Context: an optimization exercise on an open-source flow, tuned for small area. The choices shown serve that exercise and are no tape-out recipe.
Function was checked by simulation only, so behaviour that the tests miss may differ from the original.
Not every run is shown, and edits may drop behaviour that the tests do not exercise.
No driver is modelled on the clock port, so clocking that relies on it looks cheaper here than on a real chip.

<file path="design/flow/design.v">
module vgaSync(clk, rst, hsync, vsync, video_on, p_tick, pixel_x, pixel_y);
input clk, rst;
output hsync, vsync, video_on, p_tick;
output [9:0] pixel_x, pixel_y;
parameter HD = 640;  
parameter HF = 48;  
parameter HB = 16;  
parameter HR = 96;  
parameter VD = 480;  
parameter VF = 10;  
parameter VB = 33;  
parameter VR = 2;  
reg mod2;
wire mod2Next;
reg [9:0] h_count, h_countNext;
reg [9:0] v_count, v_countNext;
reg v_sync, h_sync;
wire v_syncNext, h_syncNext;
wire h_end, v_end, pixel_tick;
always @(posedge clk) begin
		mod2 <= mod2Next;
		v_count <= v_countNext;
		h_count <= h_countNext;
		v_sync <= v_syncNext;
		h_sync <= h_syncNext;
end
assign mod2Next = rst ? 0 : ~mod2;
assign pixel_tick = mod2;
assign h_end = (h_count == (HD+HF+HB+HR-1));
assign v_end = (v_count == (VD+VF+VB+VR-1));
always @(*) begin
	h_countNext = h_count;
	if(rst)
		h_countNext = 0;
	else if(pixel_tick)  
		if(h_end)
			h_countNext = 0;
		else
			h_countNext = h_count + 1;
end
always @(*) begin
	v_countNext = v_count;
	if(rst)
		v_countNext = 0;
	else if(pixel_tick & h_end)
		if(v_end)
			v_countNext = 0;
		else
			v_countNext = v_count + 1;
end
assign h_syncNext = rst ? 0 : (h_count >= (HD+HB) && h_count <= (HD+HB+HR-1));
assign v_syncNext = rst ? 0 : (v_count >= (VD+VB) && v_count <= (VD+VB+VR-1));
assign video_on = (h_count < HD) && (v_count < VD);
assign hsync = h_sync;
assign vsync = v_sync;
assign p_tick = mod2;
assign pixel_x = h_count;
assign pixel_y = v_count;
endmodule
module pixelGeneration(clk, rst, push, pixel_x, pixel_y, video_on, rgb);
input clk, rst;
input [2:0] push;
input [9:0] pixel_x, pixel_y;
input video_on;
output reg [2:0] rgb;
wire ball_on, border_circle, handle_on ,refr_tick;
reg handle_pixel;
localparam MAX_X = 640;
localparam MAX_Y = 480;
localparam ROD_L = 16;
localparam BALL_RADIUS = 16;
localparam BIG_BALL_RADIUS = 27;
localparam BALL_VEL = 5;
reg [1:0] state, stateNext;
wire [17:0] expanded_x, expanded_y;
wire [9:0] ball_x_left, ball_x_right, ball_y_top, ball_y_bottom;
reg [9:0] ball_y_cent, ball_y_cent_next, diffX, diffY;
reg [9:0] ball_x_cent, ball_x_cent_next;
reg direction_y, direction_x, direction_yNext, direction_xNext;
reg [1:0] quadrant, quadrant_next;
reg [7:0] angle, angle_next;
wire [7:0] tan;
LUT_TAN lut(angle, tan);
always @(posedge clk) begin
	if(rst) begin
		ball_y_cent <= 240;
		ball_x_cent <= 320;
		direction_y <= 0;  
		direction_x <= 0;  
		quadrant <= 0;
		angle <= 0;
		state <= 0;
	end
	else begin
		ball_y_cent <= ball_y_cent_next;
		ball_x_cent <= ball_x_cent_next;
		direction_y <= direction_yNext;
		direction_x <= direction_xNext;
		quadrant <= quadrant_next;
		angle <= angle_next;
		state <= stateNext;
	end
end
assign refr_tick = (pixel_y == 481) && (pixel_x == 0);
assign ball_y_top = ball_y_cent - BALL_RADIUS + 1;
assign ball_x_left = ball_x_cent - BALL_RADIUS + 1;
assign ball_y_bottom = ball_y_cent + BALL_RADIUS - 1;
assign ball_x_right = ball_x_cent + BALL_RADIUS - 1;
always @(*) begin
	rgb = 3'b000;
	if(video_on) begin
		if(handle_on)
			rgb = 3'b000;
		else begin 
			if(ball_on)
				rgb = 3'b011;
			else	
				rgb = 3'b110;
		end
	end
end
assign ball_on = ((BALL_RADIUS * BALL_RADIUS) > ((pixel_x - ball_x_cent)*(pixel_x - ball_x_cent))
									+ ((pixel_y - ball_y_cent)*(pixel_y - ball_y_cent)));
assign border_circle = ((BIG_BALL_RADIUS * BIG_BALL_RADIUS) > ((pixel_x - ball_x_cent)*(pixel_x - ball_x_cent))
									+ ((pixel_y - ball_y_cent)*(pixel_y - ball_y_cent))); 									
assign handle_on = handle_pixel && border_circle;
assign expanded_x = diffX*tan;  
assign expanded_y = diffY*tan;  
always @(*) begin
	ball_y_cent_next = ball_y_cent;
	ball_x_cent_next = ball_x_cent;
	direction_xNext = direction_x;
	direction_yNext = direction_y;
	quadrant_next = quadrant;
	angle_next = angle;
	stateNext = state;
	handle_pixel = 1'b0;
	diffX = 10'd0;
	diffY = 10'd0;
	if(ball_x_right >= (MAX_X-8))
		direction_xNext = 1;  
	else if (0 >= ball_x_left)
		direction_xNext = 0;  
	if (ball_y_bottom >= MAX_Y)
		direction_yNext = 0;  
	else if (5 >= ball_y_top)
		direction_yNext = 1;  
	if(refr_tick) begin		
		if (push[0] && (~direction_x)) begin
			ball_x_cent_next = ball_x_cent + BALL_VEL;  
		end 
		else if (push[0] && (direction_x)) begin
			if(ball_x_left < BALL_VEL) begin
				ball_x_cent_next = BALL_RADIUS - 1 ;  
			end
			else begin  
				ball_x_cent_next = ball_x_cent - BALL_VEL; 
			end
		end
		else if (push[1] && (direction_y)) begin
			ball_y_cent_next = ball_y_cent + BALL_VEL;  
		end
		else if (push[1] && (~direction_y)) begin
			ball_y_cent_next = ball_y_cent - BALL_VEL;  
		end
		if(push[2]) begin
			if(state == 0)begin
				if(angle < 23)
					angle_next = angle + 1;
				else
					stateNext = state + 1;
			end
			else if(state == 1) begin		
				if(angle > 0)
					angle_next = angle - 1;
				else begin
					stateNext = state + 1;
					quadrant_next = quadrant + 1;
				end
			end
			else if(state == 2)begin
				if(angle < 23)
					angle_next = angle + 1;
				else
					stateNext = state + 1;
			end
			else if(state == 3) begin		
				if(angle > 0)
					angle_next = angle - 1;
				else begin
					stateNext = state + 1;
					quadrant_next = quadrant + 1;
				end
			end
		end
	end	 
	case(quadrant)
		0:begin 
			diffX = pixel_x-ball_x_cent;
			diffY = ball_y_cent-pixel_y;
			if ((state == 0) || (state == 3)) begin	
				handle_pixel =
					(expanded_x[17:7]-1 == diffY)
				|| (expanded_x[17:7] == diffY)
				|| (expanded_x[17:7]+1 == diffY);
			end
			else if ((state == 1) || (state == 2))begin
				handle_pixel =
					(expanded_y[17:7]-1 == diffX)
				|| (expanded_y[17:7] == diffX)
				|| (expanded_y[17:7]+1 == diffX);
			end
		end
		1:begin
			diffX = ball_x_cent-pixel_x;
			diffY = ball_y_cent-pixel_y;
			if ((state == 0) || (state == 3)) begin	
				handle_pixel =
					(expanded_x[17:7]-1 == diffY)
				|| (expanded_x[17:7] == diffY)
				|| (expanded_x[17:7]+1 == diffY);
			end
			else if ((state == 1) || (state == 2))begin
				handle_pixel =
					(expanded_y[17:7]-1 == diffX)
				|| (expanded_y[17:7] == diffX)
				|| (expanded_y[17:7]+1 == diffX);
			end
		end
		2:begin
			diffX = ball_x_cent-pixel_x;
			diffY = pixel_y-ball_y_cent;
			if ((state == 0) || (state == 3)) begin	
				handle_pixel =
					(expanded_x[17:7]-1 == diffY)
				|| (expanded_x[17:7] == diffY)
				|| (expanded_x[17:7]+1 == diffY);
			end
			else if ((state == 1) || (state == 2))begin
				handle_pixel =
					(expanded_y[17:7]-1 == diffX)
				|| (expanded_y[17:7] == diffX)
				|| (expanded_y[17:7]+1 == diffX);
			end	
		end
		3:begin
			diffX = pixel_x-ball_x_cent;
			diffY = pixel_y-ball_y_cent;
			if ((state == 0) || (state == 3)) begin	
				handle_pixel =
					(expanded_x[17:7]-1 == diffY)
				|| (expanded_x[17:7] == diffY)
				|| (expanded_x[17:7]+1 == diffY);
			end
			else if ((state == 1) || (state == 2))begin
				handle_pixel =
					(expanded_y[17:7]-1 == diffX)
				|| (expanded_y[17:7] == diffX)
				|| (expanded_y[17:7]+1 == diffX);
			end	
		end
	endcase
	if(refr_tick) begin		
		if (push[0] && (~direction_x)) begin
			ball_x_cent_next = ball_x_cent + BALL_VEL;  
		end 
		else if (push[0] && (direction_x)) begin
			if(ball_x_left < BALL_VEL) begin
				ball_x_cent_next = BALL_RADIUS - 1 ;  
			end
			else begin  
				ball_x_cent_next = ball_x_cent - BALL_VEL; 
			end
		end
		else if (push[1] && (direction_y)) begin
			ball_y_cent_next = ball_y_cent + BALL_VEL;  
		end
		else if (push[1] && (~direction_y)) begin
			ball_y_cent_next = ball_y_cent - BALL_VEL;  
		end
	end
end
endmodule
module LUT_TAN (angle, tan_scale);
input [7:0] angle;
output reg [7:0] tan_scale;
always @(*)
   case(angle)
       0: tan_scale = 4;   
       1: tan_scale = 7;   
       2: tan_scale = 11;   
       3: tan_scale = 14;  
       4: tan_scale = 18;  
       5: tan_scale = 21;  
       6: tan_scale = 25;  
       7: tan_scale = 29;  
       8: tan_scale = 33;   
       9: tan_scale = 36;   
       10: tan_scale = 40;   
       11: tan_scale = 45;   
       12: tan_scale = 49;   
       13: tan_scale = 53;   
       14: tan_scale = 58;   
       15: tan_scale = 63;   
       16: tan_scale = 67;   
       17: tan_scale = 73;   
       18: tan_scale = 78;   
       19: tan_scale = 84;   
       20: tan_scale = 90;   
       21: tan_scale = 97;   
       22: tan_scale = 100;  
       default: tan_scale = 100; 
    endcase
endmodule
module project_top_milestone_3(clk, rst, push, hsync, vsync, rgb);
input clk, rst;
input [2:0] push; 
output hsync, vsync;
output [2:0] rgb;
wire video_on;
wire [9:0] pixel_x, pixel_y;
vgaSync vgaSync(.clk(clk), .rst(rst), .hsync(hsync), .vsync(vsync), .video_on(video_on), .p_tick(), .pixel_x(pixel_x), .pixel_y(pixel_y));
pixelGeneration pixelGeneration(.clk(clk), .rst(rst), .push(push), .pixel_x(pixel_x), .pixel_y(pixel_y), .video_on(video_on), .rgb(rgb));
endmodule
</file>
<file path="design/flow/run.sh">
#!/bin/bash
# synth_recipe.tcl (not shown) runs the flow's synth.tcl, then flattens the netlist and writes it again
# the make line also repeats each setting of config.mk as NAME=value (left out here)
make -C /OpenROAD-flow-scripts/flow DESIGN_CONFIG=/design/flow/config.mk WORK_HOME=/design/flow/orfs CLKGATE_MAP_FILE= SYNTH_SCRIPT=/design/flow/synth_recipe.tcl finish
</file>
<file path="design/flow/config.mk">
export PLATFORM = sky130hd
export DESIGN_NAME = project_top_milestone_3
export DESIGN_NICKNAME = project_top_milestone_3
export VERILOG_FILES = /design/flow/design.v
export SDC_FILE = /design/flow/constraint.sdc
export NUM_CORES = 4
export LEC_CHECK = 0
export CAP_MARGIN = 20
export CORE_MARGIN = 2
export CORE_UTILIZATION = 40
export SLEW_MARGIN = 20
</file>
<file path="design/flow/constraint.sdc">
create_clock -name core_clock -period 20.0 [get_ports {clk}]
set_input_delay 4.0000 -clock core_clock [delete_from_list [all_inputs] [get_ports {clk}]]
set_output_delay 4.0000 -clock core_clock [all_outputs]
set_load 0.01 [all_outputs]
</file>
Figure 1. M2 wires (run 1).
Drawn at 1.5 px/um.
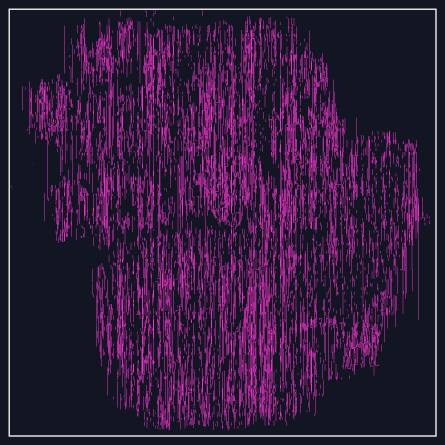
share of all routed wire	46%
main direction	vertical
nets with wire on the layer	3659

Figure 2. Where the registers sit (run 1).
Drawn at 2 px/um. Other sequential cells in the stronger gray, the rest of the logic in the fainter gray.
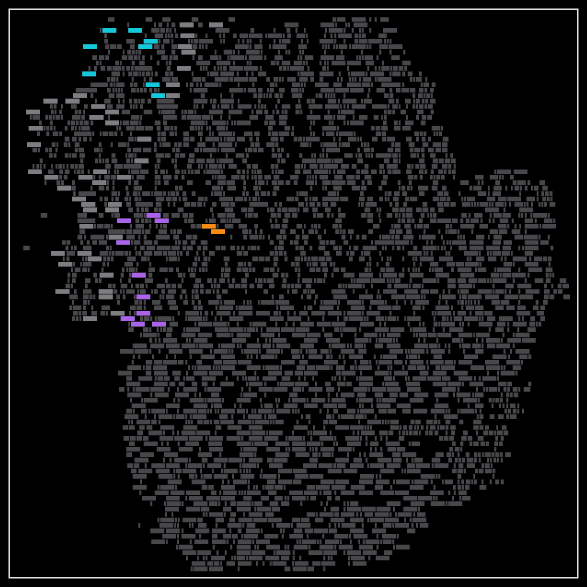
color	netlist name	sequential cells
cyan	`pixelGeneration.angle`	8
purple	`vgaSync.v_count`	10
orange	`pixelGeneration.quadrant`	2
not colored	44

Figure 3. Metal layers overlaid (run 1).
Drawn at 2 px/um. Two of the layers only.
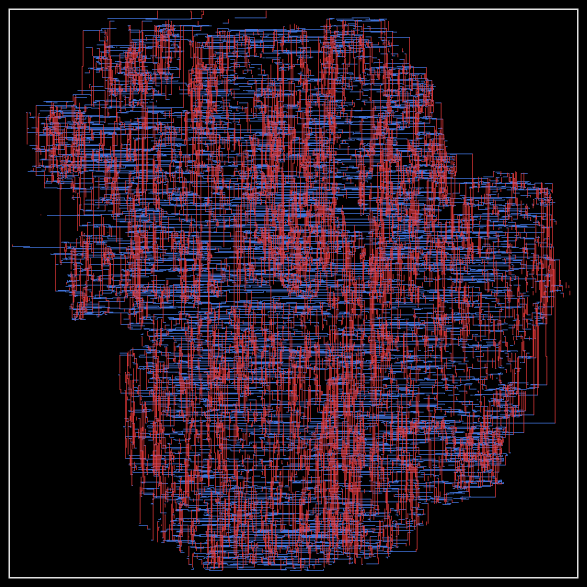
color	layer	wire length
red	M2	37.8 mm
blue	M1	39.4 mm

==> key figures, run 1 <==
Run status
  • Status: complete, no violations

Routing
  • Post-route ant nets: 0
  • Top layer in use: met4
  • DR WL/cell: 17.9 um
  • Drt drc: 0
  • First-pass iteration count of the detailed router: 5
  • Vias per inst: 5.11
  • Met3 wire length: 4280 um
  • DR iter-0 viols: 1455
  • Met2 WL post-DR: 37800 um

Finish
  • Comb_multi_in: 2577
  • Final Cell Area: 32900 um^2
  • Sequential cell count: 64
  • Clock buffers: 12
  • Diode count: 1
  • Sequential cell area share: 3.89%
  • Fin nets: 4538
  • Non-clock buffer share of cell area: 1.19%
  • Ratio of cells with drive above 1 in the final layout: 3.73%
  • P&R area growth vs syn: 5.34%
  • Register area: 1280 um^2
  • Multi-input gate area: 26400 um^2
  • Fillcell total: 7711
  • Final clock-cell share: 0.977%

STA
  • Post-route clock period utilization: 86.6%
  • Final hold vios: 0
  • Setup TNS: 0 ps
  • Max-slew violations: 0
  • Final setup violation count: 0
  • Fin Clk Skew: 9.21 ps
  • Clock period minus final worst setup slack: 17320 ps
  • RSZ-0062 raised after global routing: false
  • FMAX: 0.0577 GHz

Logic synthesis
  • Yosys reg bits: 64
  • Top FF cell, synth: dfxtp_1
  • Most common cell in the netlist: inv_1
  • Top cells by area, synth: fa_1, ha_1, inv_1, xnor2_1, nor2_1
  • Commonest cells in the netlist: inv_1, fa_1, ha_1
  • Post-synth top area share: 37.7%
  • Number of synthesized flops with an enable pin: 0
  • Asr flop ratio synth: 0%
  • Mapped Cells: 3593
  • Syn_area_per_cell: 8.70 um^2
  • Synth cell types: 102
  • Sequential cell area fraction in the yosys report: 4.10%

Clocking
  • CTS resizes: 0
  • H-tree levels: 3
  • Total setup buffers inserted after CTS: 0
  • Skew-Pair Late Insertion Delay: 340 ps
  • CTS Sinks: 64
  • CTS root buf: clkbuf_16
  • CTS tree: done
  • Clk slew on worst S/H paths: 60 ps
  • Hold Buf Count CTS: 0

Critical path
  • CP endpoint kind: output pin
  • Worst path top cell family by delay: adder cells
  • Count of buffer and inverter cells on the critical path: 11
  • CP max-delay cell: o21ai_0
  • Crit-path max cell delay: 840 ps
  • Worst Path Arrival: 13320 ps
  • Worst r2r src: vgaSync.v_count[5]
  • Max Fanout on Critical Path: 13
  • R2R setup slack: 16280 ps
  • Cell mode on critical path: fa_1
  • Req. time, crit path: 16000 ps
  • CP Class: reg2out
  • Reg2Reg Depth: 14
  • Critical Path Start Type: flip-flop

Min path
  • Hold EP: pixelGeneration.angle[7]
  • Hold Path Cell Cnt: 2
  • Worst Hold Launch: pixelGeneration.angle[7]
  • Worst Hold Class: reg2reg

Floorplan
  • Die area: 80400 um^2
  • FP Rows: 102
  • Die W: 284 um
  • Die Span Y: 284 um
  • Area of the core: 77500 um^2
  • IO Count: 10
  • Tap cells: 1040

Global route
  • GRT Max-Usage Layer: met2
  • Initial antenna violation count: 0
  • Grt met1 use: 30.5%
  • GRT overflow: 0
  • Vias in the first global route: 24100
  • GRT met3 Usage: 2.55%
  • All-Layer GR Usage: 20.8%
  • Pin count of the biggest net entering global routing: 37

Placed design
  • Dpl hpwl: 71500 um
  • # port buffers: 9
  • Global placer's final weighted congestion: 0.954
  • Placed instance area: 32600 um^2

Flow run
  • Max cap viols: 0
## run 1: logic make-up (layout without fill, tap and decap cells)
logic type,count (synthesis),after routing,synth area share [%]
flops,64,64,4.10
xor+xnor,233,233,6.67
mux,30,30,0.973
simple gates,859,859,13.3
compound gates,484,484,10.4
buf+inv,952,925,11.5
other cells,0,1,0
fa+ha+maj,971,971,53.0
## run 1: worst register-to-register path: stages, from the launching register on
cell	delay, ps
dfxtp_1	460
inv_1	100
nor3_1	270
nand2_1	200
nor3_1	310
buf_4	210
and3_1	340
nand3_1	170
o211ai_1	360
nand2_1	260
ha_1	380
xnor2_1	160
nor2_1	60
a21oi_1	190
o22ai_1	100
## run 1: worst max-delay path by stage
stage,end,startpoint,cells after the start
2_1_floorplan,rgb[2],vgaSync.v_count[0],39
3_3_place_gp,rgb[2],pixelGeneration.ball_y_cent[2],38
3_5_place_dp,rgb[2],pixelGeneration.ball_y_cent[2],38
4_1_cts,rgb[2],pixelGeneration.ball_y_cent[2],38
5_1_grt,rgb[2],pixelGeneration.ball_y_cent[2],38
6_report,rgb[2],vgaSync.v_count[0],41
## run 1: metrics by stage
step	hold WS (ps)	util (%)	std cells	setup slack (ps)
after global placement	475	42.1	4591	3230
after CTS	500	42.5	4606	2550
after floorplan	459	-	3593	4510
after global routing	519	42.5	4606	1770
final	494	42.5	4607	2680
after detailed placement	493	42.1	4591	2910
## run 1: cell usage in the layout, fill, tap and decap left out, types with 7 or more instances in the layout
cell and instances:
a2111oi_0 9, a211oi_1 21, a21o_1 34, a21oi_1 141, a31oi_1 25, and2_1 19, and3_1 24, and4_1 7
buf_4 40, clkbuf_16 9, clkdlybuf4s50_1 9, dfxtp_1 64, fa_1 589, ha_1 382, inv_1 852, mux2i_1 27
nand2_1 157, nand2b_1 29, nand3_1 49, nand3b_1 7, nand4_1 27, nor2_1 350, nor2b_1 21, nor3_1 47
nor3b_1 10, nor4_1 26, o211ai_1 24, o21a_1 24, o21ai_0 84, o21bai_1 11, o22ai_1 9, o31ai_1 15
or2_2 32, or3_1 20, or4_1 7, xnor2_1 184, xor2_1 43
Figure 4. Wires after detailed routing (run 1).
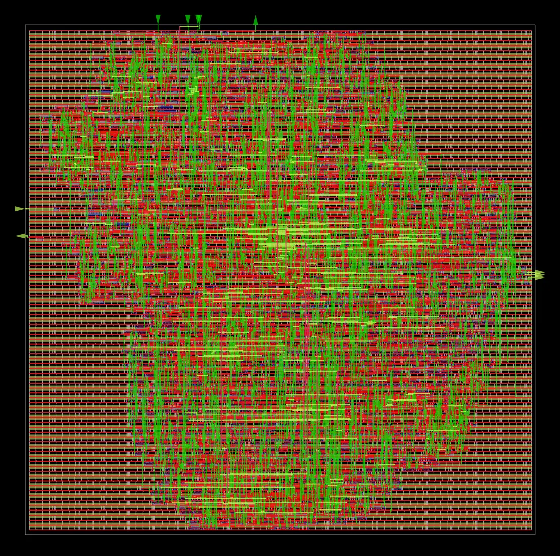

## Run 2: files that changed since run 1, shown whole
==> design/flow/design.v <==
module vgaSync(clk, rst, hsync, vsync, video_on, pix_adv, line_adv, pixel_x, pixel_y);
input clk, rst;
output hsync, vsync, video_on, pix_adv, line_adv;
output [9:0] pixel_x, pixel_y;
reg [10:0] hc;
reg [9:0] vc;
wire [11:0] hcy;
wire [10:0] hinc;
assign hcy[0] = 1'b1;
wire [10:0] vcy;
wire [9:0] vinc;
genvar i;
generate
	for (i = 0; i < 11; i = i + 1) begin : h_inc
		assign hinc[i] = hc[i] ^ hcy[i];
		assign hcy[i + 1] = hc[i] & hcy[i];
	end
	for (i = 0; i < 10; i = i + 1) begin : v_inc
		assign vinc[i] = vc[i] ^ vcy[i];
		assign vcy[i + 1] = vc[i] & vcy[i];
	end
endgenerate
assign line_adv = hcy[11];
assign vcy[0] = line_adv;
assign pix_adv = hc[0];
wire h_jump = hc[10] & ~hc[9] & hcy[8];
wire v_jump = ~vc[9] & vc[8] & vc[7] & vc[6] & vcy[5];
always @(posedge clk) begin
	if (rst) begin
		hc <= 11'd0;
		vc <= 10'd0;
	end else begin
		hc <= h_jump ? 11'd1728 : hinc;
		vc <= v_jump ? 10'd979 : vinc;
	end
end
assign hsync = (hc >= 11'd1761) && (hc <= 11'd1952);
wire line_start = (hc == 11'd0);
assign vsync = (vc == 10'd1013) || (!line_start && vc == 10'd1012) || (line_start && vc == 10'd1014);
assign video_on = ~(hc[10] & hc[9]) & ~vc[9];
assign pixel_x = hc[10:1];
assign pixel_y = vc;
endmodule
module pixelGeneration(clk, rst, push, pixel_x, pixel_y, pix_adv, line_adv, video_on, rgb);
input clk, rst;
input [2:0] push;
input [9:0] pixel_x, pixel_y;
input pix_adv, line_adv, video_on;
output [2:0] rgb;
reg [9:0] kx;
reg [8:0] ly;
reg dir_x, dir_y;        
reg [4:0] k;
reg [2:0] sq;            
reg [11:0] acc;
genvar i;
wire refr_tick = (pixel_y == 10'd980) && (pixel_x == 10'd0);
wire at_right  = ~|kx[9:6] & ~(kx[5] & kx[4] & kx[3]);    
wire at_left   = kx[9] & kx[7] & kx[4];                   
wire at_bottom = ~|ly[8:4];                               
wire at_top    = ly[8] & ly[7] & ly[6] & (ly[4] | ly[3]);  
wire mx = refr_tick & push[0] & ~(dir_x & at_left);
wire my = refr_tick & ~push[0] & push[1];
wire [9:0] dkx = {{7{mx & ~dir_x}}, mx & dir_x, mx & ~dir_x, mx};
wire [8:0] dly = {{6{my & dir_y}}, my & ~dir_y, my & dir_y, my};
wire [10:0] kcy;
wire [9:0] ksum;
wire [9:0] lcy;
wire [8:0] lsum;
assign kcy[0] = 1'b0;
assign lcy[0] = 1'b0;
generate
	for (i = 0; i < 10; i = i + 1) begin : k_add
		assign ksum[i] = kx[i] ^ dkx[i] ^ kcy[i];
		assign kcy[i + 1] = (kx[i] & dkx[i]) | (kx[i] & kcy[i]) | (dkx[i] & kcy[i]);
	end
	for (i = 0; i < 9; i = i + 1) begin : l_add
		assign lsum[i] = ly[i] ^ dly[i] ^ lcy[i];
		assign lcy[i + 1] = (ly[i] & dly[i]) | (ly[i] & lcy[i]) | (dly[i] & lcy[i]);
	end
endgenerate
wire ma = refr_tick & push[2];
wire k_wrap = k[4] & k[2] & k[1] & k[0];      
wire [5:0] kacy;
wire [4:0] kinc;
assign kacy[0] = ma;
wire [3:0] scy;
wire [2:0] sinc;
assign scy[0] = ma & k_wrap;
generate
	for (i = 0; i < 5; i = i + 1) begin : a_inc
		assign kinc[i] = k[i] ^ kacy[i];
		assign kacy[i + 1] = k[i] & kacy[i];
	end
	for (i = 0; i < 3; i = i + 1) begin : s_inc
		assign sinc[i] = sq[i] ^ scy[i];
		assign scy[i + 1] = sq[i] & scy[i];
	end
endgenerate
always @(posedge clk) begin
	if (rst) begin
		kx <= 10'd352;
		ly <= 9'd240;
		dir_x <= 1'b0;
		dir_y <= 1'b0;
		k <= 5'd0;
		sq <= 3'd0;
	end else begin
		kx <= ksum;
		ly <= lsum;
		dir_x <= at_right | (dir_x & ~at_left);
		dir_y <= ~at_bottom & (at_top | dir_y);
		k <= (ma & k_wrap) ? 5'd0 : kinc;
		sq <= sinc;
	end
end
wire s0 = sq[0];
wire [1:0] quadrant = sq[2:1];
wire [9:0] t, s;
wire [10:0] tcy, scy2;
assign tcy[0] = 1'b0;
assign scy2[0] = 1'b0;
wire [9:0] lyx = {1'b0, ly};
generate
	for (i = 0; i < 10; i = i + 1) begin : t_add
		assign t[i] = pixel_x[i] ^ kx[i] ^ tcy[i];
		assign tcy[i + 1] = (pixel_x[i] & kx[i]) | (pixel_x[i] & tcy[i]) | (kx[i] & tcy[i]);
		assign s[i] = pixel_y[i] ^ lyx[i] ^ scy2[i];
		assign scy2[i + 1] = (pixel_y[i] & lyx[i]) | (pixel_y[i] & scy2[i]) | (lyx[i] & scy2[i]);
	end
endgenerate
wire wt = (t[9:6] == 4'd10);
wire ws = (s[9:6] == 4'd7);
wire [4:0] a = t[5] ? t[4:0] : 5'd0 - t[4:0];
wire [4:0] b = s[5] ? s[4:0] : 5'd0 - s[4:0];
wire in_win = wt & ws & (|t[5:0]) & (|s[5:0]);
wire ball_in, border_in;
circleTest circleTest(.a(a), .b(b), .ball_on(ball_in), .border(border_in));
wire ball_on = in_win & ball_in;
wire border = in_win & border_in;
wire [6:0] tan;
tanLut tanLut(.s0(s0), .k(k), .tan(tan));
wire u_pos = ~(quadrant[0] ^ quadrant[1]);    
wire v_pos = quadrant[1];                     
wire ok_u = u_pos ? t[5] : (~t[5] | ~|t[4:0]);
wire ok_v = v_pos ? s[5] : (~s[5] | ~|s[4:0]);
wire xmode = ~(quadrant[0] ^ s0);             
wire d_pos = xmode ? u_pos : v_pos;
wire d_win = xmode ? wt : ws;
wire d_hi = xmode ? t[5] : s[5];
wire d_en = xmode ? pix_adv : line_adv;
wire d_step = d_win & (~d_pos | d_hi);
wire d_add = d_en & d_step;
wire d_load = d_en & ~d_step;
wire [6:0] dtan = tan & {7{d_add}};
wire [12:0] acy;
wire [11:0] asum;
assign acy[0] = 1'b0;
generate
	for (i = 0; i < 12; i = i + 1) begin : acc_add
		if (i < 7) begin : full
			assign asum[i] = acc[i] ^ dtan[i] ^ acy[i];
			assign acy[i + 1] = (acc[i] & dtan[i]) | (acc[i] & acy[i]) | (dtan[i] & acy[i]);
		end else begin : half
			assign asum[i] = acc[i] ^ acy[i];
			assign acy[i + 1] = acc[i] & acy[i];
		end
	end
endgenerate
wire [11:0] d_hold = d_pos ? 12'd0 : {~tan, 5'b11111};
always @(posedge clk)
	acc <= d_load ? d_hold : asum;
wire [4:0] r = xmode ? b : a;
wire [4:0] rn = r ^ {5{d_pos}};               
wire [5:0] ncy;
wire [4:0] diff;
assign ncy[0] = 1'b1;
generate
	for (i = 0; i < 5; i = i + 1) begin : n_sub
		assign diff[i] = acc[7 + i] ^ rn[i] ^ ncy[i];
		assign ncy[i + 1] = (acc[7 + i] & rn[i]) | (acc[7 + i] & ncy[i]) | (rn[i] & ncy[i]);
	end
endgenerate
wire near = ~|diff[4:1] | (&diff);
wire handle_on = border & ok_u & ok_v & near;
assign rgb = video_on ? (handle_on ? 3'b000 : (ball_on ? 3'b011 : 3'b110)) : 3'b000;
endmodule
module circleTest(a, b, ball_on, border);
input [4:0] a, b;
output ball_on, border;
function [1023:0] disc;
	input integer rr;
	integer i;
	begin
		for (i = 0; i < 1024; i = i + 1)
			disc[i] = ((i / 32) * (i / 32) + (i % 32) * (i % 32)) < rr;
	end
endfunction
localparam [1023:0] BALL = disc(16 * 16);
localparam [1023:0] BORDER = disc(27 * 27);
assign ball_on = BALL[{a, b}];
assign border = BORDER[{a, b}];
endmodule
module tanLut(s0, k, tan);
input s0;
input [4:0] k;
output [6:0] tan;
function [447:0] table_of;
	input dummy;
	integer j, ang;
	reg [6:0] v;
	begin
		table_of = 448'd0;
		for (j = 0; j < 64; j = j + 1) begin
			ang = (j >= 32) ? 23 - (j % 32) : (j % 32);
			case (ang)
				0: v = 4;   1: v = 7;   2: v = 11;  3: v = 14;  4: v = 18;  5: v = 21;
				6: v = 25;  7: v = 29;  8: v = 33;  9: v = 36;  10: v = 40; 11: v = 45;
				12: v = 49; 13: v = 53; 14: v = 58; 15: v = 63; 16: v = 67; 17: v = 73;
				18: v = 78; 19: v = 84; 20: v = 90; 21: v = 97; default: v = 100;
			endcase
			table_of[j * 7 +: 7] = v;
		end
	end
endfunction
localparam [447:0] TAN = table_of(1'b0);
assign tan = TAN[{s0, k} * 7 +: 7];
endmodule
module project_top_milestone_3(clk, rst, push, hsync, vsync, rgb);
input clk, rst;
input [2:0] push;
output hsync, vsync;
output [2:0] rgb;
wire video_on, pix_adv, line_adv;
wire [9:0] pixel_x, pixel_y;
vgaSync vgaSync(.clk(clk), .rst(rst), .hsync(hsync), .vsync(vsync), .video_on(video_on),
                .pix_adv(pix_adv), .line_adv(line_adv), .pixel_x(pixel_x), .pixel_y(pixel_y));
pixelGeneration pixelGeneration(.clk(clk), .rst(rst), .push(push), .pixel_x(pixel_x),
                .pixel_y(pixel_y), .pix_adv(pix_adv), .line_adv(line_adv), .video_on(video_on),
                .rgb(rgb));
endmodule
Figure 5. Wires after detailed routing (run 2).
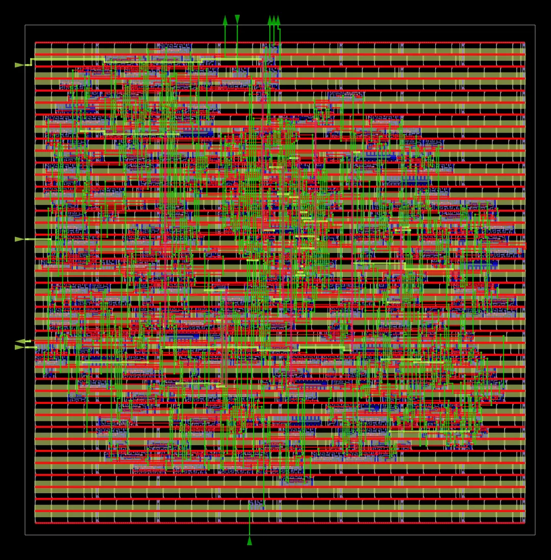
Routed WL: 10200 um
DR vias: 3670
top layer in use: met4

Figure 6. Logic cells by family (run 2).
Drawn at 4 px/um.
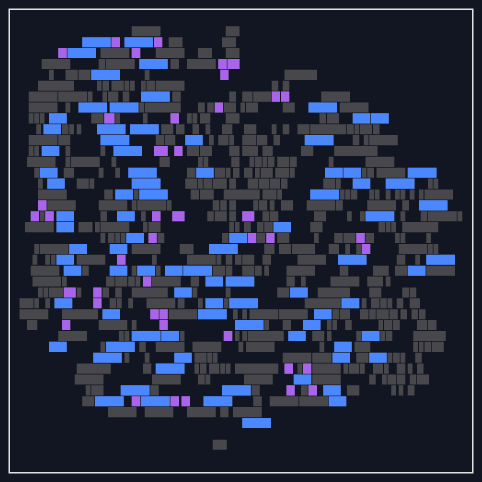
color	family	cells
blue	fa/ha/maj cells	87
purple	and/or cells	42

==> run 2 against run 1 <==
  * Global-route usage is 3.7 points lower
  * Still clean on timing, DRC and antenna
  * Largest cell class unchanged
  * Fmax is 50% higher
  * Sequential cell count is 2 lower
  * Setup slack better by 5800 ps
  * Synthesized cell count is 84% lower
  * Cell count is 84% lower
  * Critical path type unchanged
==> key figures, run 2 <==
STA
  • Post-route clock period utilization: 57.7% (-29 points)
  • Final hold vios: 0 (unchanged)
  • Max-slew violations: 0 (unchanged)
  • RSZ-0062 raised after global routing: false
  • Relative slew slack: 34.7%
  • Setup TNS: 0 ps (unchanged)
  • Fin Clk Skew: 6.69 ps (-2.52 ps)
  • Worst Tran Pin Value: 976 ps
  • Fin worst setup slack: 8450 ps (+5770 ps)
  • Final setup violation count: 0 (unchanged)
  • Clock period minus final worst setup slack: 11550 ps (-5770 ps)
  • FMAX: 0.0866 GHz (+50%)

Critical path
  • Critical Path Start Type: flip-flop
  • Req. time, crit path: 16000 ps (about the same)
  • CP endpoint kind: output pin
  • CP Class: reg2out
  • Worst Path Arrival: 7550 ps (-5770 ps)
  • Max Fanout on Critical Path: 17 (+4)

Logic synthesis
  • Asr flop ratio synth: 0% (unchanged)
  • Most common cell in the netlist: dfxtp_1
  • Mapped Nets: 654
  • Post-synth top area share: 25.0% (-13 points)
  • Syn_area_per_cell: 8.85 um^2 (+1.7%)
  • Yosys reg bits: 62 (-3.1%)
  • Top cells by area, synth: dfxtp_1, fa_1, ha_1, nor2_1, inv_1
  • Synth cell types: 61 (-40%)
  • Post-synth top area cell: dfxtp_1
  • Mapped Cells: 562 (-84%)
  • YS warnings: 2
  • Top FF cell, synth: dfxtp_1
  • Synthesized cell area: 4970 um^2
  • Number of synthesized flops with an enable pin: 0 (unchanged)
  • Sequential cell area fraction in the yosys report: 25.0% (+21 points)
  • Commonest cells in the netlist: dfxtp_1, nor2_1, inv_1

Floorplan
  • Starting Density: 41.2%
  • IO Count: 10 (unchanged)
  • FP Rows: 40 (-61%)
  • Die area: 13300 um^2 (-83%)
  • Die W: 115 um (-59%)
  • Area of the core: 12100 um^2 (-84%)
  • Die Span Y: 115 um (-59%)

Clocking
  • H-tree levels: 3 (unchanged)
  • CTS Buf Count: 9
  • CTS root buf: clkbuf_16
  • Total setup buffers inserted after CTS: 0 (unchanged)
  • Buffer depth of the longest clock path: 2
  • CTS tree: done
  • CTS Sinks: 62 (-3.1%)
  • Clk slew on worst S/H paths: 50 ps (about the same)
  • CTS resizes: 0 (unchanged)
  • Hold Buf Count CTS: 0 (unchanged)
  • Skew-Pair Late Insertion Delay: 340 ps (about the same)

Finish
  • Ratio of cells with drive above 1 in the final layout: 5.51% (+1.8 points)
  • Multi-input gate area: 3420 um^2 (-87%)
  • P&R area growth vs syn: 10.5%
  • Fillcell total: 1179 (-85%)
  • Most frequent cells in the layout: dfxtp_1, nor2_1, inv_1
  • Fin nets: 650 (-86%)
  • Commonest non-fill, non-tap cell in the layout: dfxtp_1
  • Diode count: 0 (-1)
  • Register area: 1240 um^2 (-3.1%)
  • Largest Register: pixelGeneration.acc
  • Biggest regs: pixelGeneration.acc x12, vgaSync.hc x11

Flow run
  • Max cap viols: 0 (unchanged)

Global route
  • Initial antenna violation count: 0 (unchanged)
  • Vias in the first global route: 3744 (-84%)
  • GRT overflow: 0 (unchanged)
  • First-pass GRT wire length: 17600 um
  • Pin count of the biggest net entering global routing: 41 (+11%)
  • All-Layer GR Usage: 17.2% (-3.7 points)

Routing
  • Drt drc: 0 (unchanged)
  • First-pass iteration count of the detailed router: 4 (-1)
  • Post-route ant nets: 0 (unchanged)
  • DR iter-0 viols: 238 (-84%)
  • Vias per inst: 5.02 (-1.7%)
  • DR WL/cell: 14.0 um (-22%)

Placed design
  • Dpl hpwl: 7800 um (-89%)
  • Place WS: 8780 ps (+5870 ps)
  • # port buffers: 9 (unchanged)
  • Global placer's final weighted congestion: 0.894 (-6.2%)

Run status
  • Status: complete, no violations

Min path
  • Worst Hold Class: reg2reg
Figure 7. M2 wires (run 2).
Drawn at 4 px/um.
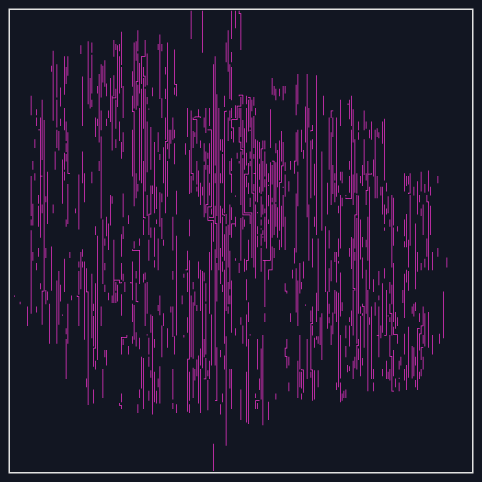
nets with wire on the layer	525
longest straight run	42.7 um
share of all routed wire	49%
main direction	vertical

Figure 8. Where the registers sit (run 2).
Drawn at 4 px/um. Other sequential cells in the stronger gray, the rest of the logic in the fainter gray.
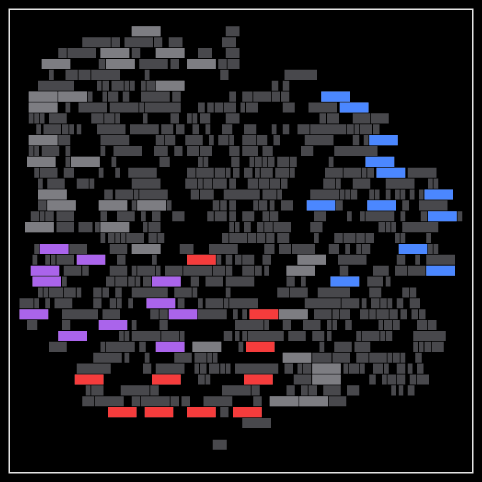
color	netlist name	sequential cells
blue	`pixelGeneration.acc`	12
red	`pixelGeneration.kx`	10
purple	`vgaSync.hc`	11
not colored	29

-- run 2: final cells by class --
cell class	instances	share of cell area (%)
Tap cell	168	3.83
Timing Repair Buffer	10	1.78
Clock buffer	12	4.49
Sequential cell	62	22.6
Inverter	56	3.83
Clock inverter	4	1.28
Multi-Input combinational cell	419	62.2
-- run 2: cells by family (layout without fill, tap and decap cells) --
kind of cell               Yosys count  count (layout)  share of synthesized area (%)
AOI/OAI and AO/OA                   94              94                           12.3
xor gates and xnor gates            30              30                           5.86
adders and majority gates           87              87                           27.9
buffers and inverters               81              82                           6.42
DFF                                 62              62                           25.0
muxes                                7               7                           1.99
and+or+nand+nor                    201             201                           20.6
-- run 2: per-layer routing --
layer | vias up | wire length, um | track usage (%) | part of all wire [%]
met5 | - | 0 | 0 | 0
met4 | 0 | 295 | 7.47 | 2.9
met3 | 22 | 269 | 4.24 | 2.6
met2 | 55 | 5040 | 29.0 | 49
met1 | 1713 | 4620 | 20.8 | 45
li1 | 1880 | - | - | -
-- run 2: critical path, cell delays in order, from the launching register on --
cell	delay, ps
dfxtp_1	380
ha_1	160
inv_1	50
fa_1	450
fa_1	470
fa_1	470
fa_1	470
fa_1	870
nand2_1	140
o21ai_0	190
mux2i_1	150
xnor2_1	190
fa_1	480
fa_1	440
fa_1	420
xnor2_1	180
xnor3_1	250
and3_1	160
or3_1	320
a211oi_2	180
o211ai_1	140
and3b_1	200
clkdlybuf4s50_1	470
-- run 2: per-stage QoR --
step	instances	hold slack [ps]	utilization [%]	cell area (um^2)
floorplan	562	466	-	4970
global placement	715	481	42.9	5170
detailed placement	715	499	42.9	5170
CTS	731	507	45.5	5490
global route	731	530	45.6	5500
finish	731	507	45.6	5500
-- run 2: worst paths after layout --
check	start	to	slack, ps	cells after the start
worst min register to register	pixelGeneration.dir_x	pixelGeneration.dir_x	510	2
worst min-delay path	pixelGeneration.dir_x	pixelGeneration.dir_x	510	2
worst max register to register	vgaSync.vc[0]	pixelGeneration.acc[10]	10920	31
worst max-delay path	vgaSync.hc[1]	rgb[2]	8450	22
Figure 9. Metal layers overlaid (run 2).
Drawn at 4 px/um. Two of the layers only.
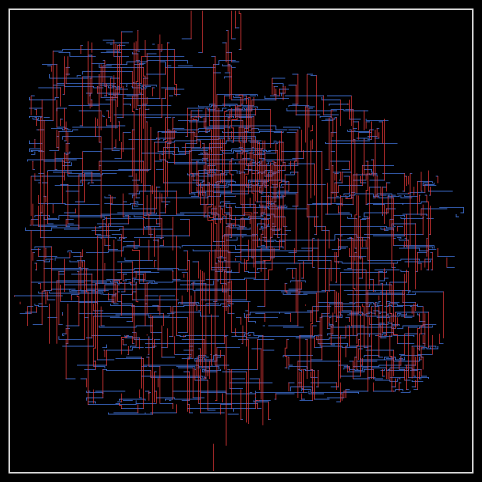

==> run 3, diff against run 2 <==
--- a/design/flow/design.v
+++ b/design/flow/design.v
@@ -50,8 +50,9 @@
 reg [9:0] kx;
 reg [8:0] ly;
 reg dir_x, dir_y;        
-reg [4:0] k;
-reg [2:0] sq;            
+reg [4:0] angle;
+reg s0;                  
+reg [1:0] quadrant;
 reg [11:0] acc;
 genvar i;
 wire refr_tick = (pixel_y == 10'd980) && (pixel_x == 10'd0);
@@ -80,42 +81,39 @@
 	end
 endgenerate
 wire ma = refr_tick & push[2];
-wire k_wrap = k[4] & k[2] & k[1] & k[0];      
-wire [5:0] kacy;
-wire [4:0] kinc;
-assign kacy[0] = ma;
-wire [3:0] scy;
-wire [2:0] sinc;
-assign scy[0] = ma & k_wrap;
-generate
-	for (i = 0; i < 5; i = i + 1) begin : a_inc
-		assign kinc[i] = k[i] ^ kacy[i];
-		assign kacy[i + 1] = k[i] & kacy[i];
-	end
-	for (i = 0; i < 3; i = i + 1) begin : s_inc
-		assign sinc[i] = sq[i] ^ scy[i];
-		assign scy[i + 1] = sq[i] & scy[i];
-	end
-endgenerate
+wire a_end = s0 ? ~|angle : (angle[4] & angle[2] & angle[1] & angle[0]);
+wire ma_step = ma & ~a_end;
+wire ma_turn = ma & a_end;
+wire [4:0] dang = {{4{ma_step & s0}}, ma_step};
+wire [5:0] angcy;
+wire [4:0] anginc;
+assign angcy[0] = 1'b0;
+generate
+	for (i = 0; i < 5; i = i + 1) begin : a_add
+		assign anginc[i] = angle[i] ^ dang[i] ^ angcy[i];
+		assign angcy[i + 1] = (angle[i] & dang[i]) | (angle[i] & angcy[i]) | (dang[i] & angcy[i]);
+	end
+endgenerate
+wire q_step = ma_turn & s0;
 always @(posedge clk) begin
 	if (rst) begin
 		kx <= 10'd352;
 		ly <= 9'd240;
 		dir_x <= 1'b0;
 		dir_y <= 1'b0;
-		k <= 5'd0;
-		sq <= 3'd0;
+		angle <= 5'd0;
+		s0 <= 1'b0;
+		quadrant <= 2'd0;
 	end else begin
 		kx <= ksum;
 		ly <= lsum;
 		dir_x <= at_right | (dir_x & ~at_left);
 		dir_y <= ~at_bottom & (at_top | dir_y);
-		k <= (ma & k_wrap) ? 5'd0 : kinc;
-		sq <= sinc;
+		angle <= anginc;
+		s0 <= s0 ^ ma_turn;
+		quadrant <= {quadrant[1] ^ (quadrant[0] & q_step), quadrant[0] ^ q_step};
 	end
 end
-wire s0 = sq[0];
-wire [1:0] quadrant = sq[2:1];
 wire [9:0] t, s;
 wire [10:0] tcy, scy2;
 assign tcy[0] = 1'b0;
@@ -139,7 +137,7 @@
 wire ball_on = in_win & ball_in;
 wire border = in_win & border_in;
 wire [6:0] tan;
-tanLut tanLut(.s0(s0), .k(k), .tan(tan));
+tanLut tanLut(.angle(angle), .tan(tan));
 wire u_pos = ~(quadrant[0] ^ quadrant[1]);    
 wire v_pos = quadrant[1];                     
 wire ok_u = u_pos ? t[5] : (~t[5] | ~|t[4:0]);
@@ -201,30 +199,15 @@
 assign ball_on = BALL[{a, b}];
 assign border = BORDER[{a, b}];
 endmodule
-module tanLut(s0, k, tan);
-input s0;
-input [4:0] k;
+module tanLut(angle, tan);
+input [4:0] angle;
 output [6:0] tan;
-function [447:0] table_of;
-	input dummy;
-	integer j, ang;
-	reg [6:0] v;
-	begin
-		table_of = 448'd0;
-		for (j = 0; j < 64; j = j + 1) begin
-			ang = (j >= 32) ? 23 - (j % 32) : (j % 32);
-			case (ang)
-				0: v = 4;   1: v = 7;   2: v = 11;  3: v = 14;  4: v = 18;  5: v = 21;
-				6: v = 25;  7: v = 29;  8: v = 33;  9: v = 36;  10: v = 40; 11: v = 45;
-				12: v = 49; 13: v = 53; 14: v = 58; 15: v = 63; 16: v = 67; 17: v = 73;
-				18: v = 78; 19: v = 84; 20: v = 90; 21: v = 97; default: v = 100;
-			endcase
-			table_of[j * 7 +: 7] = v;
-		end
-	end
-endfunction
-localparam [447:0] TAN = table_of(1'b0);
-assign tan = TAN[{s0, k} * 7 +: 7];
+localparam [223:0] TAN = {
+	7'd63,  7'd58,  7'd53,  7'd49,  7'd45,  7'd40,  7'd36,  7'd33,
+	7'd100, 7'd100, 7'd97,  7'd90,  7'd84,  7'd78,  7'd73,  7'd67,
+	7'd63,  7'd58,  7'd53,  7'd49,  7'd45,  7'd40,  7'd36,  7'd33,
+	7'd29,  7'd25,  7'd21,  7'd18,  7'd14,  7'd11,  7'd7,   7'd4};
+assign tan = TAN[angle * 7 +: 7];
 endmodule
 module project_top_milestone_3(clk, rst, push, hsync, vsync, rgb);
 input clk, rst;
Figure 10. Metal layers overlaid (run 3).
Drawn at 4 px/um. Two of the layers only.
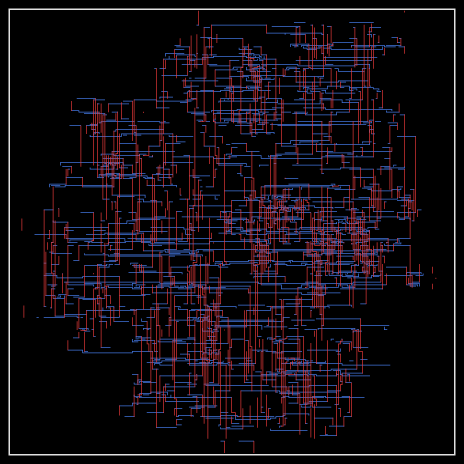
color	layer	wire length
blue	M1	4290 um
red	M2	4040 um

Figure 11. Where the registers sit (run 3).
Drawn at 4 px/um. Other sequential cells in the stronger gray, the rest of the logic in the fainter gray.
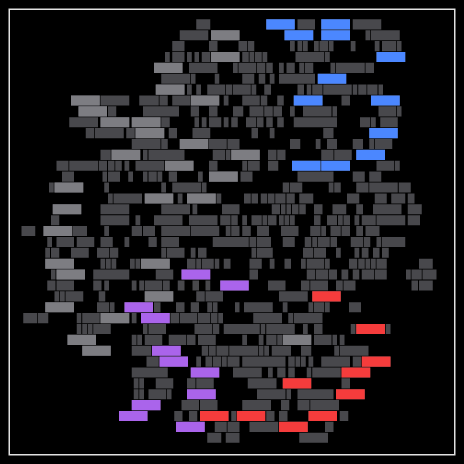
color	netlist name	sequential cells
blue	`pixelGeneration.acc`	12
red	`pixelGeneration.kx`	10
purple	`vgaSync.hc`	11

==> run 3 against run 2 <==
  * Worst hold slack worse by 6.6 ps
  * Non-clock buffer count up 2
  * Count of clock-buffer cells in the layout up 1
  * Global-route usage down 1.5 points
  * Die area down 7.6%
  * Core utilization down 0.19 points
==> key figures, run 3 <==
Clocking
  • CTS Sinks: 62 (unchanged)
  • Skew-Pair Late Insertion Delay: 330 ps (about the same)
  • CTS tree: done
  • Hold Buf Count CTS: 0 (unchanged)
  • H-tree levels: 3 (unchanged)
  • Total setup buffers inserted after CTS: 0 (unchanged)
  • CTS Buf Count: 9 (unchanged)
  • CTS root buf: clkbuf_16

Routing
  • Post-route ant nets: 0 (unchanged)
  • DR iter-0 viols: 104 (-56%)
  • Vias per inst: 5.10 (+1.6%)
  • First-pass iteration count of the detailed router: 5 (+1)
  • Drt drc: 0 (unchanged)

Min path
  • Worst Hold Class: reg2reg
  • Hold Path Cell Cnt: 1 (-1)

Finish
  • Commonest non-fill, non-tap cell in the layout: dfxtp_1
  • Fin nets: 600 (-7.7%)
  • Diode count: 0 (unchanged)
  • Fin util: 45.4% (-0.19 points)
  • Largest Register: pixelGeneration.acc
  • Final std cells w/o fill: 658 (-10%)
  • P&R area growth vs syn: 12.1%
  • Biggest regs: pixelGeneration.acc x12, vgaSync.hc x11
  • Most frequent cells in the layout: dfxtp_1, inv_1, nor2_1
  • Final Cell Area: 5140 um^2 (-6.5%)
  • Ratio of cells with drive above 1 in the final layout: 5.83% (+0.32 points)

Floorplan
  • Die area: 12300 um^2 (-7.6%)
  • IO Count: 10 (unchanged)
  • Die Span Y: 111 um (-3.9%)
  • Die W: 111 um (-3.9%)
  • Starting Density: 40.5% (-0.75 points)
  • FP Rows: 39 (-2.5%)
  • Area of the core: 11300 um^2 (-6.1%)

STA
  • Fin worst setup slack: 8730 ps (+282 ps)
  • Final setup violation count: 0 (unchanged)
  • Post-route clock period utilization: 56.3% (-1.4 points)
  • RSZ-0062 raised after global routing: false
  • Worst Tran Pin Value: 948 ps (-27.9 ps)
  • Max-slew violations: 0 (unchanged)
  • Hold slack: 501 ps (-6.64 ps)
  • Final hold vios: 0 (unchanged)
  • Clock period minus final worst setup slack: 11270 ps (-282 ps)
  • Setup TNS: 0 ps (unchanged)
  • FMAX: 0.0888 GHz (+2.5%)

Critical path
  • CP endpoint kind: output pin
  • Critical Path Start Type: flip-flop
  • Max Fanout on Critical Path: 16 (-1)
  • Req. time, crit path: 16000 ps (about the same)
  • Reg2Reg Depth: 32 (+3.2%)
  • CP Class: reg2out

Placed design
  • Place WS: 9050 ps (+263 ps)
  • # port buffers: 9 (unchanged)
  • Dpl hpwl: 6890 um (-12%)
  • Global placer's final weighted congestion: 0.828 (-7.4%)
  • Post-Place Cells: 641 (-10%)
  • Placed instance area: 4790 um^2 (-7.3%)

Logic synthesis
  • Top FF cell, synth: dfxtp_1
  • Mapped Nets: 596 (-8.9%)
  • Number of synthesized flops with an enable pin: 0 (unchanged)
  • Post-synth top area cell: dfxtp_1
  • Mapped Cells: 506 (-10%)
  • Synth cell types: 53 (-13%)
  • Most common cell in the netlist: dfxtp_1
  • Post-synth top area share: 27.1% (+2.1 points)
  • Asr flop ratio synth: 0% (unchanged)
  • YS warnings: 2 (unchanged)
  • Syn_area_per_cell: 9.06 um^2 (+2.3%)
  • Top cells by area, synth: dfxtp_1, fa_1, ha_1, inv_1, nor2_1

Run status
  • Status: complete, no violations

Global route
  • Vias in the first global route: 3384 (-9.6%)
  • First-pass GRT wire length: 15700 um (-11%)
  • GRT overflow: 0 (unchanged)
  • Pin count of the biggest net entering global routing: 44 (+7.3%)
  • Initial antenna violation count: 0 (unchanged)

Flow run
  • Max cap viols: 0 (unchanged)
Figure 12. Wires after detailed routing (run 3).
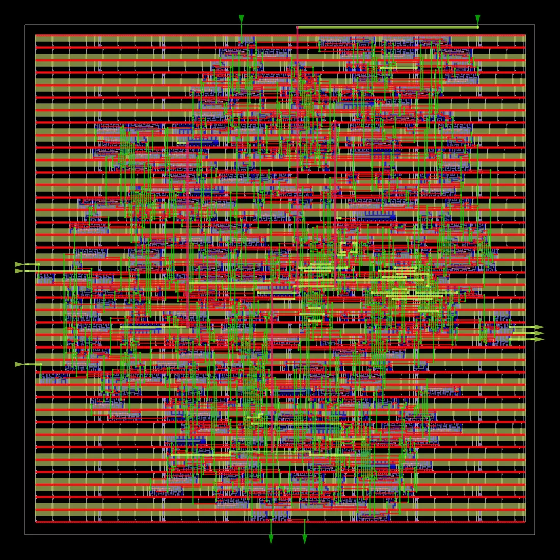
DR vias: 3355
Routed WL: 8850 um
All-Layer GR Usage: 15.6%
met1 wire length: 4290 um
met2 WL post-DR: 4040 um

Figure 13. M2 wires (run 3).
Drawn at 4 px/um.
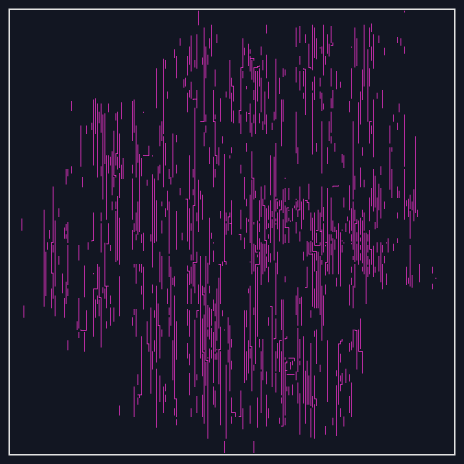
longest straight run	31.6 um
nets with wire on the layer	488
wire length on this layer	4040 um
main direction	vertical
share of all routed wire	46%

[run 3: layer usage]
| layer | up-vias | track usage (%) | routed length, um |
|---|---|---|---|
| li1 | 1692 | - | - |
| met1 | 1583 | 20.9 | 4290 |
| met5 | - | 0 | 0 |
| met3 | 13 | 3.55 | 348 |
| met2 | 67 | 24.7 | 4040 |
| met4 | 0 | 6.26 | 170 |
[run 3: logic make-up (layout without fill, tap and decap cells)]
family | Yosys count | after routing | synth area share (%)
AND/OR/NAND/NOR | 171 | 171 | 18.8
adder cells (fa/ha/maj) | 85 | 85 | 30.3
AO/OA/AOI/OAI | 78 | 78 | 10.9
buffers and inverters | 76 | 85 | 6.25
flip-flops | 62 | 62 | 27.1
XOR/XNOR | 28 | 28 | 5.35
multiplexers | 6 | 6 | 1.31
[run 3: final cells by class]
class | instances | area, um^2
Clock buffer | 13 | 270
Clock inverter | 3 | 65.1
Fill cell | 1078 | 6180
Inverter | 57 | 214
Multi-Input combinational cell | 368 | 3050
Sequential cell | 62 | 1240
Tap cell | 143 | 179
Timing Repair Buffer | 12 | 113
[run 3: worst paths after layout]
check	start	endpoint	slack, ps
hold / removal	vgaSync.hc[0]	vgaSync.hc[0]	500
setup / recovery	vgaSync.vc[0]	rgb[0]	8730
hold reg to reg	vgaSync.hc[0]	vgaSync.hc[0]	500
setup reg to reg	vgaSync.vc[0]	pixelGeneration.acc[11]	11050
[run 3: worst max-delay path: stages (launching register included)]
cell and delay, ps:
dfxtp_1 350, ha_1 160, inv_1 60, fa_1 440, fa_1 460, fa_1 460, fa_1 460, fa_1 860
nor2_1 140, a21oi_1 270, mux2i_1 130, xor2_1 200, fa_1 460, fa_1 430, fa_1 420, xor2_1 170
xnor2_1 180, xnor2_1 150, mux2i_1 110, o41ai_2 400, a21oi_1 120, clkdlybuf4s50_1 490
Figure 14. Logic cells by family (run 3).
Drawn at 4 px/um.
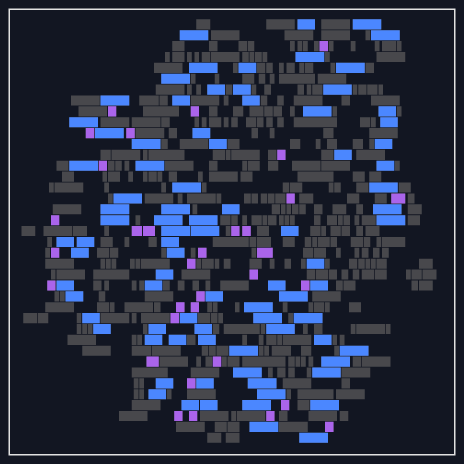

==> run 4, diff against run 3 <==
--- a/design/flow/config.mk
+++ b/design/flow/config.mk
@@ -8,4 +8,7 @@
 export CAP_MARGIN = 20
 export CORE_MARGIN = 2
 export CORE_UTILIZATION = 40
+export CTS_BUF_LIST = sky130_fd_sc_hd__clkbuf_8
+export CTS_CLUSTER_DIAMETER = 200
+export CTS_CLUSTER_SIZE = 32
 export SLEW_MARGIN = 20
Figure 15. Logic cells by family (run 4).
Drawn at 4 px/um.
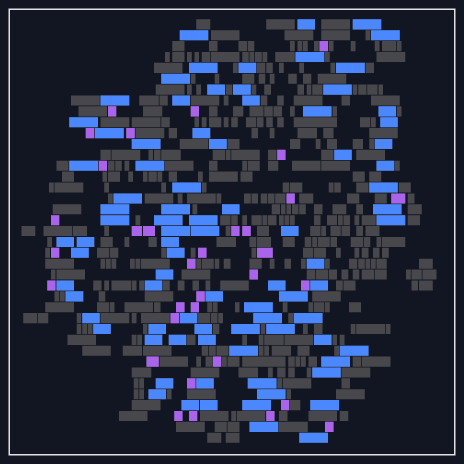
color	family	cells
purple	and/or cells	33
blue	fa/ha/maj cells	85

Figure 16. M2 wires (run 4).
Drawn at 4 px/um.
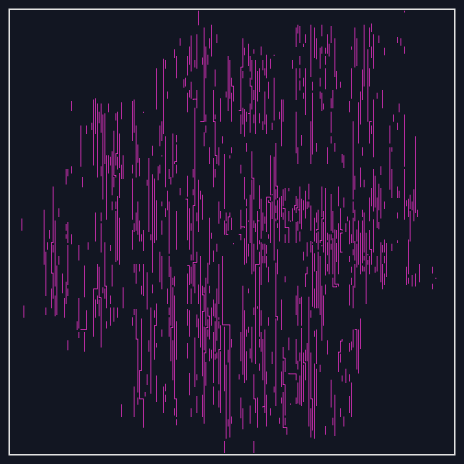
nets with wire on the layer	481
wire length on this layer	4000 um
share of all routed wire	45%
longest straight run	32.3 um

==> run 4 against run 3 <==
  * Design area shrank 2.1%
  * Setup slack lost 24 ps
  * Fmax shrank 0.21%
  * Non-clock buffer count shrank 1
  * Register-to-register slack is essentially flat
  * First-iteration DRC count shrank 6.7%
  * Critical path type unchanged
  * Critical endpoint unchanged
==> key figures, run 4 <==
Logic synthesis
  • Post-synth top area cell: dfxtp_1
  • Top FF cell, synth: dfxtp_1
  • Synth cell types: 53 (unchanged)
  • Mapped Nets: 596 (unchanged)
  • Top cells by area, synth: dfxtp_1, fa_1, ha_1, inv_1, nor2_1
  • Asr flop ratio synth: 0% (unchanged)
  • Sequential cell area fraction in the yosys report: 27.1%
  • Most common cell in the netlist: dfxtp_1
  • Mapped Cells: 506 (unchanged)
  • YS warnings: 2 (unchanged)
  • Number of synthesized flops with an enable pin: 0 (unchanged)
  • Yosys reg bits: 62
  • Synthesized cell area: 4580 um^2
  • Post-synth top area share: 27.1% (unchanged)
  • Commonest cells in the netlist: dfxtp_1, inv_1, nor2_1
  • Syn_area_per_cell: 9.06 um^2 (unchanged)

Global route
  • All-Layer GR Usage: 15.7% (+0.047 points)
  • GRT overflow: 0 (unchanged)
  • First-pass GRT wire length: 15600 um (about the same)
  • Initial antenna violation count: 0 (unchanged)
  • Vias in the first global route: 3404 (+0.59%)
  • Pin count of the biggest net entering global routing: 44 (unchanged)

Routing
  • Vias per inst: 5.03 (-1.3%)
  • First-pass iteration count of the detailed router: 4 (-1)
  • Routed WL: 8860 um (about the same)
  • DR vias: 3305 (-1.5%)
  • Drt drc: 0 (unchanged)
  • DR WL/cell: 13.5 um
  • Post-route ant nets: 0 (unchanged)
  • DR iter-0 viols: 97 (-6.7%)

STA
  • Clock period minus final worst setup slack: 11290 ps (+23.6 ps)
  • Final hold vios: 0 (unchanged)
  • Max-slew violations: 0 (unchanged)
  • Fin Clk Skew: 9.25 ps
  • Post-route clock period utilization: 56.4% (+0.12 points)
  • Setup TNS: 0 ps (unchanged)
  • FMAX: 0.0886 GHz (-0.21%)
  • Fin worst setup slack: 8710 ps (-23.6 ps)
  • Relative slew slack: 37.1%
  • Worst Tran Pin Value: 941 ps (-7.05 ps)
  • RSZ-0062 raised after global routing: false
  • Final setup violation count: 0 (unchanged)

Placed design
  • Place WS: 9050 ps (unchanged)
  • Global placer's final weighted congestion: 0.828 (unchanged)
  • Dpl hpwl: 6890 um (unchanged)
  • # port buffers: 9 (unchanged)

Clocking
  • CTS resizes: 0
  • CTS Buf Count: 9 (unchanged)
  • Buffer depth of the longest clock path: 2
  • CTS Sinks: 62 (unchanged)
  • CTS tree: done
  • Skew-Pair Late Insertion Delay: 350 ps (+20 ps)
  • Total setup buffers inserted after CTS: 0 (unchanged)
  • H-tree levels: 3 (unchanged)
  • Hold Buf Count CTS: 0 (unchanged)
  • CTS root buf: clkbuf_8

Critical path
  • Worst Path Arrival: 7290 ps
  • Max Fanout on Critical Path: 16 (unchanged)
  • CP Class: reg2out
  • CP endpoint kind: output pin
  • Req. time, crit path: 16000 ps (about the same)
  • Critical Path Start Type: flip-flop

Finish
  • Biggest regs: pixelGeneration.acc x12, vgaSync.hc x11
  • Multi-input gate area: 3060 um^2 (about the same)
  • Fin nets: 599 (-0.17%)
  • Register area: 1240 um^2 (unchanged)
  • P&R area growth vs syn: 9.78%
  • Ratio of cells with drive above 1 in the final layout: 5.84% (+0.011 points)
  • Fillcell total: 1090 (+1.1%)
  • Largest Register: pixelGeneration.acc
  • Commonest non-fill, non-tap cell in the layout: dfxtp_1
  • Fin util: 44.4% (-0.94 points)
  • Diode count: 0 (unchanged)
  • Number of flip-flops under the largest register name: 12
  • Most frequent cells in the layout: dfxtp_1, inv_1, nor2_1

Min path
  • Worst Hold Class: reg2reg

Run status
  • Status: complete, no violations

Floorplan
  • Starting Density: 40.5% (unchanged)
  • Die W: 111 um (unchanged)
  • FP Rows: 39 (unchanged)
  • IO Count: 10 (unchanged)
  • Die Span Y: 111 um (unchanged)
  • Die area: 12300 um^2 (unchanged)
  • Area of the core: 11300 um^2 (unchanged)

Flow run
  • Max cap viols: 0 (unchanged)
Figure 17. Metal layers overlaid (run 4).
Drawn at 4 px/um. Two of the layers only.
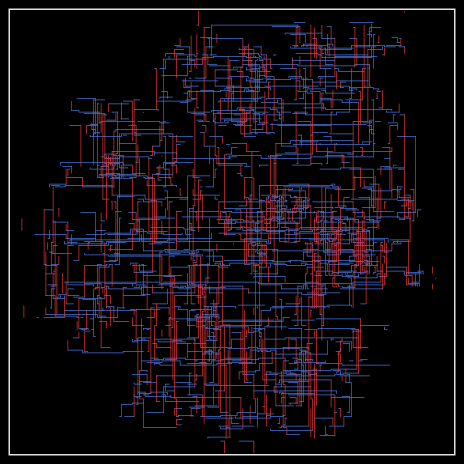
color	layer	wire length
blue	M1	4330 um
red	M2	4000 um

Figure 18. Where the registers sit (run 4).
Drawn at 4 px/um. Other sequential cells in the stronger gray, the rest of the logic in the fainter gray.
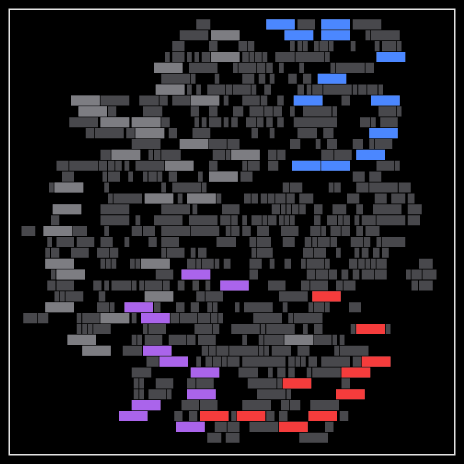
color	netlist name	sequential cells
blue	`pixelGeneration.acc`	12
red	`pixelGeneration.kx`	10
purple	`vgaSync.hc`	11
not colored	29

[run 4: cell types whose count changed in the layout (fill, tap and decap cells not counted), sizes merged]
cell	before	now
inv	57	58
buf	3	2
clkbuf	13	12
[run 4: per-stage QoR]
stage	area [um^2]	cells	hold slack (ps)
6_report	5030	657	503
3_5_place_dp	4790	641	491
5_1_grt	5030	657	532
3_3_place_gp	4790	641	477
4_1_cts	5030	657	501
2_1_floorplan	4580	506	456
[run 4: cell type report]
cell class / instances / share of cell area [%]
Multi-Input combinational cell: 368 / 60.8
Sequential cell: 62 / 24.7
Inverter: 57 / 4.25
Tap cell: 143 / 3.56
Clock buffer: 12 / 3.28
Timing Repair Buffer: 11 / 2.09
Clock inverter: 4 / 1.37
[run 4: final timing paths]
kind,slack (ps),cells past startpoint,start,endpoint
max,8710,21,vgaSync.vc[0],rgb[0]
min,500,1,vgaSync.hc[0],vgaSync.hc[0]
max reg2reg,11040,32,vgaSync.vc[0],pixelGeneration.acc[11]
min reg2reg,500,1,vgaSync.hc[0],vgaSync.hc[0]
[run 4: critical path: stages, from the launching register on]
cell and delay, ps:
dfxtp_1 360, ha_1 160, inv_1 60, fa_1 440, fa_1 460, fa_1 460
fa_1 460, fa_1 860, nor2_1 140, a21oi_1 270, mux2i_1 140, xor2_1 200
fa_1 460, fa_1 430, fa_1 420, xor2_1 170, xnor2_1 180, xnor2_1 150
mux2i_1 110, o41ai_2 390, a21oi_1 120, clkdlybuf4s50_1 490
[run 4: cell families after synthesis]
group           share of synthesized area, %
simple gates                            18.8
fa+ha+maj                               30.3
compound gates                          10.9
buf+inv                                 6.25
flops                                   27.1
xor+xnor                                5.35
mux                                     1.31
[run 4: metal layers]
metal  global-route usage [%]  up-vias  routed length, um
met5                        0        -                  0
met4                     7.08        0                195
met3                     3.61       12                327
met2                     24.5       49               4000
met1                     20.8     1558               4330
li1                         -     1686                  -
Figure 19. Wires after detailed routing (run 4).
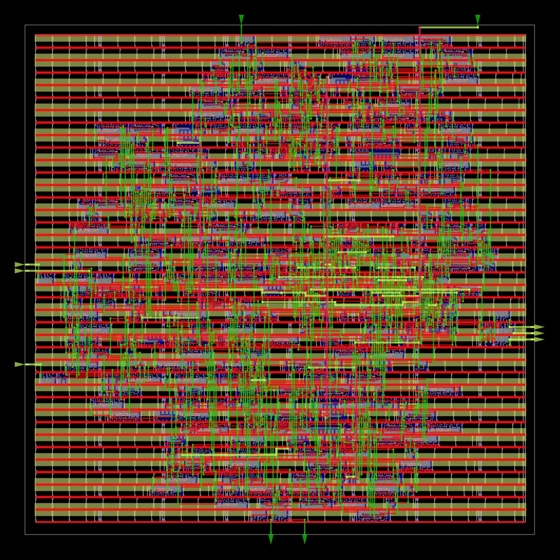

==> run 5, diff against run 4 <==
--- a/design/flow/config.mk
+++ b/design/flow/config.mk
@@ -8,7 +8,7 @@
 export CAP_MARGIN = 20
 export CORE_MARGIN = 2
 export CORE_UTILIZATION = 40
-export CTS_BUF_LIST = sky130_fd_sc_hd__clkbuf_8
+export CTS_BUF_LIST = sky130_fd_sc_hd__clkbuf_4
 export CTS_CLUSTER_DIAMETER = 200
-export CTS_CLUSTER_SIZE = 32
+export CTS_CLUSTER_SIZE = 30
 export SLEW_MARGIN = 20
Figure 20. Wires after detailed routing (run 5).
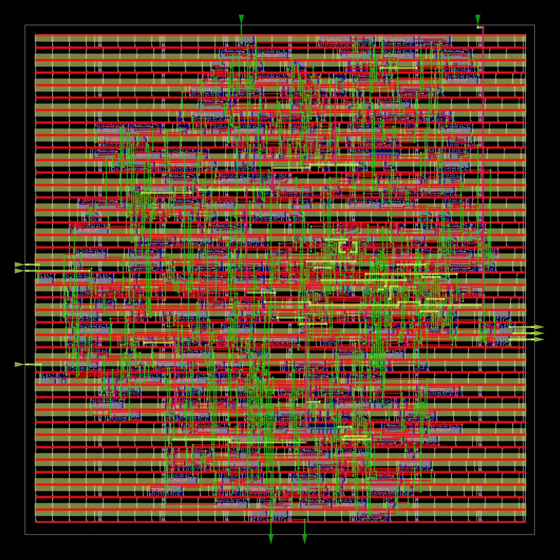
All-Layer GR Usage: 15.6%
met1 wire length: 4390 um
DR vias: 3340

Figure 21. Where the registers sit (run 5).
Drawn at 4 px/um. Other sequential cells in the stronger gray, the rest of the logic in the fainter gray.
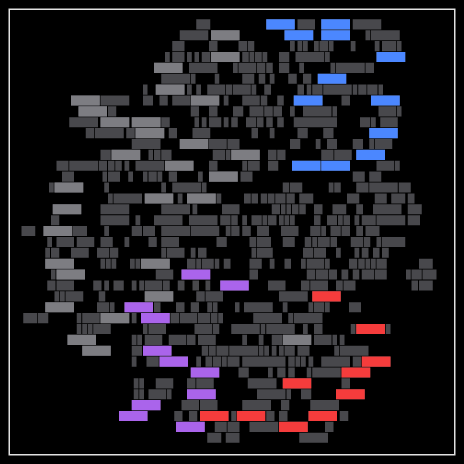
color	netlist name	sequential cells
blue	`pixelGeneration.acc`	12
purple	`vgaSync.hc`	11
red	`pixelGeneration.kx`	10

Figure 22. Metal layers overlaid (run 5).
Drawn at 4 px/um. Two of the layers only.
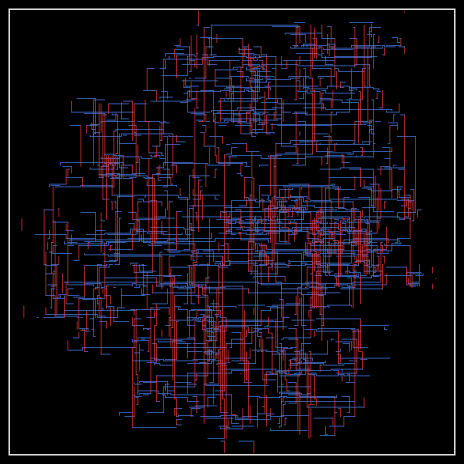
color	layer	wire length
blue	M1	4390 um
red	M2	4010 um

Figure 23. M2 wires (run 5).
Drawn at 4 px/um.
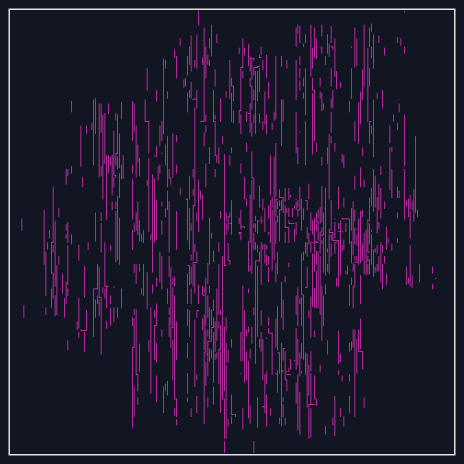
share of all routed wire	45%
wire length on this layer	4010 um
longest straight run	35.7 um
nets with wire on the layer	485

==> run 5 against run 4 <==
  * Still clean
  * Via count increased by 1.1%
  * Worst hold slack improved by 3.8 ps
  * Clock skew increased by 5.7 ps
  * Setup slack got worse by 100 ps
  * Critical endpoint unchanged
  * Non-clock buffer count increased by 1
  * Critical path depth unchanged
  * Fmax decreased by 0.88%
  * Critical path type unchanged
  * Synthesized cell count unchanged
==> key figures, run 5 <==
Run status
  • Status: complete, no violations

Placed design
  • Dpl hpwl: 6890 um (unchanged)
  • # port buffers: 9 (unchanged)

Critical path
  • Req. time, crit path: 16000 ps (about the same)
  • Reg2Reg Depth: 32 (unchanged)
  • CP Class: reg2out
  • Max Fanout on Critical Path: 16 (unchanged)
  • Critical path cell sequence: ha_1, inv_1, fa_1, fa_1, fa_1, fa_1, fa_1, nor2_1, a21oi_1, mux2i_1, xor2_1, fa_1, fa_1, fa_1, xor2_1, xnor2_1, xnor2_1, mux2i_1, o41ai_2, a21oi_1, clkdlybuf4s50_1
  • CP endpoint kind: output pin
  • Reg2reg end: pixelGeneration.acc[11]
  • Crit-path max cell delay: 870 ps (about the same)
  • Worst path top cell family by delay: adder cells

Logic synthesis
  • Mapped Cells: 506 (unchanged)
  • YS warnings: 2 (unchanged)
  • Yosys reg bits: 62 (unchanged)
  • Top FF cell, synth: dfxtp_1
  • Synth cell types: 53 (unchanged)
  • Synthesized cell area: 4580 um^2 (unchanged)
  • Mapped Nets: 596 (unchanged)
  • Top cells by area, synth: dfxtp_1, fa_1, ha_1, inv_1, nor2_1

Global route
  • GRT overflow: 0 (unchanged)
  • Grt met1 use: 20.8% (+0.035 points)
  • Vias in the first global route: 3394 (-0.29%)
  • Pin count of the biggest net entering global routing: 44 (unchanged)
  • GRT met3 Usage: 3.28% (-0.33 points)
  • Met2 Usage GRT: 24.6% (+0.082 points)
  • First-pass GRT wire length: 15600 um (-0.40%)
  • GRT Max-Usage Layer: met2

Routing
  • First-pass iteration count of the detailed router: 5 (+1)
  • Routed WL: 8840 um (-0.24%)
  • Drt drc: 0 (unchanged)
  • Vias per inst: 5.07 (+0.75%)
  • Post-route ant nets: 0 (unchanged)
  • DR WL/cell: 13.4 um (-0.54%)

Floorplan
  • Starting Density: 40.5% (unchanged)
  • Die area: 12300 um^2 (unchanged)
  • Die W: 111 um (unchanged)
  • Die Span Y: 111 um (unchanged)

Clocking
  • Total setup buffers inserted after CTS: 0 (unchanged)
  • CTS root buf: clkbuf_4
  • H-tree levels: 3 (unchanged)
  • CTS Sinks: 62 (unchanged)
  • CTS Buf Count: 9 (unchanged)
  • CTS tree: done

STA
  • Setup TNS: 0 ps (unchanged)
  • Post-route clock period utilization: 57.0% (+0.50 points)
  • Clock period minus final worst setup slack: 11390 ps (+100 ps)
  • RSZ-0062 raised after global routing: false
  • Final hold vios: 0 (unchanged)
  • Fin Clk Skew: 14.9 ps (+5.68 ps)

Finish
  • Most frequent cells in the layout: dfxtp_1, inv_1, nor2_1
  • P&R area growth vs syn: 8.14%
  • Fillcell total: 1107 (+1.6%)
  • Commonest non-fill, non-tap cell in the layout: dfxtp_1
  • Number of flip-flops under the largest register name: 12 (unchanged)
  • Fin util: 43.8% (-0.66 points)
  • Largest Register: pixelGeneration.acc
## run 5: cell families after synthesis
| group | Yosys count | share of synthesized area [%] |
|---|---|---|
| fa+ha+maj | 85 | 30.3 |
| compound gates | 78 | 10.9 |
| mux | 6 | 1.31 |
| xor+xnor | 28 | 5.35 |
| simple gates | 171 | 18.8 |
| buf+inv | 76 | 6.25 |
| flops | 62 | 27.1 |
## run 5: final cells by class
cell class	count	area, um^2	area share [%]
antenna	1	2.50	0.0505
clock buffer	10	75.1	1.52
clock inverter	6	76.3	1.54
inverter	57	214	4.32
multi-input combinational	368	3050	61.6
sequential	62	1240	25.1
tap	143	179	3.61
timing repair buffer	12	113	2.27
## run 5: metal layers
metal	routed length, um	up-vias
met1	4390	1574
met3	298	13
li1	-	1693
met5	0	-
met2	4010	60
met4	145	0
## run 5: metrics by stage
step                hold slack, ps  setup WS (ps)  cell area (um^2)  std cells
finish                         507           8610              4950        659
floorplan                      456           9990              4580        506
detailed placement             491           9050              4790        641
global placement               477           9240              4790        641
global route                   530           8220              4950        659
CTS                            506           8550              4940        657
## run 5: worst max path at each step
stage	cells after the start	start	slack, ps	endpoint
after floorplan	20	vgaSync.vc[0]	9990	rgb[0]
after global placement	21	vgaSync.vc[0]	9240	rgb[0]
after detailed placement	21	vgaSync.vc[0]	9050	rgb[0]
after CTS	21	vgaSync.vc[0]	8550	rgb[0]
after global routing	21	vgaSync.vc[0]	8220	rgb[0]
final	21	vgaSync.vc[0]	8610	rgb[0]
==> run 6, diff against run 5 <==
--- a/design/flow/config.mk
+++ b/design/flow/config.mk
@@ -9,6 +9,4 @@
 export CORE_MARGIN = 2
 export CORE_UTILIZATION = 40
 export CTS_BUF_LIST = sky130_fd_sc_hd__clkbuf_4
-export CTS_CLUSTER_DIAMETER = 200
-export CTS_CLUSTER_SIZE = 30
 export SLEW_MARGIN = 20
Figure 24. Logic cells by family (run 6).
Drawn at 4 px/um.
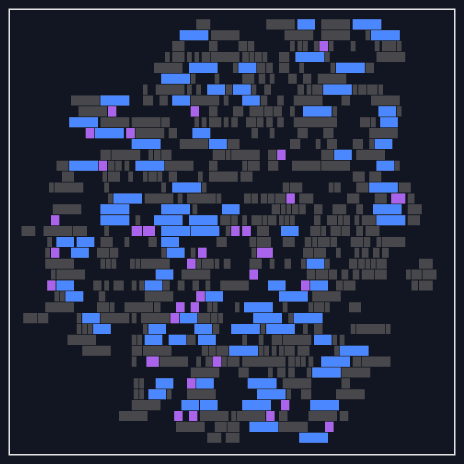
color	family	cells
purple	and/or cells	33
blue	fa/ha/maj cells	85

==> run 6 against run 5 <==
  * Core utilization unchanged
  * Cell count unchanged
  * Global-route usage unchanged
  * Count of clock-buffer cells in the layout unchanged
  * Worst hold slack unchanged
  * Still clean
==> key figures, run 6 <==
Run status
  • Status: complete, no violations

Floorplan
  • Die Span Y: 111 um (unchanged)
  • Die area: 12300 um^2 (unchanged)
  • Starting Density: 40.5% (unchanged)
  • Die W: 111 um (unchanged)

Placed design
  • # port buffers: 9 (unchanged)
  • Post-Place Cells: 641 (unchanged)
  • Dpl hpwl: 6890 um (unchanged)
  • Place WS: 9050 ps (unchanged)

Logic synthesis
  • Synthesized cell area: 4580 um^2 (unchanged)
  • Mapped Nets: 596 (unchanged)
  • Top FF cell, synth: dfxtp_1
  • Yosys reg bits: 62 (unchanged)
  • Top cells by area, synth: dfxtp_1, fa_1, ha_1, inv_1, nor2_1
  • Synth cell types: 53 (unchanged)
  • Mapped Cells: 506 (unchanged)

STA
  • Clock period minus final worst setup slack: 11390 ps (unchanged)
  • Fin Clk Skew: 14.9 ps (unchanged)
  • Post-route clock period utilization: 57.0% (unchanged)
  • Final hold vios: 0 (unchanged)
  • Hold slack: 507 ps (unchanged)

Global route
  • Vias in the first global route: 3394 (unchanged)
  • GRT overflow: 0 (unchanged)
  • All-Layer GR Usage: 15.6% (unchanged)
  • First-pass GRT wire length: 15600 um (unchanged)
  • Pin count of the biggest net entering global routing: 44 (unchanged)

Routing
  • Drt drc: 0 (unchanged)
  • DR WL/cell: 13.4 um (unchanged)
  • Routed WL: 8840 um (unchanged)
  • Post-route ant nets: 0 (unchanged)
  • First-pass iteration count of the detailed router: 5 (unchanged)
  • DR vias: 3340 (unchanged)

Finish
  • P&R area growth vs syn: 8.14% (unchanged)
  • Fin util: 43.8% (unchanged)
  • Fillcell total: 1107 (unchanged)
  • Largest Register: pixelGeneration.acc
  • Number of flip-flops under the largest register name: 12 (unchanged)
  • Commonest non-fill, non-tap cell in the layout: dfxtp_1
  • Most frequent cells in the layout: dfxtp_1, inv_1, nor2_1
  • Final std cells w/o fill: 659 (unchanged)

Clocking
  • CTS root buf: clkbuf_4
  • H-tree levels: 3 (unchanged)
  • Total setup buffers inserted after CTS: 0 (unchanged)
  • CTS Buf Count: 9 (unchanged)
  • CTS Sinks: 62 (unchanged)

Critical path
  • Max Fanout on Critical Path: 16 (unchanged)
  • CP Class: reg2out
run 6: cell counts in the layout (fill, tap and decap cells not counted):
No cell type changed its count.
run 6: final timing paths:
path	slack (ps)	cells after the start	end	start
hold / removal	510	1	vgaSync.hc[0]	vgaSync.hc[0]
setup reg to reg	11030	32	pixelGeneration.acc[11]	vgaSync.vc[0]
setup / recovery	8610	21	rgb[0]	vgaSync.vc[0]
hold reg to reg	510	1	vgaSync.hc[0]	vgaSync.hc[0]
run 6: logic make-up (layout without fill, tap and decap cells):
kind of cell | Yosys count | after routing | synth area share [%]
AO/OA/AOI/OAI | 78 | 78 | 10.9
XOR/XNOR | 28 | 28 | 5.35
adder cells (fa/ha/maj) | 85 | 85 | 30.3
buffers and inverters | 76 | 85 | 6.25
flip-flops | 62 | 62 | 27.1
multiplexers | 6 | 6 | 1.31
other | 0 | 1 | 0
AND/OR/NAND/NOR | 171 | 171 | 18.8
run 6: final cells by class:
| type | instances | area (um^2) | area share, % |
|---|---|---|---|
| multi-input combinational | 368 | 3050 | 61.6 |
| sequential | 62 | 1240 | 25.1 |
| inverter | 57 | 214 | 4.32 |
| tap | 143 | 179 | 3.61 |
| timing repair buffer | 12 | 113 | 2.27 |
| clock inverter | 6 | 76.3 | 1.54 |
| clock buffer | 10 | 75.1 | 1.52 |
| antenna | 1 | 2.50 | 0.0505 |
run 6: metal layers:
metal | vias up | track usage [%] | part of all wire (%)
met1 | 1574 | 20.8 | 50
met2 | 60 | 24.6 | 45
met5 | - | 0 | 0
met4 | 0 | 6.34 | 1.6
met3 | 13 | 3.28 | 3.4
li1 | 1693 | - | -
run 6: critical path, stage by stage, from the launching register on:
cell,delay [ps]
dfxtp_1,370
ha_1,160
inv_1,60
fa_1,440
fa_1,460
fa_1,460
fa_1,460
fa_1,870
nor2_1,140
a21oi_1,270
mux2i_1,140
xor2_1,200
fa_1,460
fa_1,430
fa_1,420
xor2_1,170
xnor2_1,180
xnor2_1,150
mux2i_1,110
o41ai_2,400
a21oi_1,120
clkdlybuf4s50_1,490
==> run 7, diff against run 6 <==
--- a/design/flow/config.mk
+++ b/design/flow/config.mk
@@ -8,5 +8,6 @@
 export CAP_MARGIN = 20
 export CORE_MARGIN = 2
 export CORE_UTILIZATION = 40
-export CTS_BUF_LIST = sky130_fd_sc_hd__clkbuf_4
+export CTS_BUF_LIST = sky130_fd_sc_hd__clkbuf_4 sky130_fd_sc_hd__clkbuf_8
+export CTS_CLUSTER_SIZE = 20
 export SLEW_MARGIN = 20
Figure 25. Logic cells by family (run 7).
Drawn at 4 px/um.
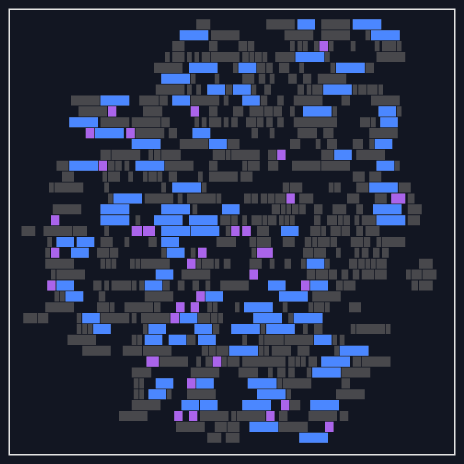
color	family	cells
blue	fa/ha/maj cells	85
purple	and/or cells	33

Figure 26. Where the registers sit (run 7).
Drawn at 4 px/um. Other sequential cells in the stronger gray, the rest of the logic in the fainter gray.
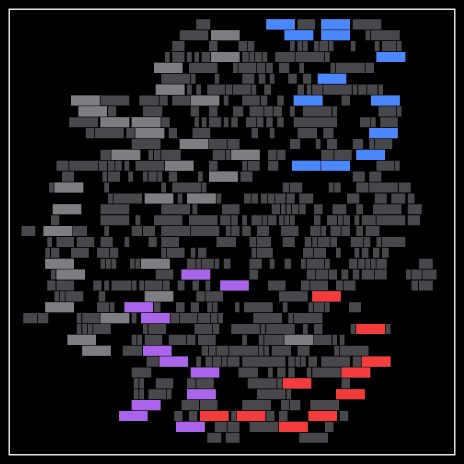
color	netlist name	sequential cells
red	`pixelGeneration.kx`	10
blue	`pixelGeneration.acc`	12
purple	`vgaSync.hc`	11
not colored	29

Figure 27. Metal layers overlaid (run 7).
Drawn at 4 px/um. Two of the layers only.
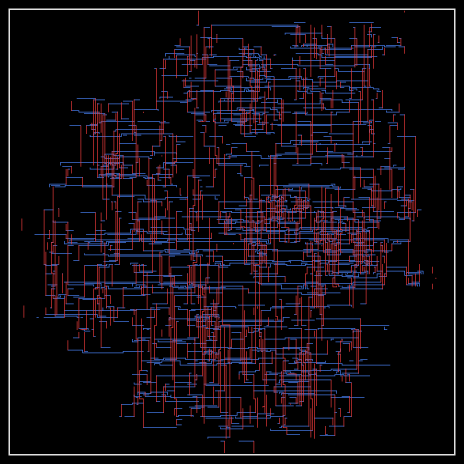
color	layer	wire length
blue	M1	4330 um
red	M2	4000 um

Figure 28. Wires after detailed routing (run 7).
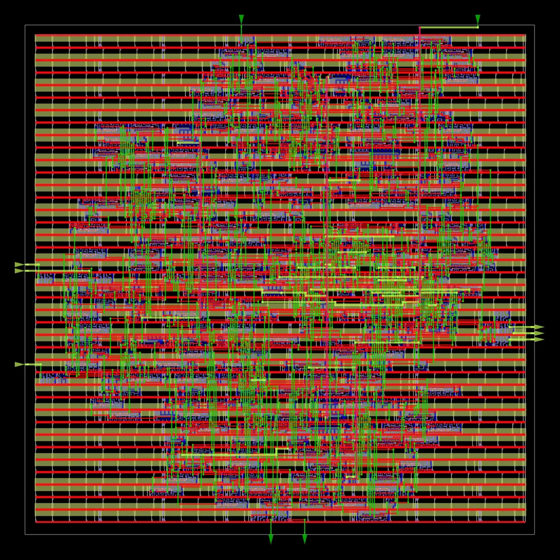
DR WL/cell: 13.5 um
All-Layer GR Usage: 15.7%
met2 WL post-DR: 4000 um
met1 wire length: 4330 um

==> run 7 against run 6 <==
  * Non-clock buffer count down 1
  * Critical path depth stayed put
  * Wire length rose by 0.24%
==> key figures, run 7 <==
Critical path
  • Critical path cell sequence: ha_1, inv_1, fa_1, fa_1, fa_1, fa_1, fa_1, nor2_1, a21oi_1, mux2i_1, xor2_1, fa_1, fa_1, fa_1, xor2_1, xnor2_1, xnor2_1, mux2i_1, o41ai_2, a21oi_1, clkdlybuf4s50_1
  • Worst Path Arrival: 7290 ps
  • Cell mode on critical path: fa_1
  • Max Fanout on Critical Path: 16 (unchanged)
  • Count of buffer and inverter cells on the critical path: 2 (unchanged)
  • Crit-path max cell delay: 860 ps (about the same)
  • CP Class: reg2out
  • CP max-delay cell: fa_1
  • Worst path top cell family by delay: adder cells

Routing
  • First-pass iteration count of the detailed router: 4 (-1)
  • Routed WL: 8860 um (+0.24%)
  • Post-route ant nets: 0 (unchanged)
  • DR vias: 3305 (-1.0%)
  • Drt drc: 0 (unchanged)

Floorplan
  • FP Rows: 39
  • Die W: 111 um (unchanged)
  • Starting Density: 40.5% (unchanged)
  • Die Span Y: 111 um (unchanged)
  • Die area: 12300 um^2 (unchanged)

Clocking
  • CTS Sinks: 62 (unchanged)
  • H-tree levels: 3 (unchanged)
  • CTS Buf Count: 9 (unchanged)
  • Buffer depth of the longest clock path: 2
  • CTS root buf: clkbuf_8
  • Total setup buffers inserted after CTS: 0 (unchanged)

Placed design
  • Dpl hpwl: 6890 um (unchanged)
  • # port buffers: 9 (unchanged)
  • Global placer's final weighted congestion: 0.828

Finish
  • Diode count: 0 (-1)
  • Most frequent cells in the layout: dfxtp_1, inv_1, nor2_1
  • Fin nets: 599
  • Commonest non-fill, non-tap cell in the layout: dfxtp_1
  • Largest Register: pixelGeneration.acc
  • P&R area growth vs syn: 9.86%
  • Fillcell total: 1090 (-1.5%)
  • Number of flip-flops under the largest register name: 12 (unchanged)

Logic synthesis
  • Synth Area in Compound Gates: 10.9% (unchanged)
  • Post-Synth Simple-Gate Area: 18.8% (unchanged)
  • Synth cell types: 53 (unchanged)
  • Top FF cell, synth: dfxtp_1
  • Post-synthesis mux area share: 1.31% (unchanged)
  • Top cells by area, synth: dfxtp_1, fa_1, ha_1, inv_1, nor2_1
  • Largest family of logic cells by synthesized area: adder cells
  • Sequential cell area fraction in the yosys report: 27.1%
  • Synthesized cell area: 4580 um^2 (unchanged)
  • Yosys reg bits: 62 (unchanged)
  • XOR/XNOR share of the synthesized area: 5.35% (unchanged)
  • Mapped Nets: 596 (unchanged)
  • Synth Area in Adders: 30.3% (unchanged)
  • Mapped Cells: 506 (unchanged)

STA
  • Fin Clk Skew: 9.03 ps (-5.90 ps)
  • FMAX: 0.0886 GHz
  • Clock period minus final worst setup slack: 11290 ps (-100 ps)
  • Final hold vios: 0 (unchanged)
  • Hold slack: 503 ps (-3.83 ps)
  • Max-slew violations: 0
  • Setup TNS: 0 ps

Flow run
  • Max cap viols: 0

Global route
  • Vias in the first global route: 3404 (+0.29%)
  • Pin count of the biggest net entering global routing: 44 (unchanged)
  • Initial antenna violation count: 0
  • GRT overflow: 0 (unchanged)
  • First-pass GRT wire length: 15600 um (+0.40%)

Run status
  • Status: complete, no violations
-- run 7: cell counts after synthesis --
Identical to the previous run, type by type.
-- run 7: final timing paths --
check,startpoint,end,slack [ps],cells after the start
max,vgaSync.vc[0],rgb[0],8710,21
max reg2reg,vgaSync.vc[0],pixelGeneration.acc[11],11040,32
min,vgaSync.hc[0],vgaSync.hc[0],500,1
min reg2reg,vgaSync.hc[0],vgaSync.hc[0],500,1
-- run 7: worst reg2reg max path, delay by kind of cell (launching register included) --
family,cells,cell delay (ps)
AND/OR/NAND/NOR,4,540
XOR/XNOR,2,300
flip-flops,1,360
buffers and inverters,3,200
adder cells (fa/ha/maj),20,7100
AO/OA/AOI/OAI,3,340
-- run 7: area by class of cell --
cell class / instances / area (um^2) / share of cell area [%]
Clock buffer: 13 / 173 / 3.43
Clock inverter: 3 / 65.1 / 1.29
Inverter: 57 / 214 / 4.25
Multi-Input combinational cell: 368 / 3060 / 60.7
Tap cell: 143 / 179 / 3.55
Sequential cell: 62 / 1240 / 24.7
Timing Repair Buffer: 11 / 105 / 2.09
-- run 7: cell families (layout without fill, tap and decap cells) --
group,after synthesis,after routing
buf+inv,76,84
mux,6,6
flops,62,62
fa+ha+maj,85,85
compound gates,78,78
xor+xnor,28,28
simple gates,171,171
-- run 7: routing by layer --
metal  global-route usage [%]  routed length (um)  vias up
met2                     24.5                4000       49
met3                     3.61                 327       12
met1                     20.8                4330     1558
li1                         -                   -     1686
met4                     7.08                 195        0
met5                        0                   0        -
-- run 7: metrics by stage --
stage | worst slack [ps] | cells | area [um^2] | util (%)
final | 8710 | 657 | 5030 | 44.5
after global routing | 8320 | 657 | 5030 | 44.5
after CTS | 8650 | 657 | 5030 | 44.4
after detailed placement | 9050 | 641 | 4790 | 42.3
after global placement | 9240 | 641 | 4790 | 42.3
after floorplan | 9990 | 506 | 4580 | -
==> run 8, diff against run 7 <==
==> design/flow/flow/run.sh (new file) <==
#!/bin/bash
# Layout flow: the standard flow (standard.sh), with three changes:
#  - after the standard synthesis, the combinational logic is re-mapped by ABC
#    with an area-oriented script (flip-flops, adders and tie cells are kept as
#    synthesized), and the result is proven equivalent to the standard netlist;
#  - the port buffers are buf_1 cells;
#  - clock tree synthesis uses clkbuf_4 buffers and inserts no dummy loads.
# Each tool's output goes to a log file of its own in this folder.
set -euo pipefail
HERE=$(cd "$(dirname "$0")" && pwd)
WD=$(pwd)
LIB=$FLOW_HOME/platforms/$FLOW_PLATFORM/lib/sky130_fd_sc_hd__tt_025C_1v80.lib
RES=$WD/orfs/results/$FLOW_PLATFORM/project_top_milestone_3/base

bash standard.sh synth > "$WD/1_synth_standard.log" 2>&1
cp "$RES/1_2_yosys.v" "$WD/synth_standard.v"

bash "$HERE/reopt.sh" "$WD/synth_standard.v" "$WD/synth_reopt.v" "$LIB" "$WD/reopt" > "$WD/2_reopt.log" 2>&1
(cd "$WD/reopt" && bash "$HERE/equiv.sh" "$WD/synth_standard.v" "$WD/synth_reopt.v" "$LIB") > "$WD/3_equiv.log" 2>&1

cp "$WD/synth_reopt.v" "$RES/1_2_yosys.v"
rm -f "$RES/1_synth.odb" "$RES/1_synth.sdc"

export BUFFER_PORTS_ARGS="-buffer_cell sky130_fd_sc_hd__buf_1"
export CTS_ARGS="-sink_clustering_enable -repair_clock_nets -buf_list sky130_fd_sc_hd__clkbuf_4 -dont_use_dummy_load"
bash standard.sh finish > "$WD/4_layout.log" 2>&1
==> design/flow/flow/equiv.sh (new file) <==
#!/bin/bash
# equiv.sh GOLD_NETLIST GATE_NETLIST LIB : proves the two mapped netlists equivalent
# (flip-flops paired by name), reading the cells from the liberty file.
set -euo pipefail
cat > equiv.ys <<EOY
read_liberty -ignore_miss_func $3
read_verilog $1
rename $FLOW_TOP gold
read_verilog $2
rename $FLOW_TOP gate
hierarchy -check
flatten gold gate
opt_clean
equiv_make gold gate equiv
hierarchy -top equiv
equiv_simple -seq 2
equiv_induct
equiv_status -assert
EOY
yosys -s equiv.ys
==> design/flow/flow/gen_cells.py (new file) <==
#!/usr/bin/env python3
# Writes Verilog models of the liberty's cells for re-mapping a netlist:
# single-output combinational cells as logic, every other cell as an empty blackbox.
import re, sys
lib = open(sys.argv[1]).read()
comb, boxes = [], []
for body in re.split(r'\n\s*cell\s*\(', lib)[1:]:
    name = re.match(r'\s*"?(\w+)"?', body).group(1)
    pins = []
    for m in re.finditer(r'\n\s*pin\s*\(\s*"?(\w+)"?\s*\)\s*\{', body):
        seg = body[m.end():m.end() + 6000]
        d = re.search(r'direction\s*:\s*"?(\w+)"?', seg).group(1)
        head = seg.split('timing')[0].split('internal_power')[0]
        f = re.search(r'function\s*:\s*"([^"]*)"', head)
        if m.group(1) not in [p[0] for p in pins]:
            pins.append((m.group(1), d, f.group(1) if f else None))
    ins = [p for p, d, f in pins if d == 'input']
    outs = [(p, f) for p, d, f in pins if d == 'output']
    seq = re.search(r'\b(ff|latch|statetable)\s*\(', body) is not None
    ports = ins + [p for p, _ in outs]
    if not ports:
        continue
    if not seq and len(outs) == 1 and outs[0][1]:
        o, f = outs[0]
        e = f.replace('!', '~').replace('+', '|').replace('*', '&')
        e = re.sub(r'(\w)\s+(?=[\w(~])', r'\1 & ', e)
        e = re.sub(r'\)\s+(?=[\w(~])', r') & ', e)
        comb.append('module %s(%s);\n%s output %s;\n assign %s = %s;\nendmodule\n' % (
            name, ', '.join(ports), ''.join(' input %s;\n' % p for p in ins), o, o, e))
    else:
        decl = ''.join(' input %s;\n' % p for p in ins) + ''.join(' output %s;\n' % p for p, _ in outs)
        decl += ''.join(' inout %s;\n' % p for p, d, f in pins if d == 'inout')
        allp = ports + [p for p, d, f in pins if d == 'inout']
        boxes.append('(* blackbox *)\nmodule %s(%s);\n%sendmodule\n' % (name, ', '.join(allp), decl))
open(sys.argv[2], 'w').write(''.join(comb))
open(sys.argv[3], 'w').write(''.join(boxes))
==> design/flow/flow/reopt.abc (new file) <==
strash
&get -n
&st
&dch -f
&nf -R 1000
&put
mfs2 -a
strash
&get -n
&dch -f
&nf -R 1000
&put
topo
==> design/flow/flow/reopt.sh (new file) <==
#!/bin/bash
# reopt.sh IN_NETLIST OUT_NETLIST LIB WORKDIR
# Re-maps the combinational logic of a mapped netlist with ABC; flip-flops and
# multi-output cells (full/half adders, tie cells) are kept as they are.
set -euo pipefail
IN=$1; OUT=$2; LIB=$3; W=$4
HERE=$(cd "$(dirname "$0")" && pwd)
mkdir -p "$W"
python3 "$HERE/gen_cells.py" "$LIB" "$W/comb.v" "$W/boxes.v"
DU=""
for c in $(python3 - "$LIB" <<'PY'
import re, sys
names = re.findall(r'\n\s*cell\s*\(\s*"?(\w+)"?', open(sys.argv[1]).read())
bad = re.compile(r'lpflow|probe|clkbuf|clkinv|clkdly|dlygate|dlymetal|dlxb|dlxt|dlrt|_16$|_12$|_8$|buf_6|conb|einv|ebuf|bufbuf|bufinv|fill|tap|decap|diode|macro')
print(' '.join(n for n in names if bad.search(n)))
PY
); do DU="$DU -dont_use $c"; done
cat > "$W/reopt.ys" <<EOY
read_verilog $W/comb.v
read_verilog $W/boxes.v
read_verilog $IN
hierarchy -top $FLOW_TOP
flatten
techmap
opt -purge
abc -liberty $LIB $DU -script $HERE/reopt.abc
read_liberty -lib -ignore_redef $LIB
opt_clean -purge
hilomap -singleton -hicell sky130_fd_sc_hd__conb_1 HI -locell sky130_fd_sc_hd__conb_1 LO
insbuf -buf sky130_fd_sc_hd__buf_1 A X
splitnets
opt_clean -purge
check -assert -mapped
tee -o $W/reopt_stat.txt stat -liberty $LIB
write_verilog -noattr -nohex -nodec $OUT
EOY
yosys -s "$W/reopt.ys"
==> design/flow/standard.sh (new file) <==
#!/bin/bash
# synth_recipe.tcl (not shown) runs the flow's synth.tcl, then flattens the netlist and writes it again
# the make line also repeats each setting of config.mk as NAME=value (left out here)
make -C /OpenROAD-flow-scripts/flow DESIGN_CONFIG=/design/flow/config.mk WORK_HOME=/design/flow/orfs CLKGATE_MAP_FILE= SYNTH_SCRIPT=/design/flow/synth_recipe.tcl "${@:-finish}"
--- a/design/flow/config.mk
+++ b/design/flow/config.mk
@@ -8,6 +8,5 @@
 export CAP_MARGIN = 20
 export CORE_MARGIN = 2
 export CORE_UTILIZATION = 40
-export CTS_BUF_LIST = sky130_fd_sc_hd__clkbuf_4 sky130_fd_sc_hd__clkbuf_8
-export CTS_CLUSTER_SIZE = 20
+export CTS_BUF_LIST = sky130_fd_sc_hd__clkbuf_4
 export SLEW_MARGIN = 20
removed: design/flow/run.sh
Figure 29. M2 wires (run 8).
Drawn at 4 px/um.
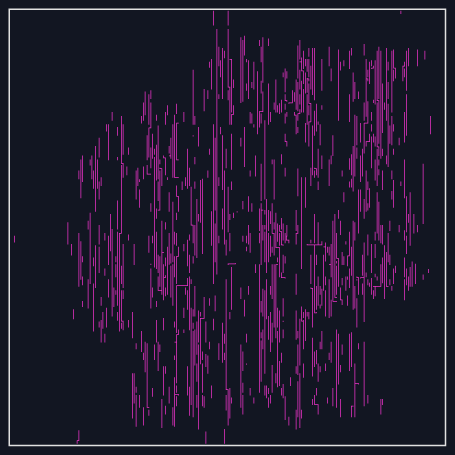
wire length on this layer	3900 um
main direction	vertical

Figure 30. Metal layers overlaid (run 8).
Drawn at 4 px/um. Two of the layers only.
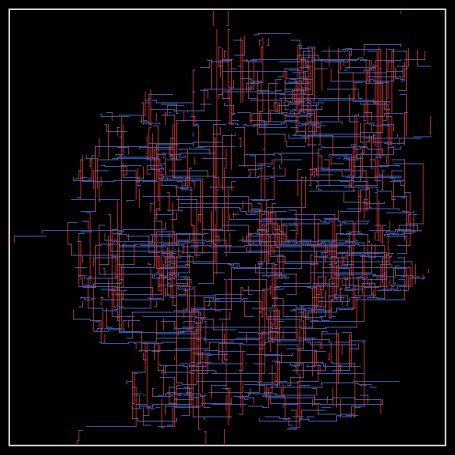
color	layer	wire length
red	M2	3900 um
blue	M1	4170 um

Figure 31. Wires after detailed routing (run 8).
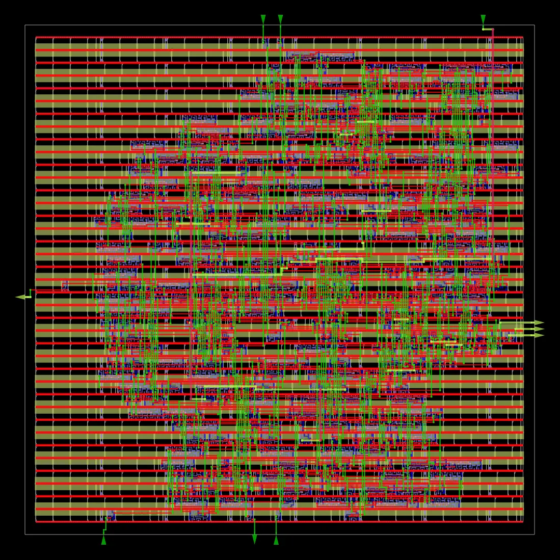
met3 wire length: 183 um
met1 wire length: 4170 um
DR vias: 3184
DR WL/cell: 13.3 um

Figure 32. Where the registers sit (run 8).
Drawn at 4 px/um. Other sequential cells in the stronger gray, the rest of the logic in the fainter gray.
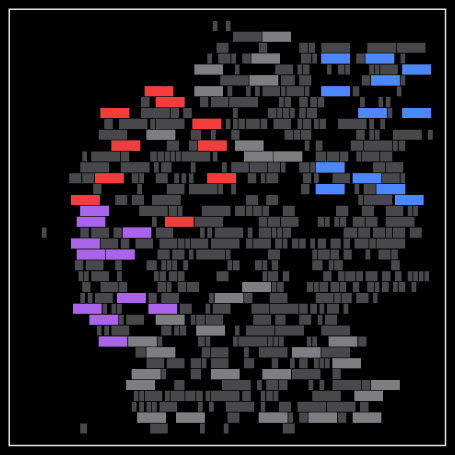
color	netlist name	sequential cells
purple	`vgaSync.hc`	11
red	`pixelGeneration.kx`	10
blue	`pixelGeneration.acc`	12

==> run 8 against run 7 <==
  * Still clean
  * Global-route usage grew 0.37 points
  * Sequential cell count is the same
  * Design area shrank 7.6%
  * Setup slack gained 130 ps
  * Critical path depth grew 1
==> key figures, run 8 <==
Run status
  • Status: complete, no violations

Clocking
  • H-tree levels: 3 (unchanged)
  • Hold Buf Count CTS: 0
  • Buffer depth of the longest clock path: 2 (unchanged)
  • CTS Buf Count: 9 (unchanged)
  • CTS root buf: clkbuf_4
  • Clk slew on worst S/H paths: 90 ps
  • CTS Sinks: 62 (unchanged)
  • Total setup buffers inserted after CTS: 0 (unchanged)

Floorplan
  • Die Span Y: 109 um (-2.1%)
  • Area of the core: 10700 um^2
  • FP Rows: 38 (-2.6%)
  • Starting Density: 40.8% (+0.34 points)
  • Die W: 109 um (-2.1%)
  • Die area: 11800 um^2 (-4.1%)

STA
  • Fin Clk Skew: 40.2 ps (+31.2 ps)
  • Setup TNS: 0 ps (unchanged)
  • Clock period minus final worst setup slack: 11150 ps (-135 ps)
  • Relative slew slack: 31.2%
  • RSZ-0062 raised after global routing: false
  • Max-slew violations: 0 (unchanged)
  • FMAX: 0.0896 GHz (+1.2%)

Routing
  • First-pass iteration count of the detailed router: 4 (unchanged)
  • Routed WL: 8360 um (-5.6%)
  • Post-route ant nets: 0 (unchanged)

Logic synthesis
  • Mapped Cells: 475 (-6.1%)
  • Mapped Nets: 565 (-5.2%)
  • Synthesized cell area: 4390 um^2 (-4.3%)

Flow run
  • Max cap viols: 0 (unchanged)

Critical path
  • CP Class: reg2out
  • Worst Path Arrival: 7150 ps (-140 ps)
  • CP endpoint kind: output pin
  • Max Fanout on Critical Path: 9 (-7)
  • Cell mode on critical path: fa_1
  • CP max-delay cell: fa_1
  • Crit-path max cell delay: 610 ps (-250 ps)
  • Critical path cell sequence: ha_1, inv_1, fa_1, fa_1, fa_1, fa_1, fa_1, o21ai_0, mux2i_1, xnor2_1, fa_1, fa_1, fa_1, xnor2_1, xnor2_1, xnor2_1, o31a_1, nor3_1, o21ai_0, a21oi_1, nor4_1, buf_1

Placed design
  • Dpl hpwl: 6680 um (-3.1%)
  • # port buffers: 9 (unchanged)
  • Global placer's final weighted congestion: 0.848 (+2.4%)

Finish
  • P&R area growth vs syn: 6.08%
  • Number of flip-flops under the largest register name: 12 (unchanged)
  • Fin nets: 582 (-2.8%)
  • Largest Register: pixelGeneration.acc
  • Biggest regs: pixelGeneration.acc x12, vgaSync.hc x11
  • Diode count: 0 (unchanged)
  • Fillcell total: 1099 (+0.83%)
  • Commonest non-fill, non-tap cell in the layout: dfxtp_1
  • Most frequent cells in the layout: dfxtp_1, inv_1, nor2_1

Global route
  • Vias in the first global route: 3271 (-3.9%)
  • All-Layer GR Usage: 16.1% (+0.37 points)
  • Initial antenna violation count: 0 (unchanged)
  • Pin count of the biggest net entering global routing: 46 (+4.5%)
  • First-pass GRT wire length: 14900 um (-4.5%)
  • GRT overflow: 0 (unchanged)

Min path
  • Worst Hold Class: reg2reg
[run 8: critical path: cells and delay by family, from the launching register on]
| kind | cells | cell delay [ps] |
|---|---|---|
| AOI/OAI and AO/OA | 4 | 880 |
| xor gates and xnor gates | 4 | 700 |
| adders and majority gates | 9 | 3910 |
| buffers and inverters | 2 | 250 |
| DFF | 1 | 440 |
| muxes | 1 | 180 |
| and+or+nand+nor | 2 | 370 |
[run 8: per-stage QoR]
step / hold WS, ps / area [um^2] / cells / utilization (%) / worst slack [ps]
final: 507 / 4650 / 630 / 43.3 / 8850
after global routing: 529 / 4650 / 630 / 43.3 / 8370
after CTS: 503 / 4650 / 630 / 43.3 / 8840
after detailed placement: 493 / 4580 / 621 / 42.7 / 9270
after global placement: 487 / 4580 / 621 / 42.7 / 9480
after floorplan: 452 / 4390 / 475 / - / 9800
[run 8: layout make-up]
cell class | count | area, um^2 | area share (%)
Multi-Input combinational cell | 353 | 2920 | 62.7
Sequential cell | 62 | 1240 | 26.7
Inverter | 57 | 214 | 4.60
Tap cell | 140 | 175 | 3.77
Clock buffer | 9 | 67.6 | 1.45
Timing Repair Buffer | 9 | 35.0 | 0.753
[run 8: metal layers]
layer  wire length (um)  GRT usage [%]  vias to the layer above  part of all wire, %
met2               3900           26.5                       33                   47
met1               4170           21.2                     1518                   50
met3                183           3.23                        9                  2.2
li1                   -              -                     1624                    -
met5                  0              0                        -                    0
met4                108           5.04                        0                  1.3
[run 8: final timing paths]
kind	from	end	slack, ps	depth (start not counted)
hold / removal	pixelGeneration.dir_x	pixelGeneration.dir_x	510	2
hold reg to reg	pixelGeneration.dir_x	pixelGeneration.dir_x	510	2
setup / recovery	vgaSync.hc[1]	rgb[0]	8850	22
setup reg to reg	vgaSync.vc[0]	pixelGeneration.acc[11]	10990	31
Figure 33. Logic cells by family (run 8).
Drawn at 4 px/um.
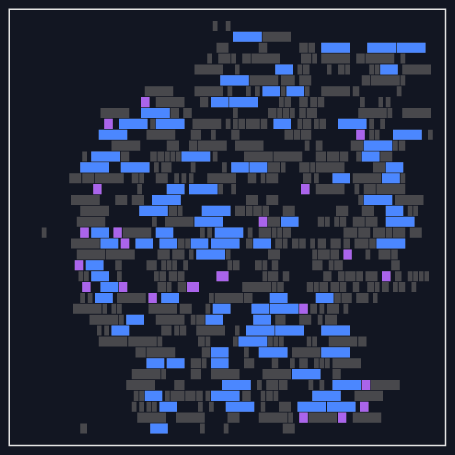

==> run 9, diff against run 8 <==
--- a/design/flow/flow/run.sh
+++ b/design/flow/flow/run.sh
@@ -4,7 +4,8 @@
 #    with an area-oriented script (flip-flops, adders and tie cells are kept as
 #    synthesized), and the result is proven equivalent to the standard netlist;
 #  - the port buffers are buf_1 cells;
-#  - clock tree synthesis uses clkbuf_4 buffers and inserts no dummy loads.
+#  - clock tree synthesis uses clkbuf_4 buffers and inserts no dummy loads; clock
+#    buffers whose sinks see a slow clock edge are then upsized to clkbuf_8.
 # Each tool's output goes to a log file of its own in this folder.
 set -euo pipefail
 HERE=$(cd "$(dirname "$0")" && pwd)
@@ -22,5 +23,6 @@
 rm -f "$RES/1_synth.odb" "$RES/1_synth.sdc"
 
 export BUFFER_PORTS_ARGS="-buffer_cell sky130_fd_sc_hd__buf_1"
+export POST_CTS_TCL="$HERE/post_cts.tcl"
 export CTS_ARGS="-sink_clustering_enable -repair_clock_nets -buf_list sky130_fd_sc_hd__clkbuf_4 -dont_use_dummy_load"
 bash standard.sh finish > "$WD/4_layout.log" 2>&1
==> design/flow/flow/post_cts.tcl (new file) <==
# Upsize clock buffers whose sinks see a slow clock edge, then re-legalize.
estimate_parasitics -placement
set changed 0
foreach inst [get_cells -hierarchical clkbuf_*] {
  set name [get_full_name $inst]
  set ref [get_property $inst ref_name]
  if { $ref != "sky130_fd_sc_hd__clkbuf_4" } { continue }
  set worst 0
  foreach pin [get_pins -of_objects [get_nets -of_objects [get_pins $name/X]]] {
    if { [get_property $pin direction] == "input" } {
      set s [get_property $pin slew_max]
      if { $s > $worst } { set worst $s }
    }
  }
  if { $worst > 0.095 } {
    puts "upsizing $name (worst sink slew $worst)"
    replace_cell $name sky130_fd_sc_hd__clkbuf_8
    incr changed
  }
}
if { $changed > 0 } {
  detailed_placement
  check_placement -verbose
  estimate_parasitics -placement
}
--- a/design/flow/config.mk
+++ b/design/flow/config.mk
@@ -7,6 +7,6 @@
 export LEC_CHECK = 0
 export CAP_MARGIN = 20
 export CORE_MARGIN = 2
-export CORE_UTILIZATION = 40
+export CORE_UTILIZATION = 60
 export CTS_BUF_LIST = sky130_fd_sc_hd__clkbuf_4
 export SLEW_MARGIN = 20
Figure 34. Logic cells by family (run 9).
Drawn at 6 px/um.
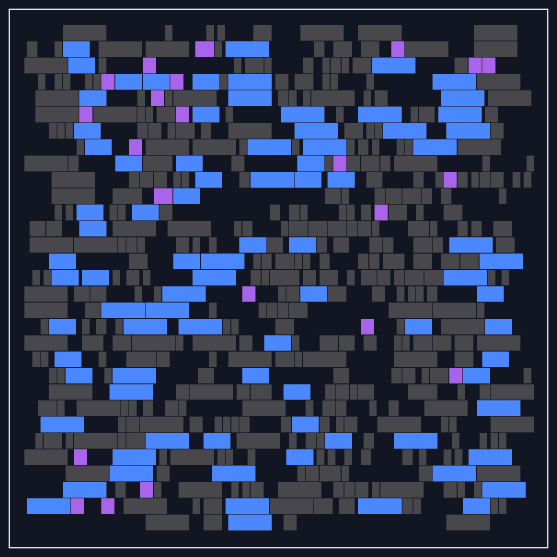
color	family	cells	where
blue	fa/ha/maj cells	85	spread over the die
purple	and/or cells	22	spread over the die

Figure 35. M2 wires (run 9).
Drawn at 6 px/um.
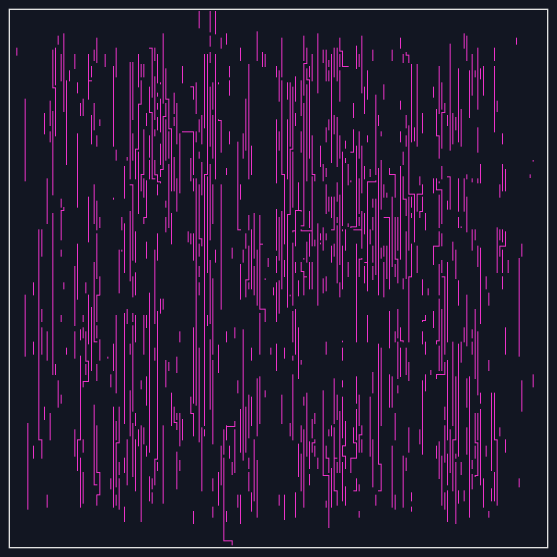
nets with wire on the layer	469
share of all routed wire	46%
wire length on this layer	3870 um
longest straight run	41.9 um
main direction	vertical

Figure 36. Where the registers sit (run 9).
Drawn at 6 px/um. Other sequential cells in the stronger gray, the rest of the logic in the fainter gray.
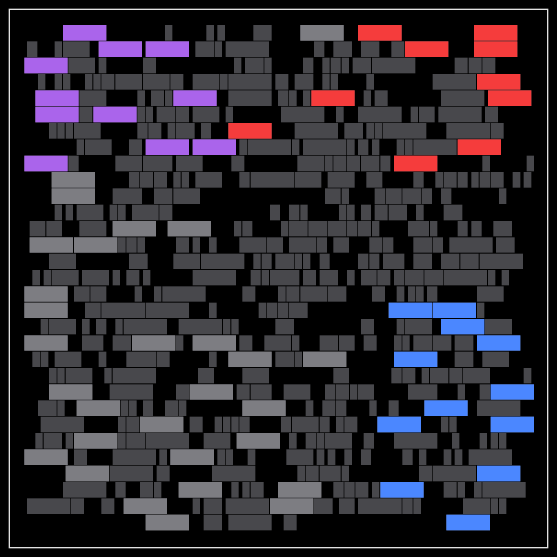
color	netlist name	sequential cells
red	`pixelGeneration.kx`	10
blue	`pixelGeneration.acc`	12
purple	`vgaSync.hc`	11

Figure 37. Metal layers overlaid (run 9).
Drawn at 6 px/um. Two of the layers only.
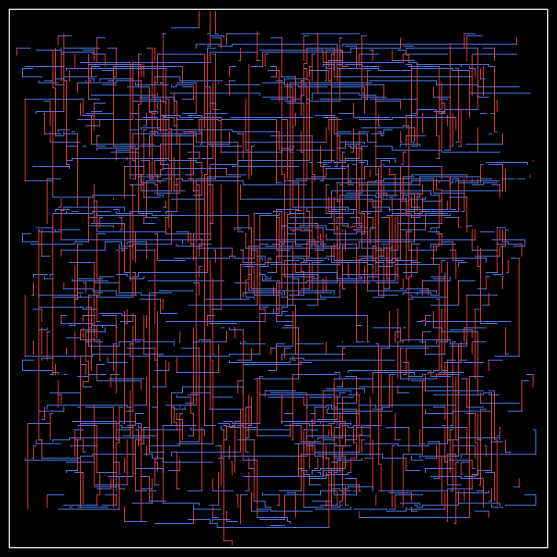
color	layer	wire length
red	M2	3870 um
blue	M1	4100 um

==> run 9 against run 8 <==
  * Highest routed layer unchanged
  * Sequential share of layout area up 0.12 points
  * Still clean
  * Global-route usage up 7.5 points
  * Area after synthesis unchanged
  * Setup slack better by 130 ps
  * Critical endpoint unchanged
  * Wire length down 0.17%
  * Design area down 0.43%
==> key figures, run 9 <==
STA
  • Fin Clk Skew: 23.3 ps (-17.0 ps)
  • Clock period minus final worst setup slack: 11030 ps (-128 ps)
  • Max-slew violations: 0 (unchanged)
  • Relative slew slack: 37.8% (+6.6 points)
  • Setup TNS: 0 ps (unchanged)
  • FMAX: 0.0907 GHz (+1.2%)
  • RSZ-0062 raised after global routing: false

Clocking
  • CTS Sinks: 62 (unchanged)
  • Clk slew on worst S/H paths: 70 ps (-20 ps)

Routing
  • DR iter-0 viols: 190
  • DR vias: 3220 (+1.1%)
  • Routed WL: 8350 um (-0.17%)
  • Post-route ant nets: 0 (unchanged)
  • First-pass iteration count of the detailed router: 4 (unchanged)
  • DR WL/cell: 14.2 um (+6.8%)

Floorplan
  • FP Rows: 31 (-18%)
  • Die area: 8010 um^2 (-32%)
  • Die Span Y: 89.5 um (-18%)
  • Starting Density: 61.1% (+20 points)

Critical path
  • Cell mode on critical path: fa_1
  • Count of buffer and inverter cells on the critical path: 2 (unchanged)
  • CP Class: reg2out
  • Worst Path Arrival: 7030 ps (-120 ps)
  • Critical path cell sequence: ha_1, inv_1, fa_1, fa_1, fa_1, fa_1, fa_1, o21ai_0, mux2i_1, xnor2_1, fa_1, fa_1, fa_1, xnor2_1, xnor2_1, xnor2_1, o31a_1, nor3_1, o21ai_0, a21oi_1, nor4_1, buf_1
  • Worst path top cell family by delay: adder cells
  • CP max-delay cell: fa_1
  • Crit-path max cell delay: 620 ps (about the same)

Placed design
  • # port buffers: 9 (unchanged)
  • Global placer's final weighted congestion: 0.902 (+6.5%)
  • Placed instance area: 4530 um^2 (-1.1%)
  • Dpl hpwl: 6540 um (-2.1%)

Finish
  • Register area: 1240 um^2 (unchanged)
  • Fin nets: 582 (unchanged)
  • Multi-input gate area: 2920 um^2 (unchanged)
  • P&R area growth vs syn: 5.62%
  • Final Cell Area: 4630 um^2 (-0.43%)
  • Fin util: 64.6% (+21 points)
  • Largest Register: pixelGeneration.acc
  • Diode count: 0 (unchanged)
  • Fillcell total: 611 (-44%)
  • Number of flip-flops under the largest register name: 12 (unchanged)

Min path
  • Worst Hold Class: reg2reg

Run status
  • Status: complete, no violations

Global route
  • All-Layer GR Usage: 23.6% (+7.5 points)
  • GRT overflow: 0 (unchanged)
  • Initial antenna violation count: 0 (unchanged)

Logic synthesis
  • Mapped Nets: 565 (unchanged)
  • Mapped Cells: 475 (unchanged)
  • Synthesized cell area: 4390 um^2 (unchanged)

Flow run
  • Max cap viols: 0 (unchanged)
run 9: area by class of cell:
type                            instances  area share [%]
Sequential cell                        62            26.8
Clock buffer                            9            2.13
Tap cell                               99            2.67
Multi-Input combinational cell        353            63.0
Timing Repair Buffer                    9           0.756
Inverter                               57            4.62
run 9: worst reg2reg max path, delay by kind of cell (launching register included):
family	cells	cell delay, ps
AO/OA/AOI/OAI	2	220
AND/OR/NAND/NOR	4	570
adder cells (fa/ha/maj)	20	7130
flip-flops	1	360
buffers and inverters	3	190
XOR/XNOR	2	310
run 9: metal layers:
layer  share of wire, %  wire [um]  up-vias  track usage [%]
li1                   -          -     1613                -
met1                 49       4100     1552             32.9
met2                 46       3870       44             37.2
met3                3.1        255       11             4.89
met4                1.5        123        0             6.92
met5                  0          0        -                0
run 9: through the flow:
step	instances	setup WS, ps	hold WS (ps)
after detailed placement	580	9310	495
after global placement	580	9520	494
after floorplan	475	9800	452
after global routing	589	8430	529
final	589	8970	504
run 9: path summary, 6_finish.rpt:
path | start | to | slack, ps | depth (start not counted)
setup reg to reg | vgaSync.vc[0] | pixelGeneration.acc[11] | 11150 | 31
hold reg to reg | pixelGeneration.dir_x | pixelGeneration.dir_x | 500 | 2
setup / recovery | vgaSync.hc[1] | rgb[0] | 8970 | 22
hold / removal | pixelGeneration.dir_x | pixelGeneration.dir_x | 500 | 2

port drivers added, routing unchanged:
No port has a modelled driver above. Below, the same layouts with a new extraction and two added sets of constraints. Step 1 (the two cells are an assumption about what drives the block):
set clk [get_ports {clk}]
set_driving_cell -lib_cell sky130_fd_sc_hd__clkbuf_16 $clk
set_driving_cell -lib_cell sky130_fd_sc_hd__buf_2 [delete_from_list [all_inputs] $clk]
Step 2 also shifts input and output timing later by t, the mid clock arrival at the registers, as if the neighbouring blocks saw the same clock. Three values: ideal, step 1, step 2; two values: the first two.
run	t, ns	setup WS [ns]	worst register clock-pin slew, ns	cell pins on the clock port's net
run 1	0.378	2.678 / 2.634 / 3.011	0.06 / 0.06	1
run 2	0.377	8.451 / 8.414 / 8.790	0.05 / 0.05	1
run 3	0.370	8.734 / 8.695 / 9.066	0.05 / 0.05	1
run 4	0.388	8.710 / 8.673 / 9.060	0.07 / 0.07	1
run 5	0.454	8.610 / 8.574 / 9.027	0.11 / 0.11	1
run 6	0.454	8.610 / 8.574 / 9.027	0.11 / 0.11	1
run 7	0.388	8.710 / 8.673 / 9.060	0.07 / 0.07	1
run 8	0.433	8.845 / 8.813 / 9.247	0.12 / 0.12	1
run 9	0.361	8.973 / 8.941 / 9.303	0.08 / 0.08	1
After both steps setup and hold are still met in every run listed.
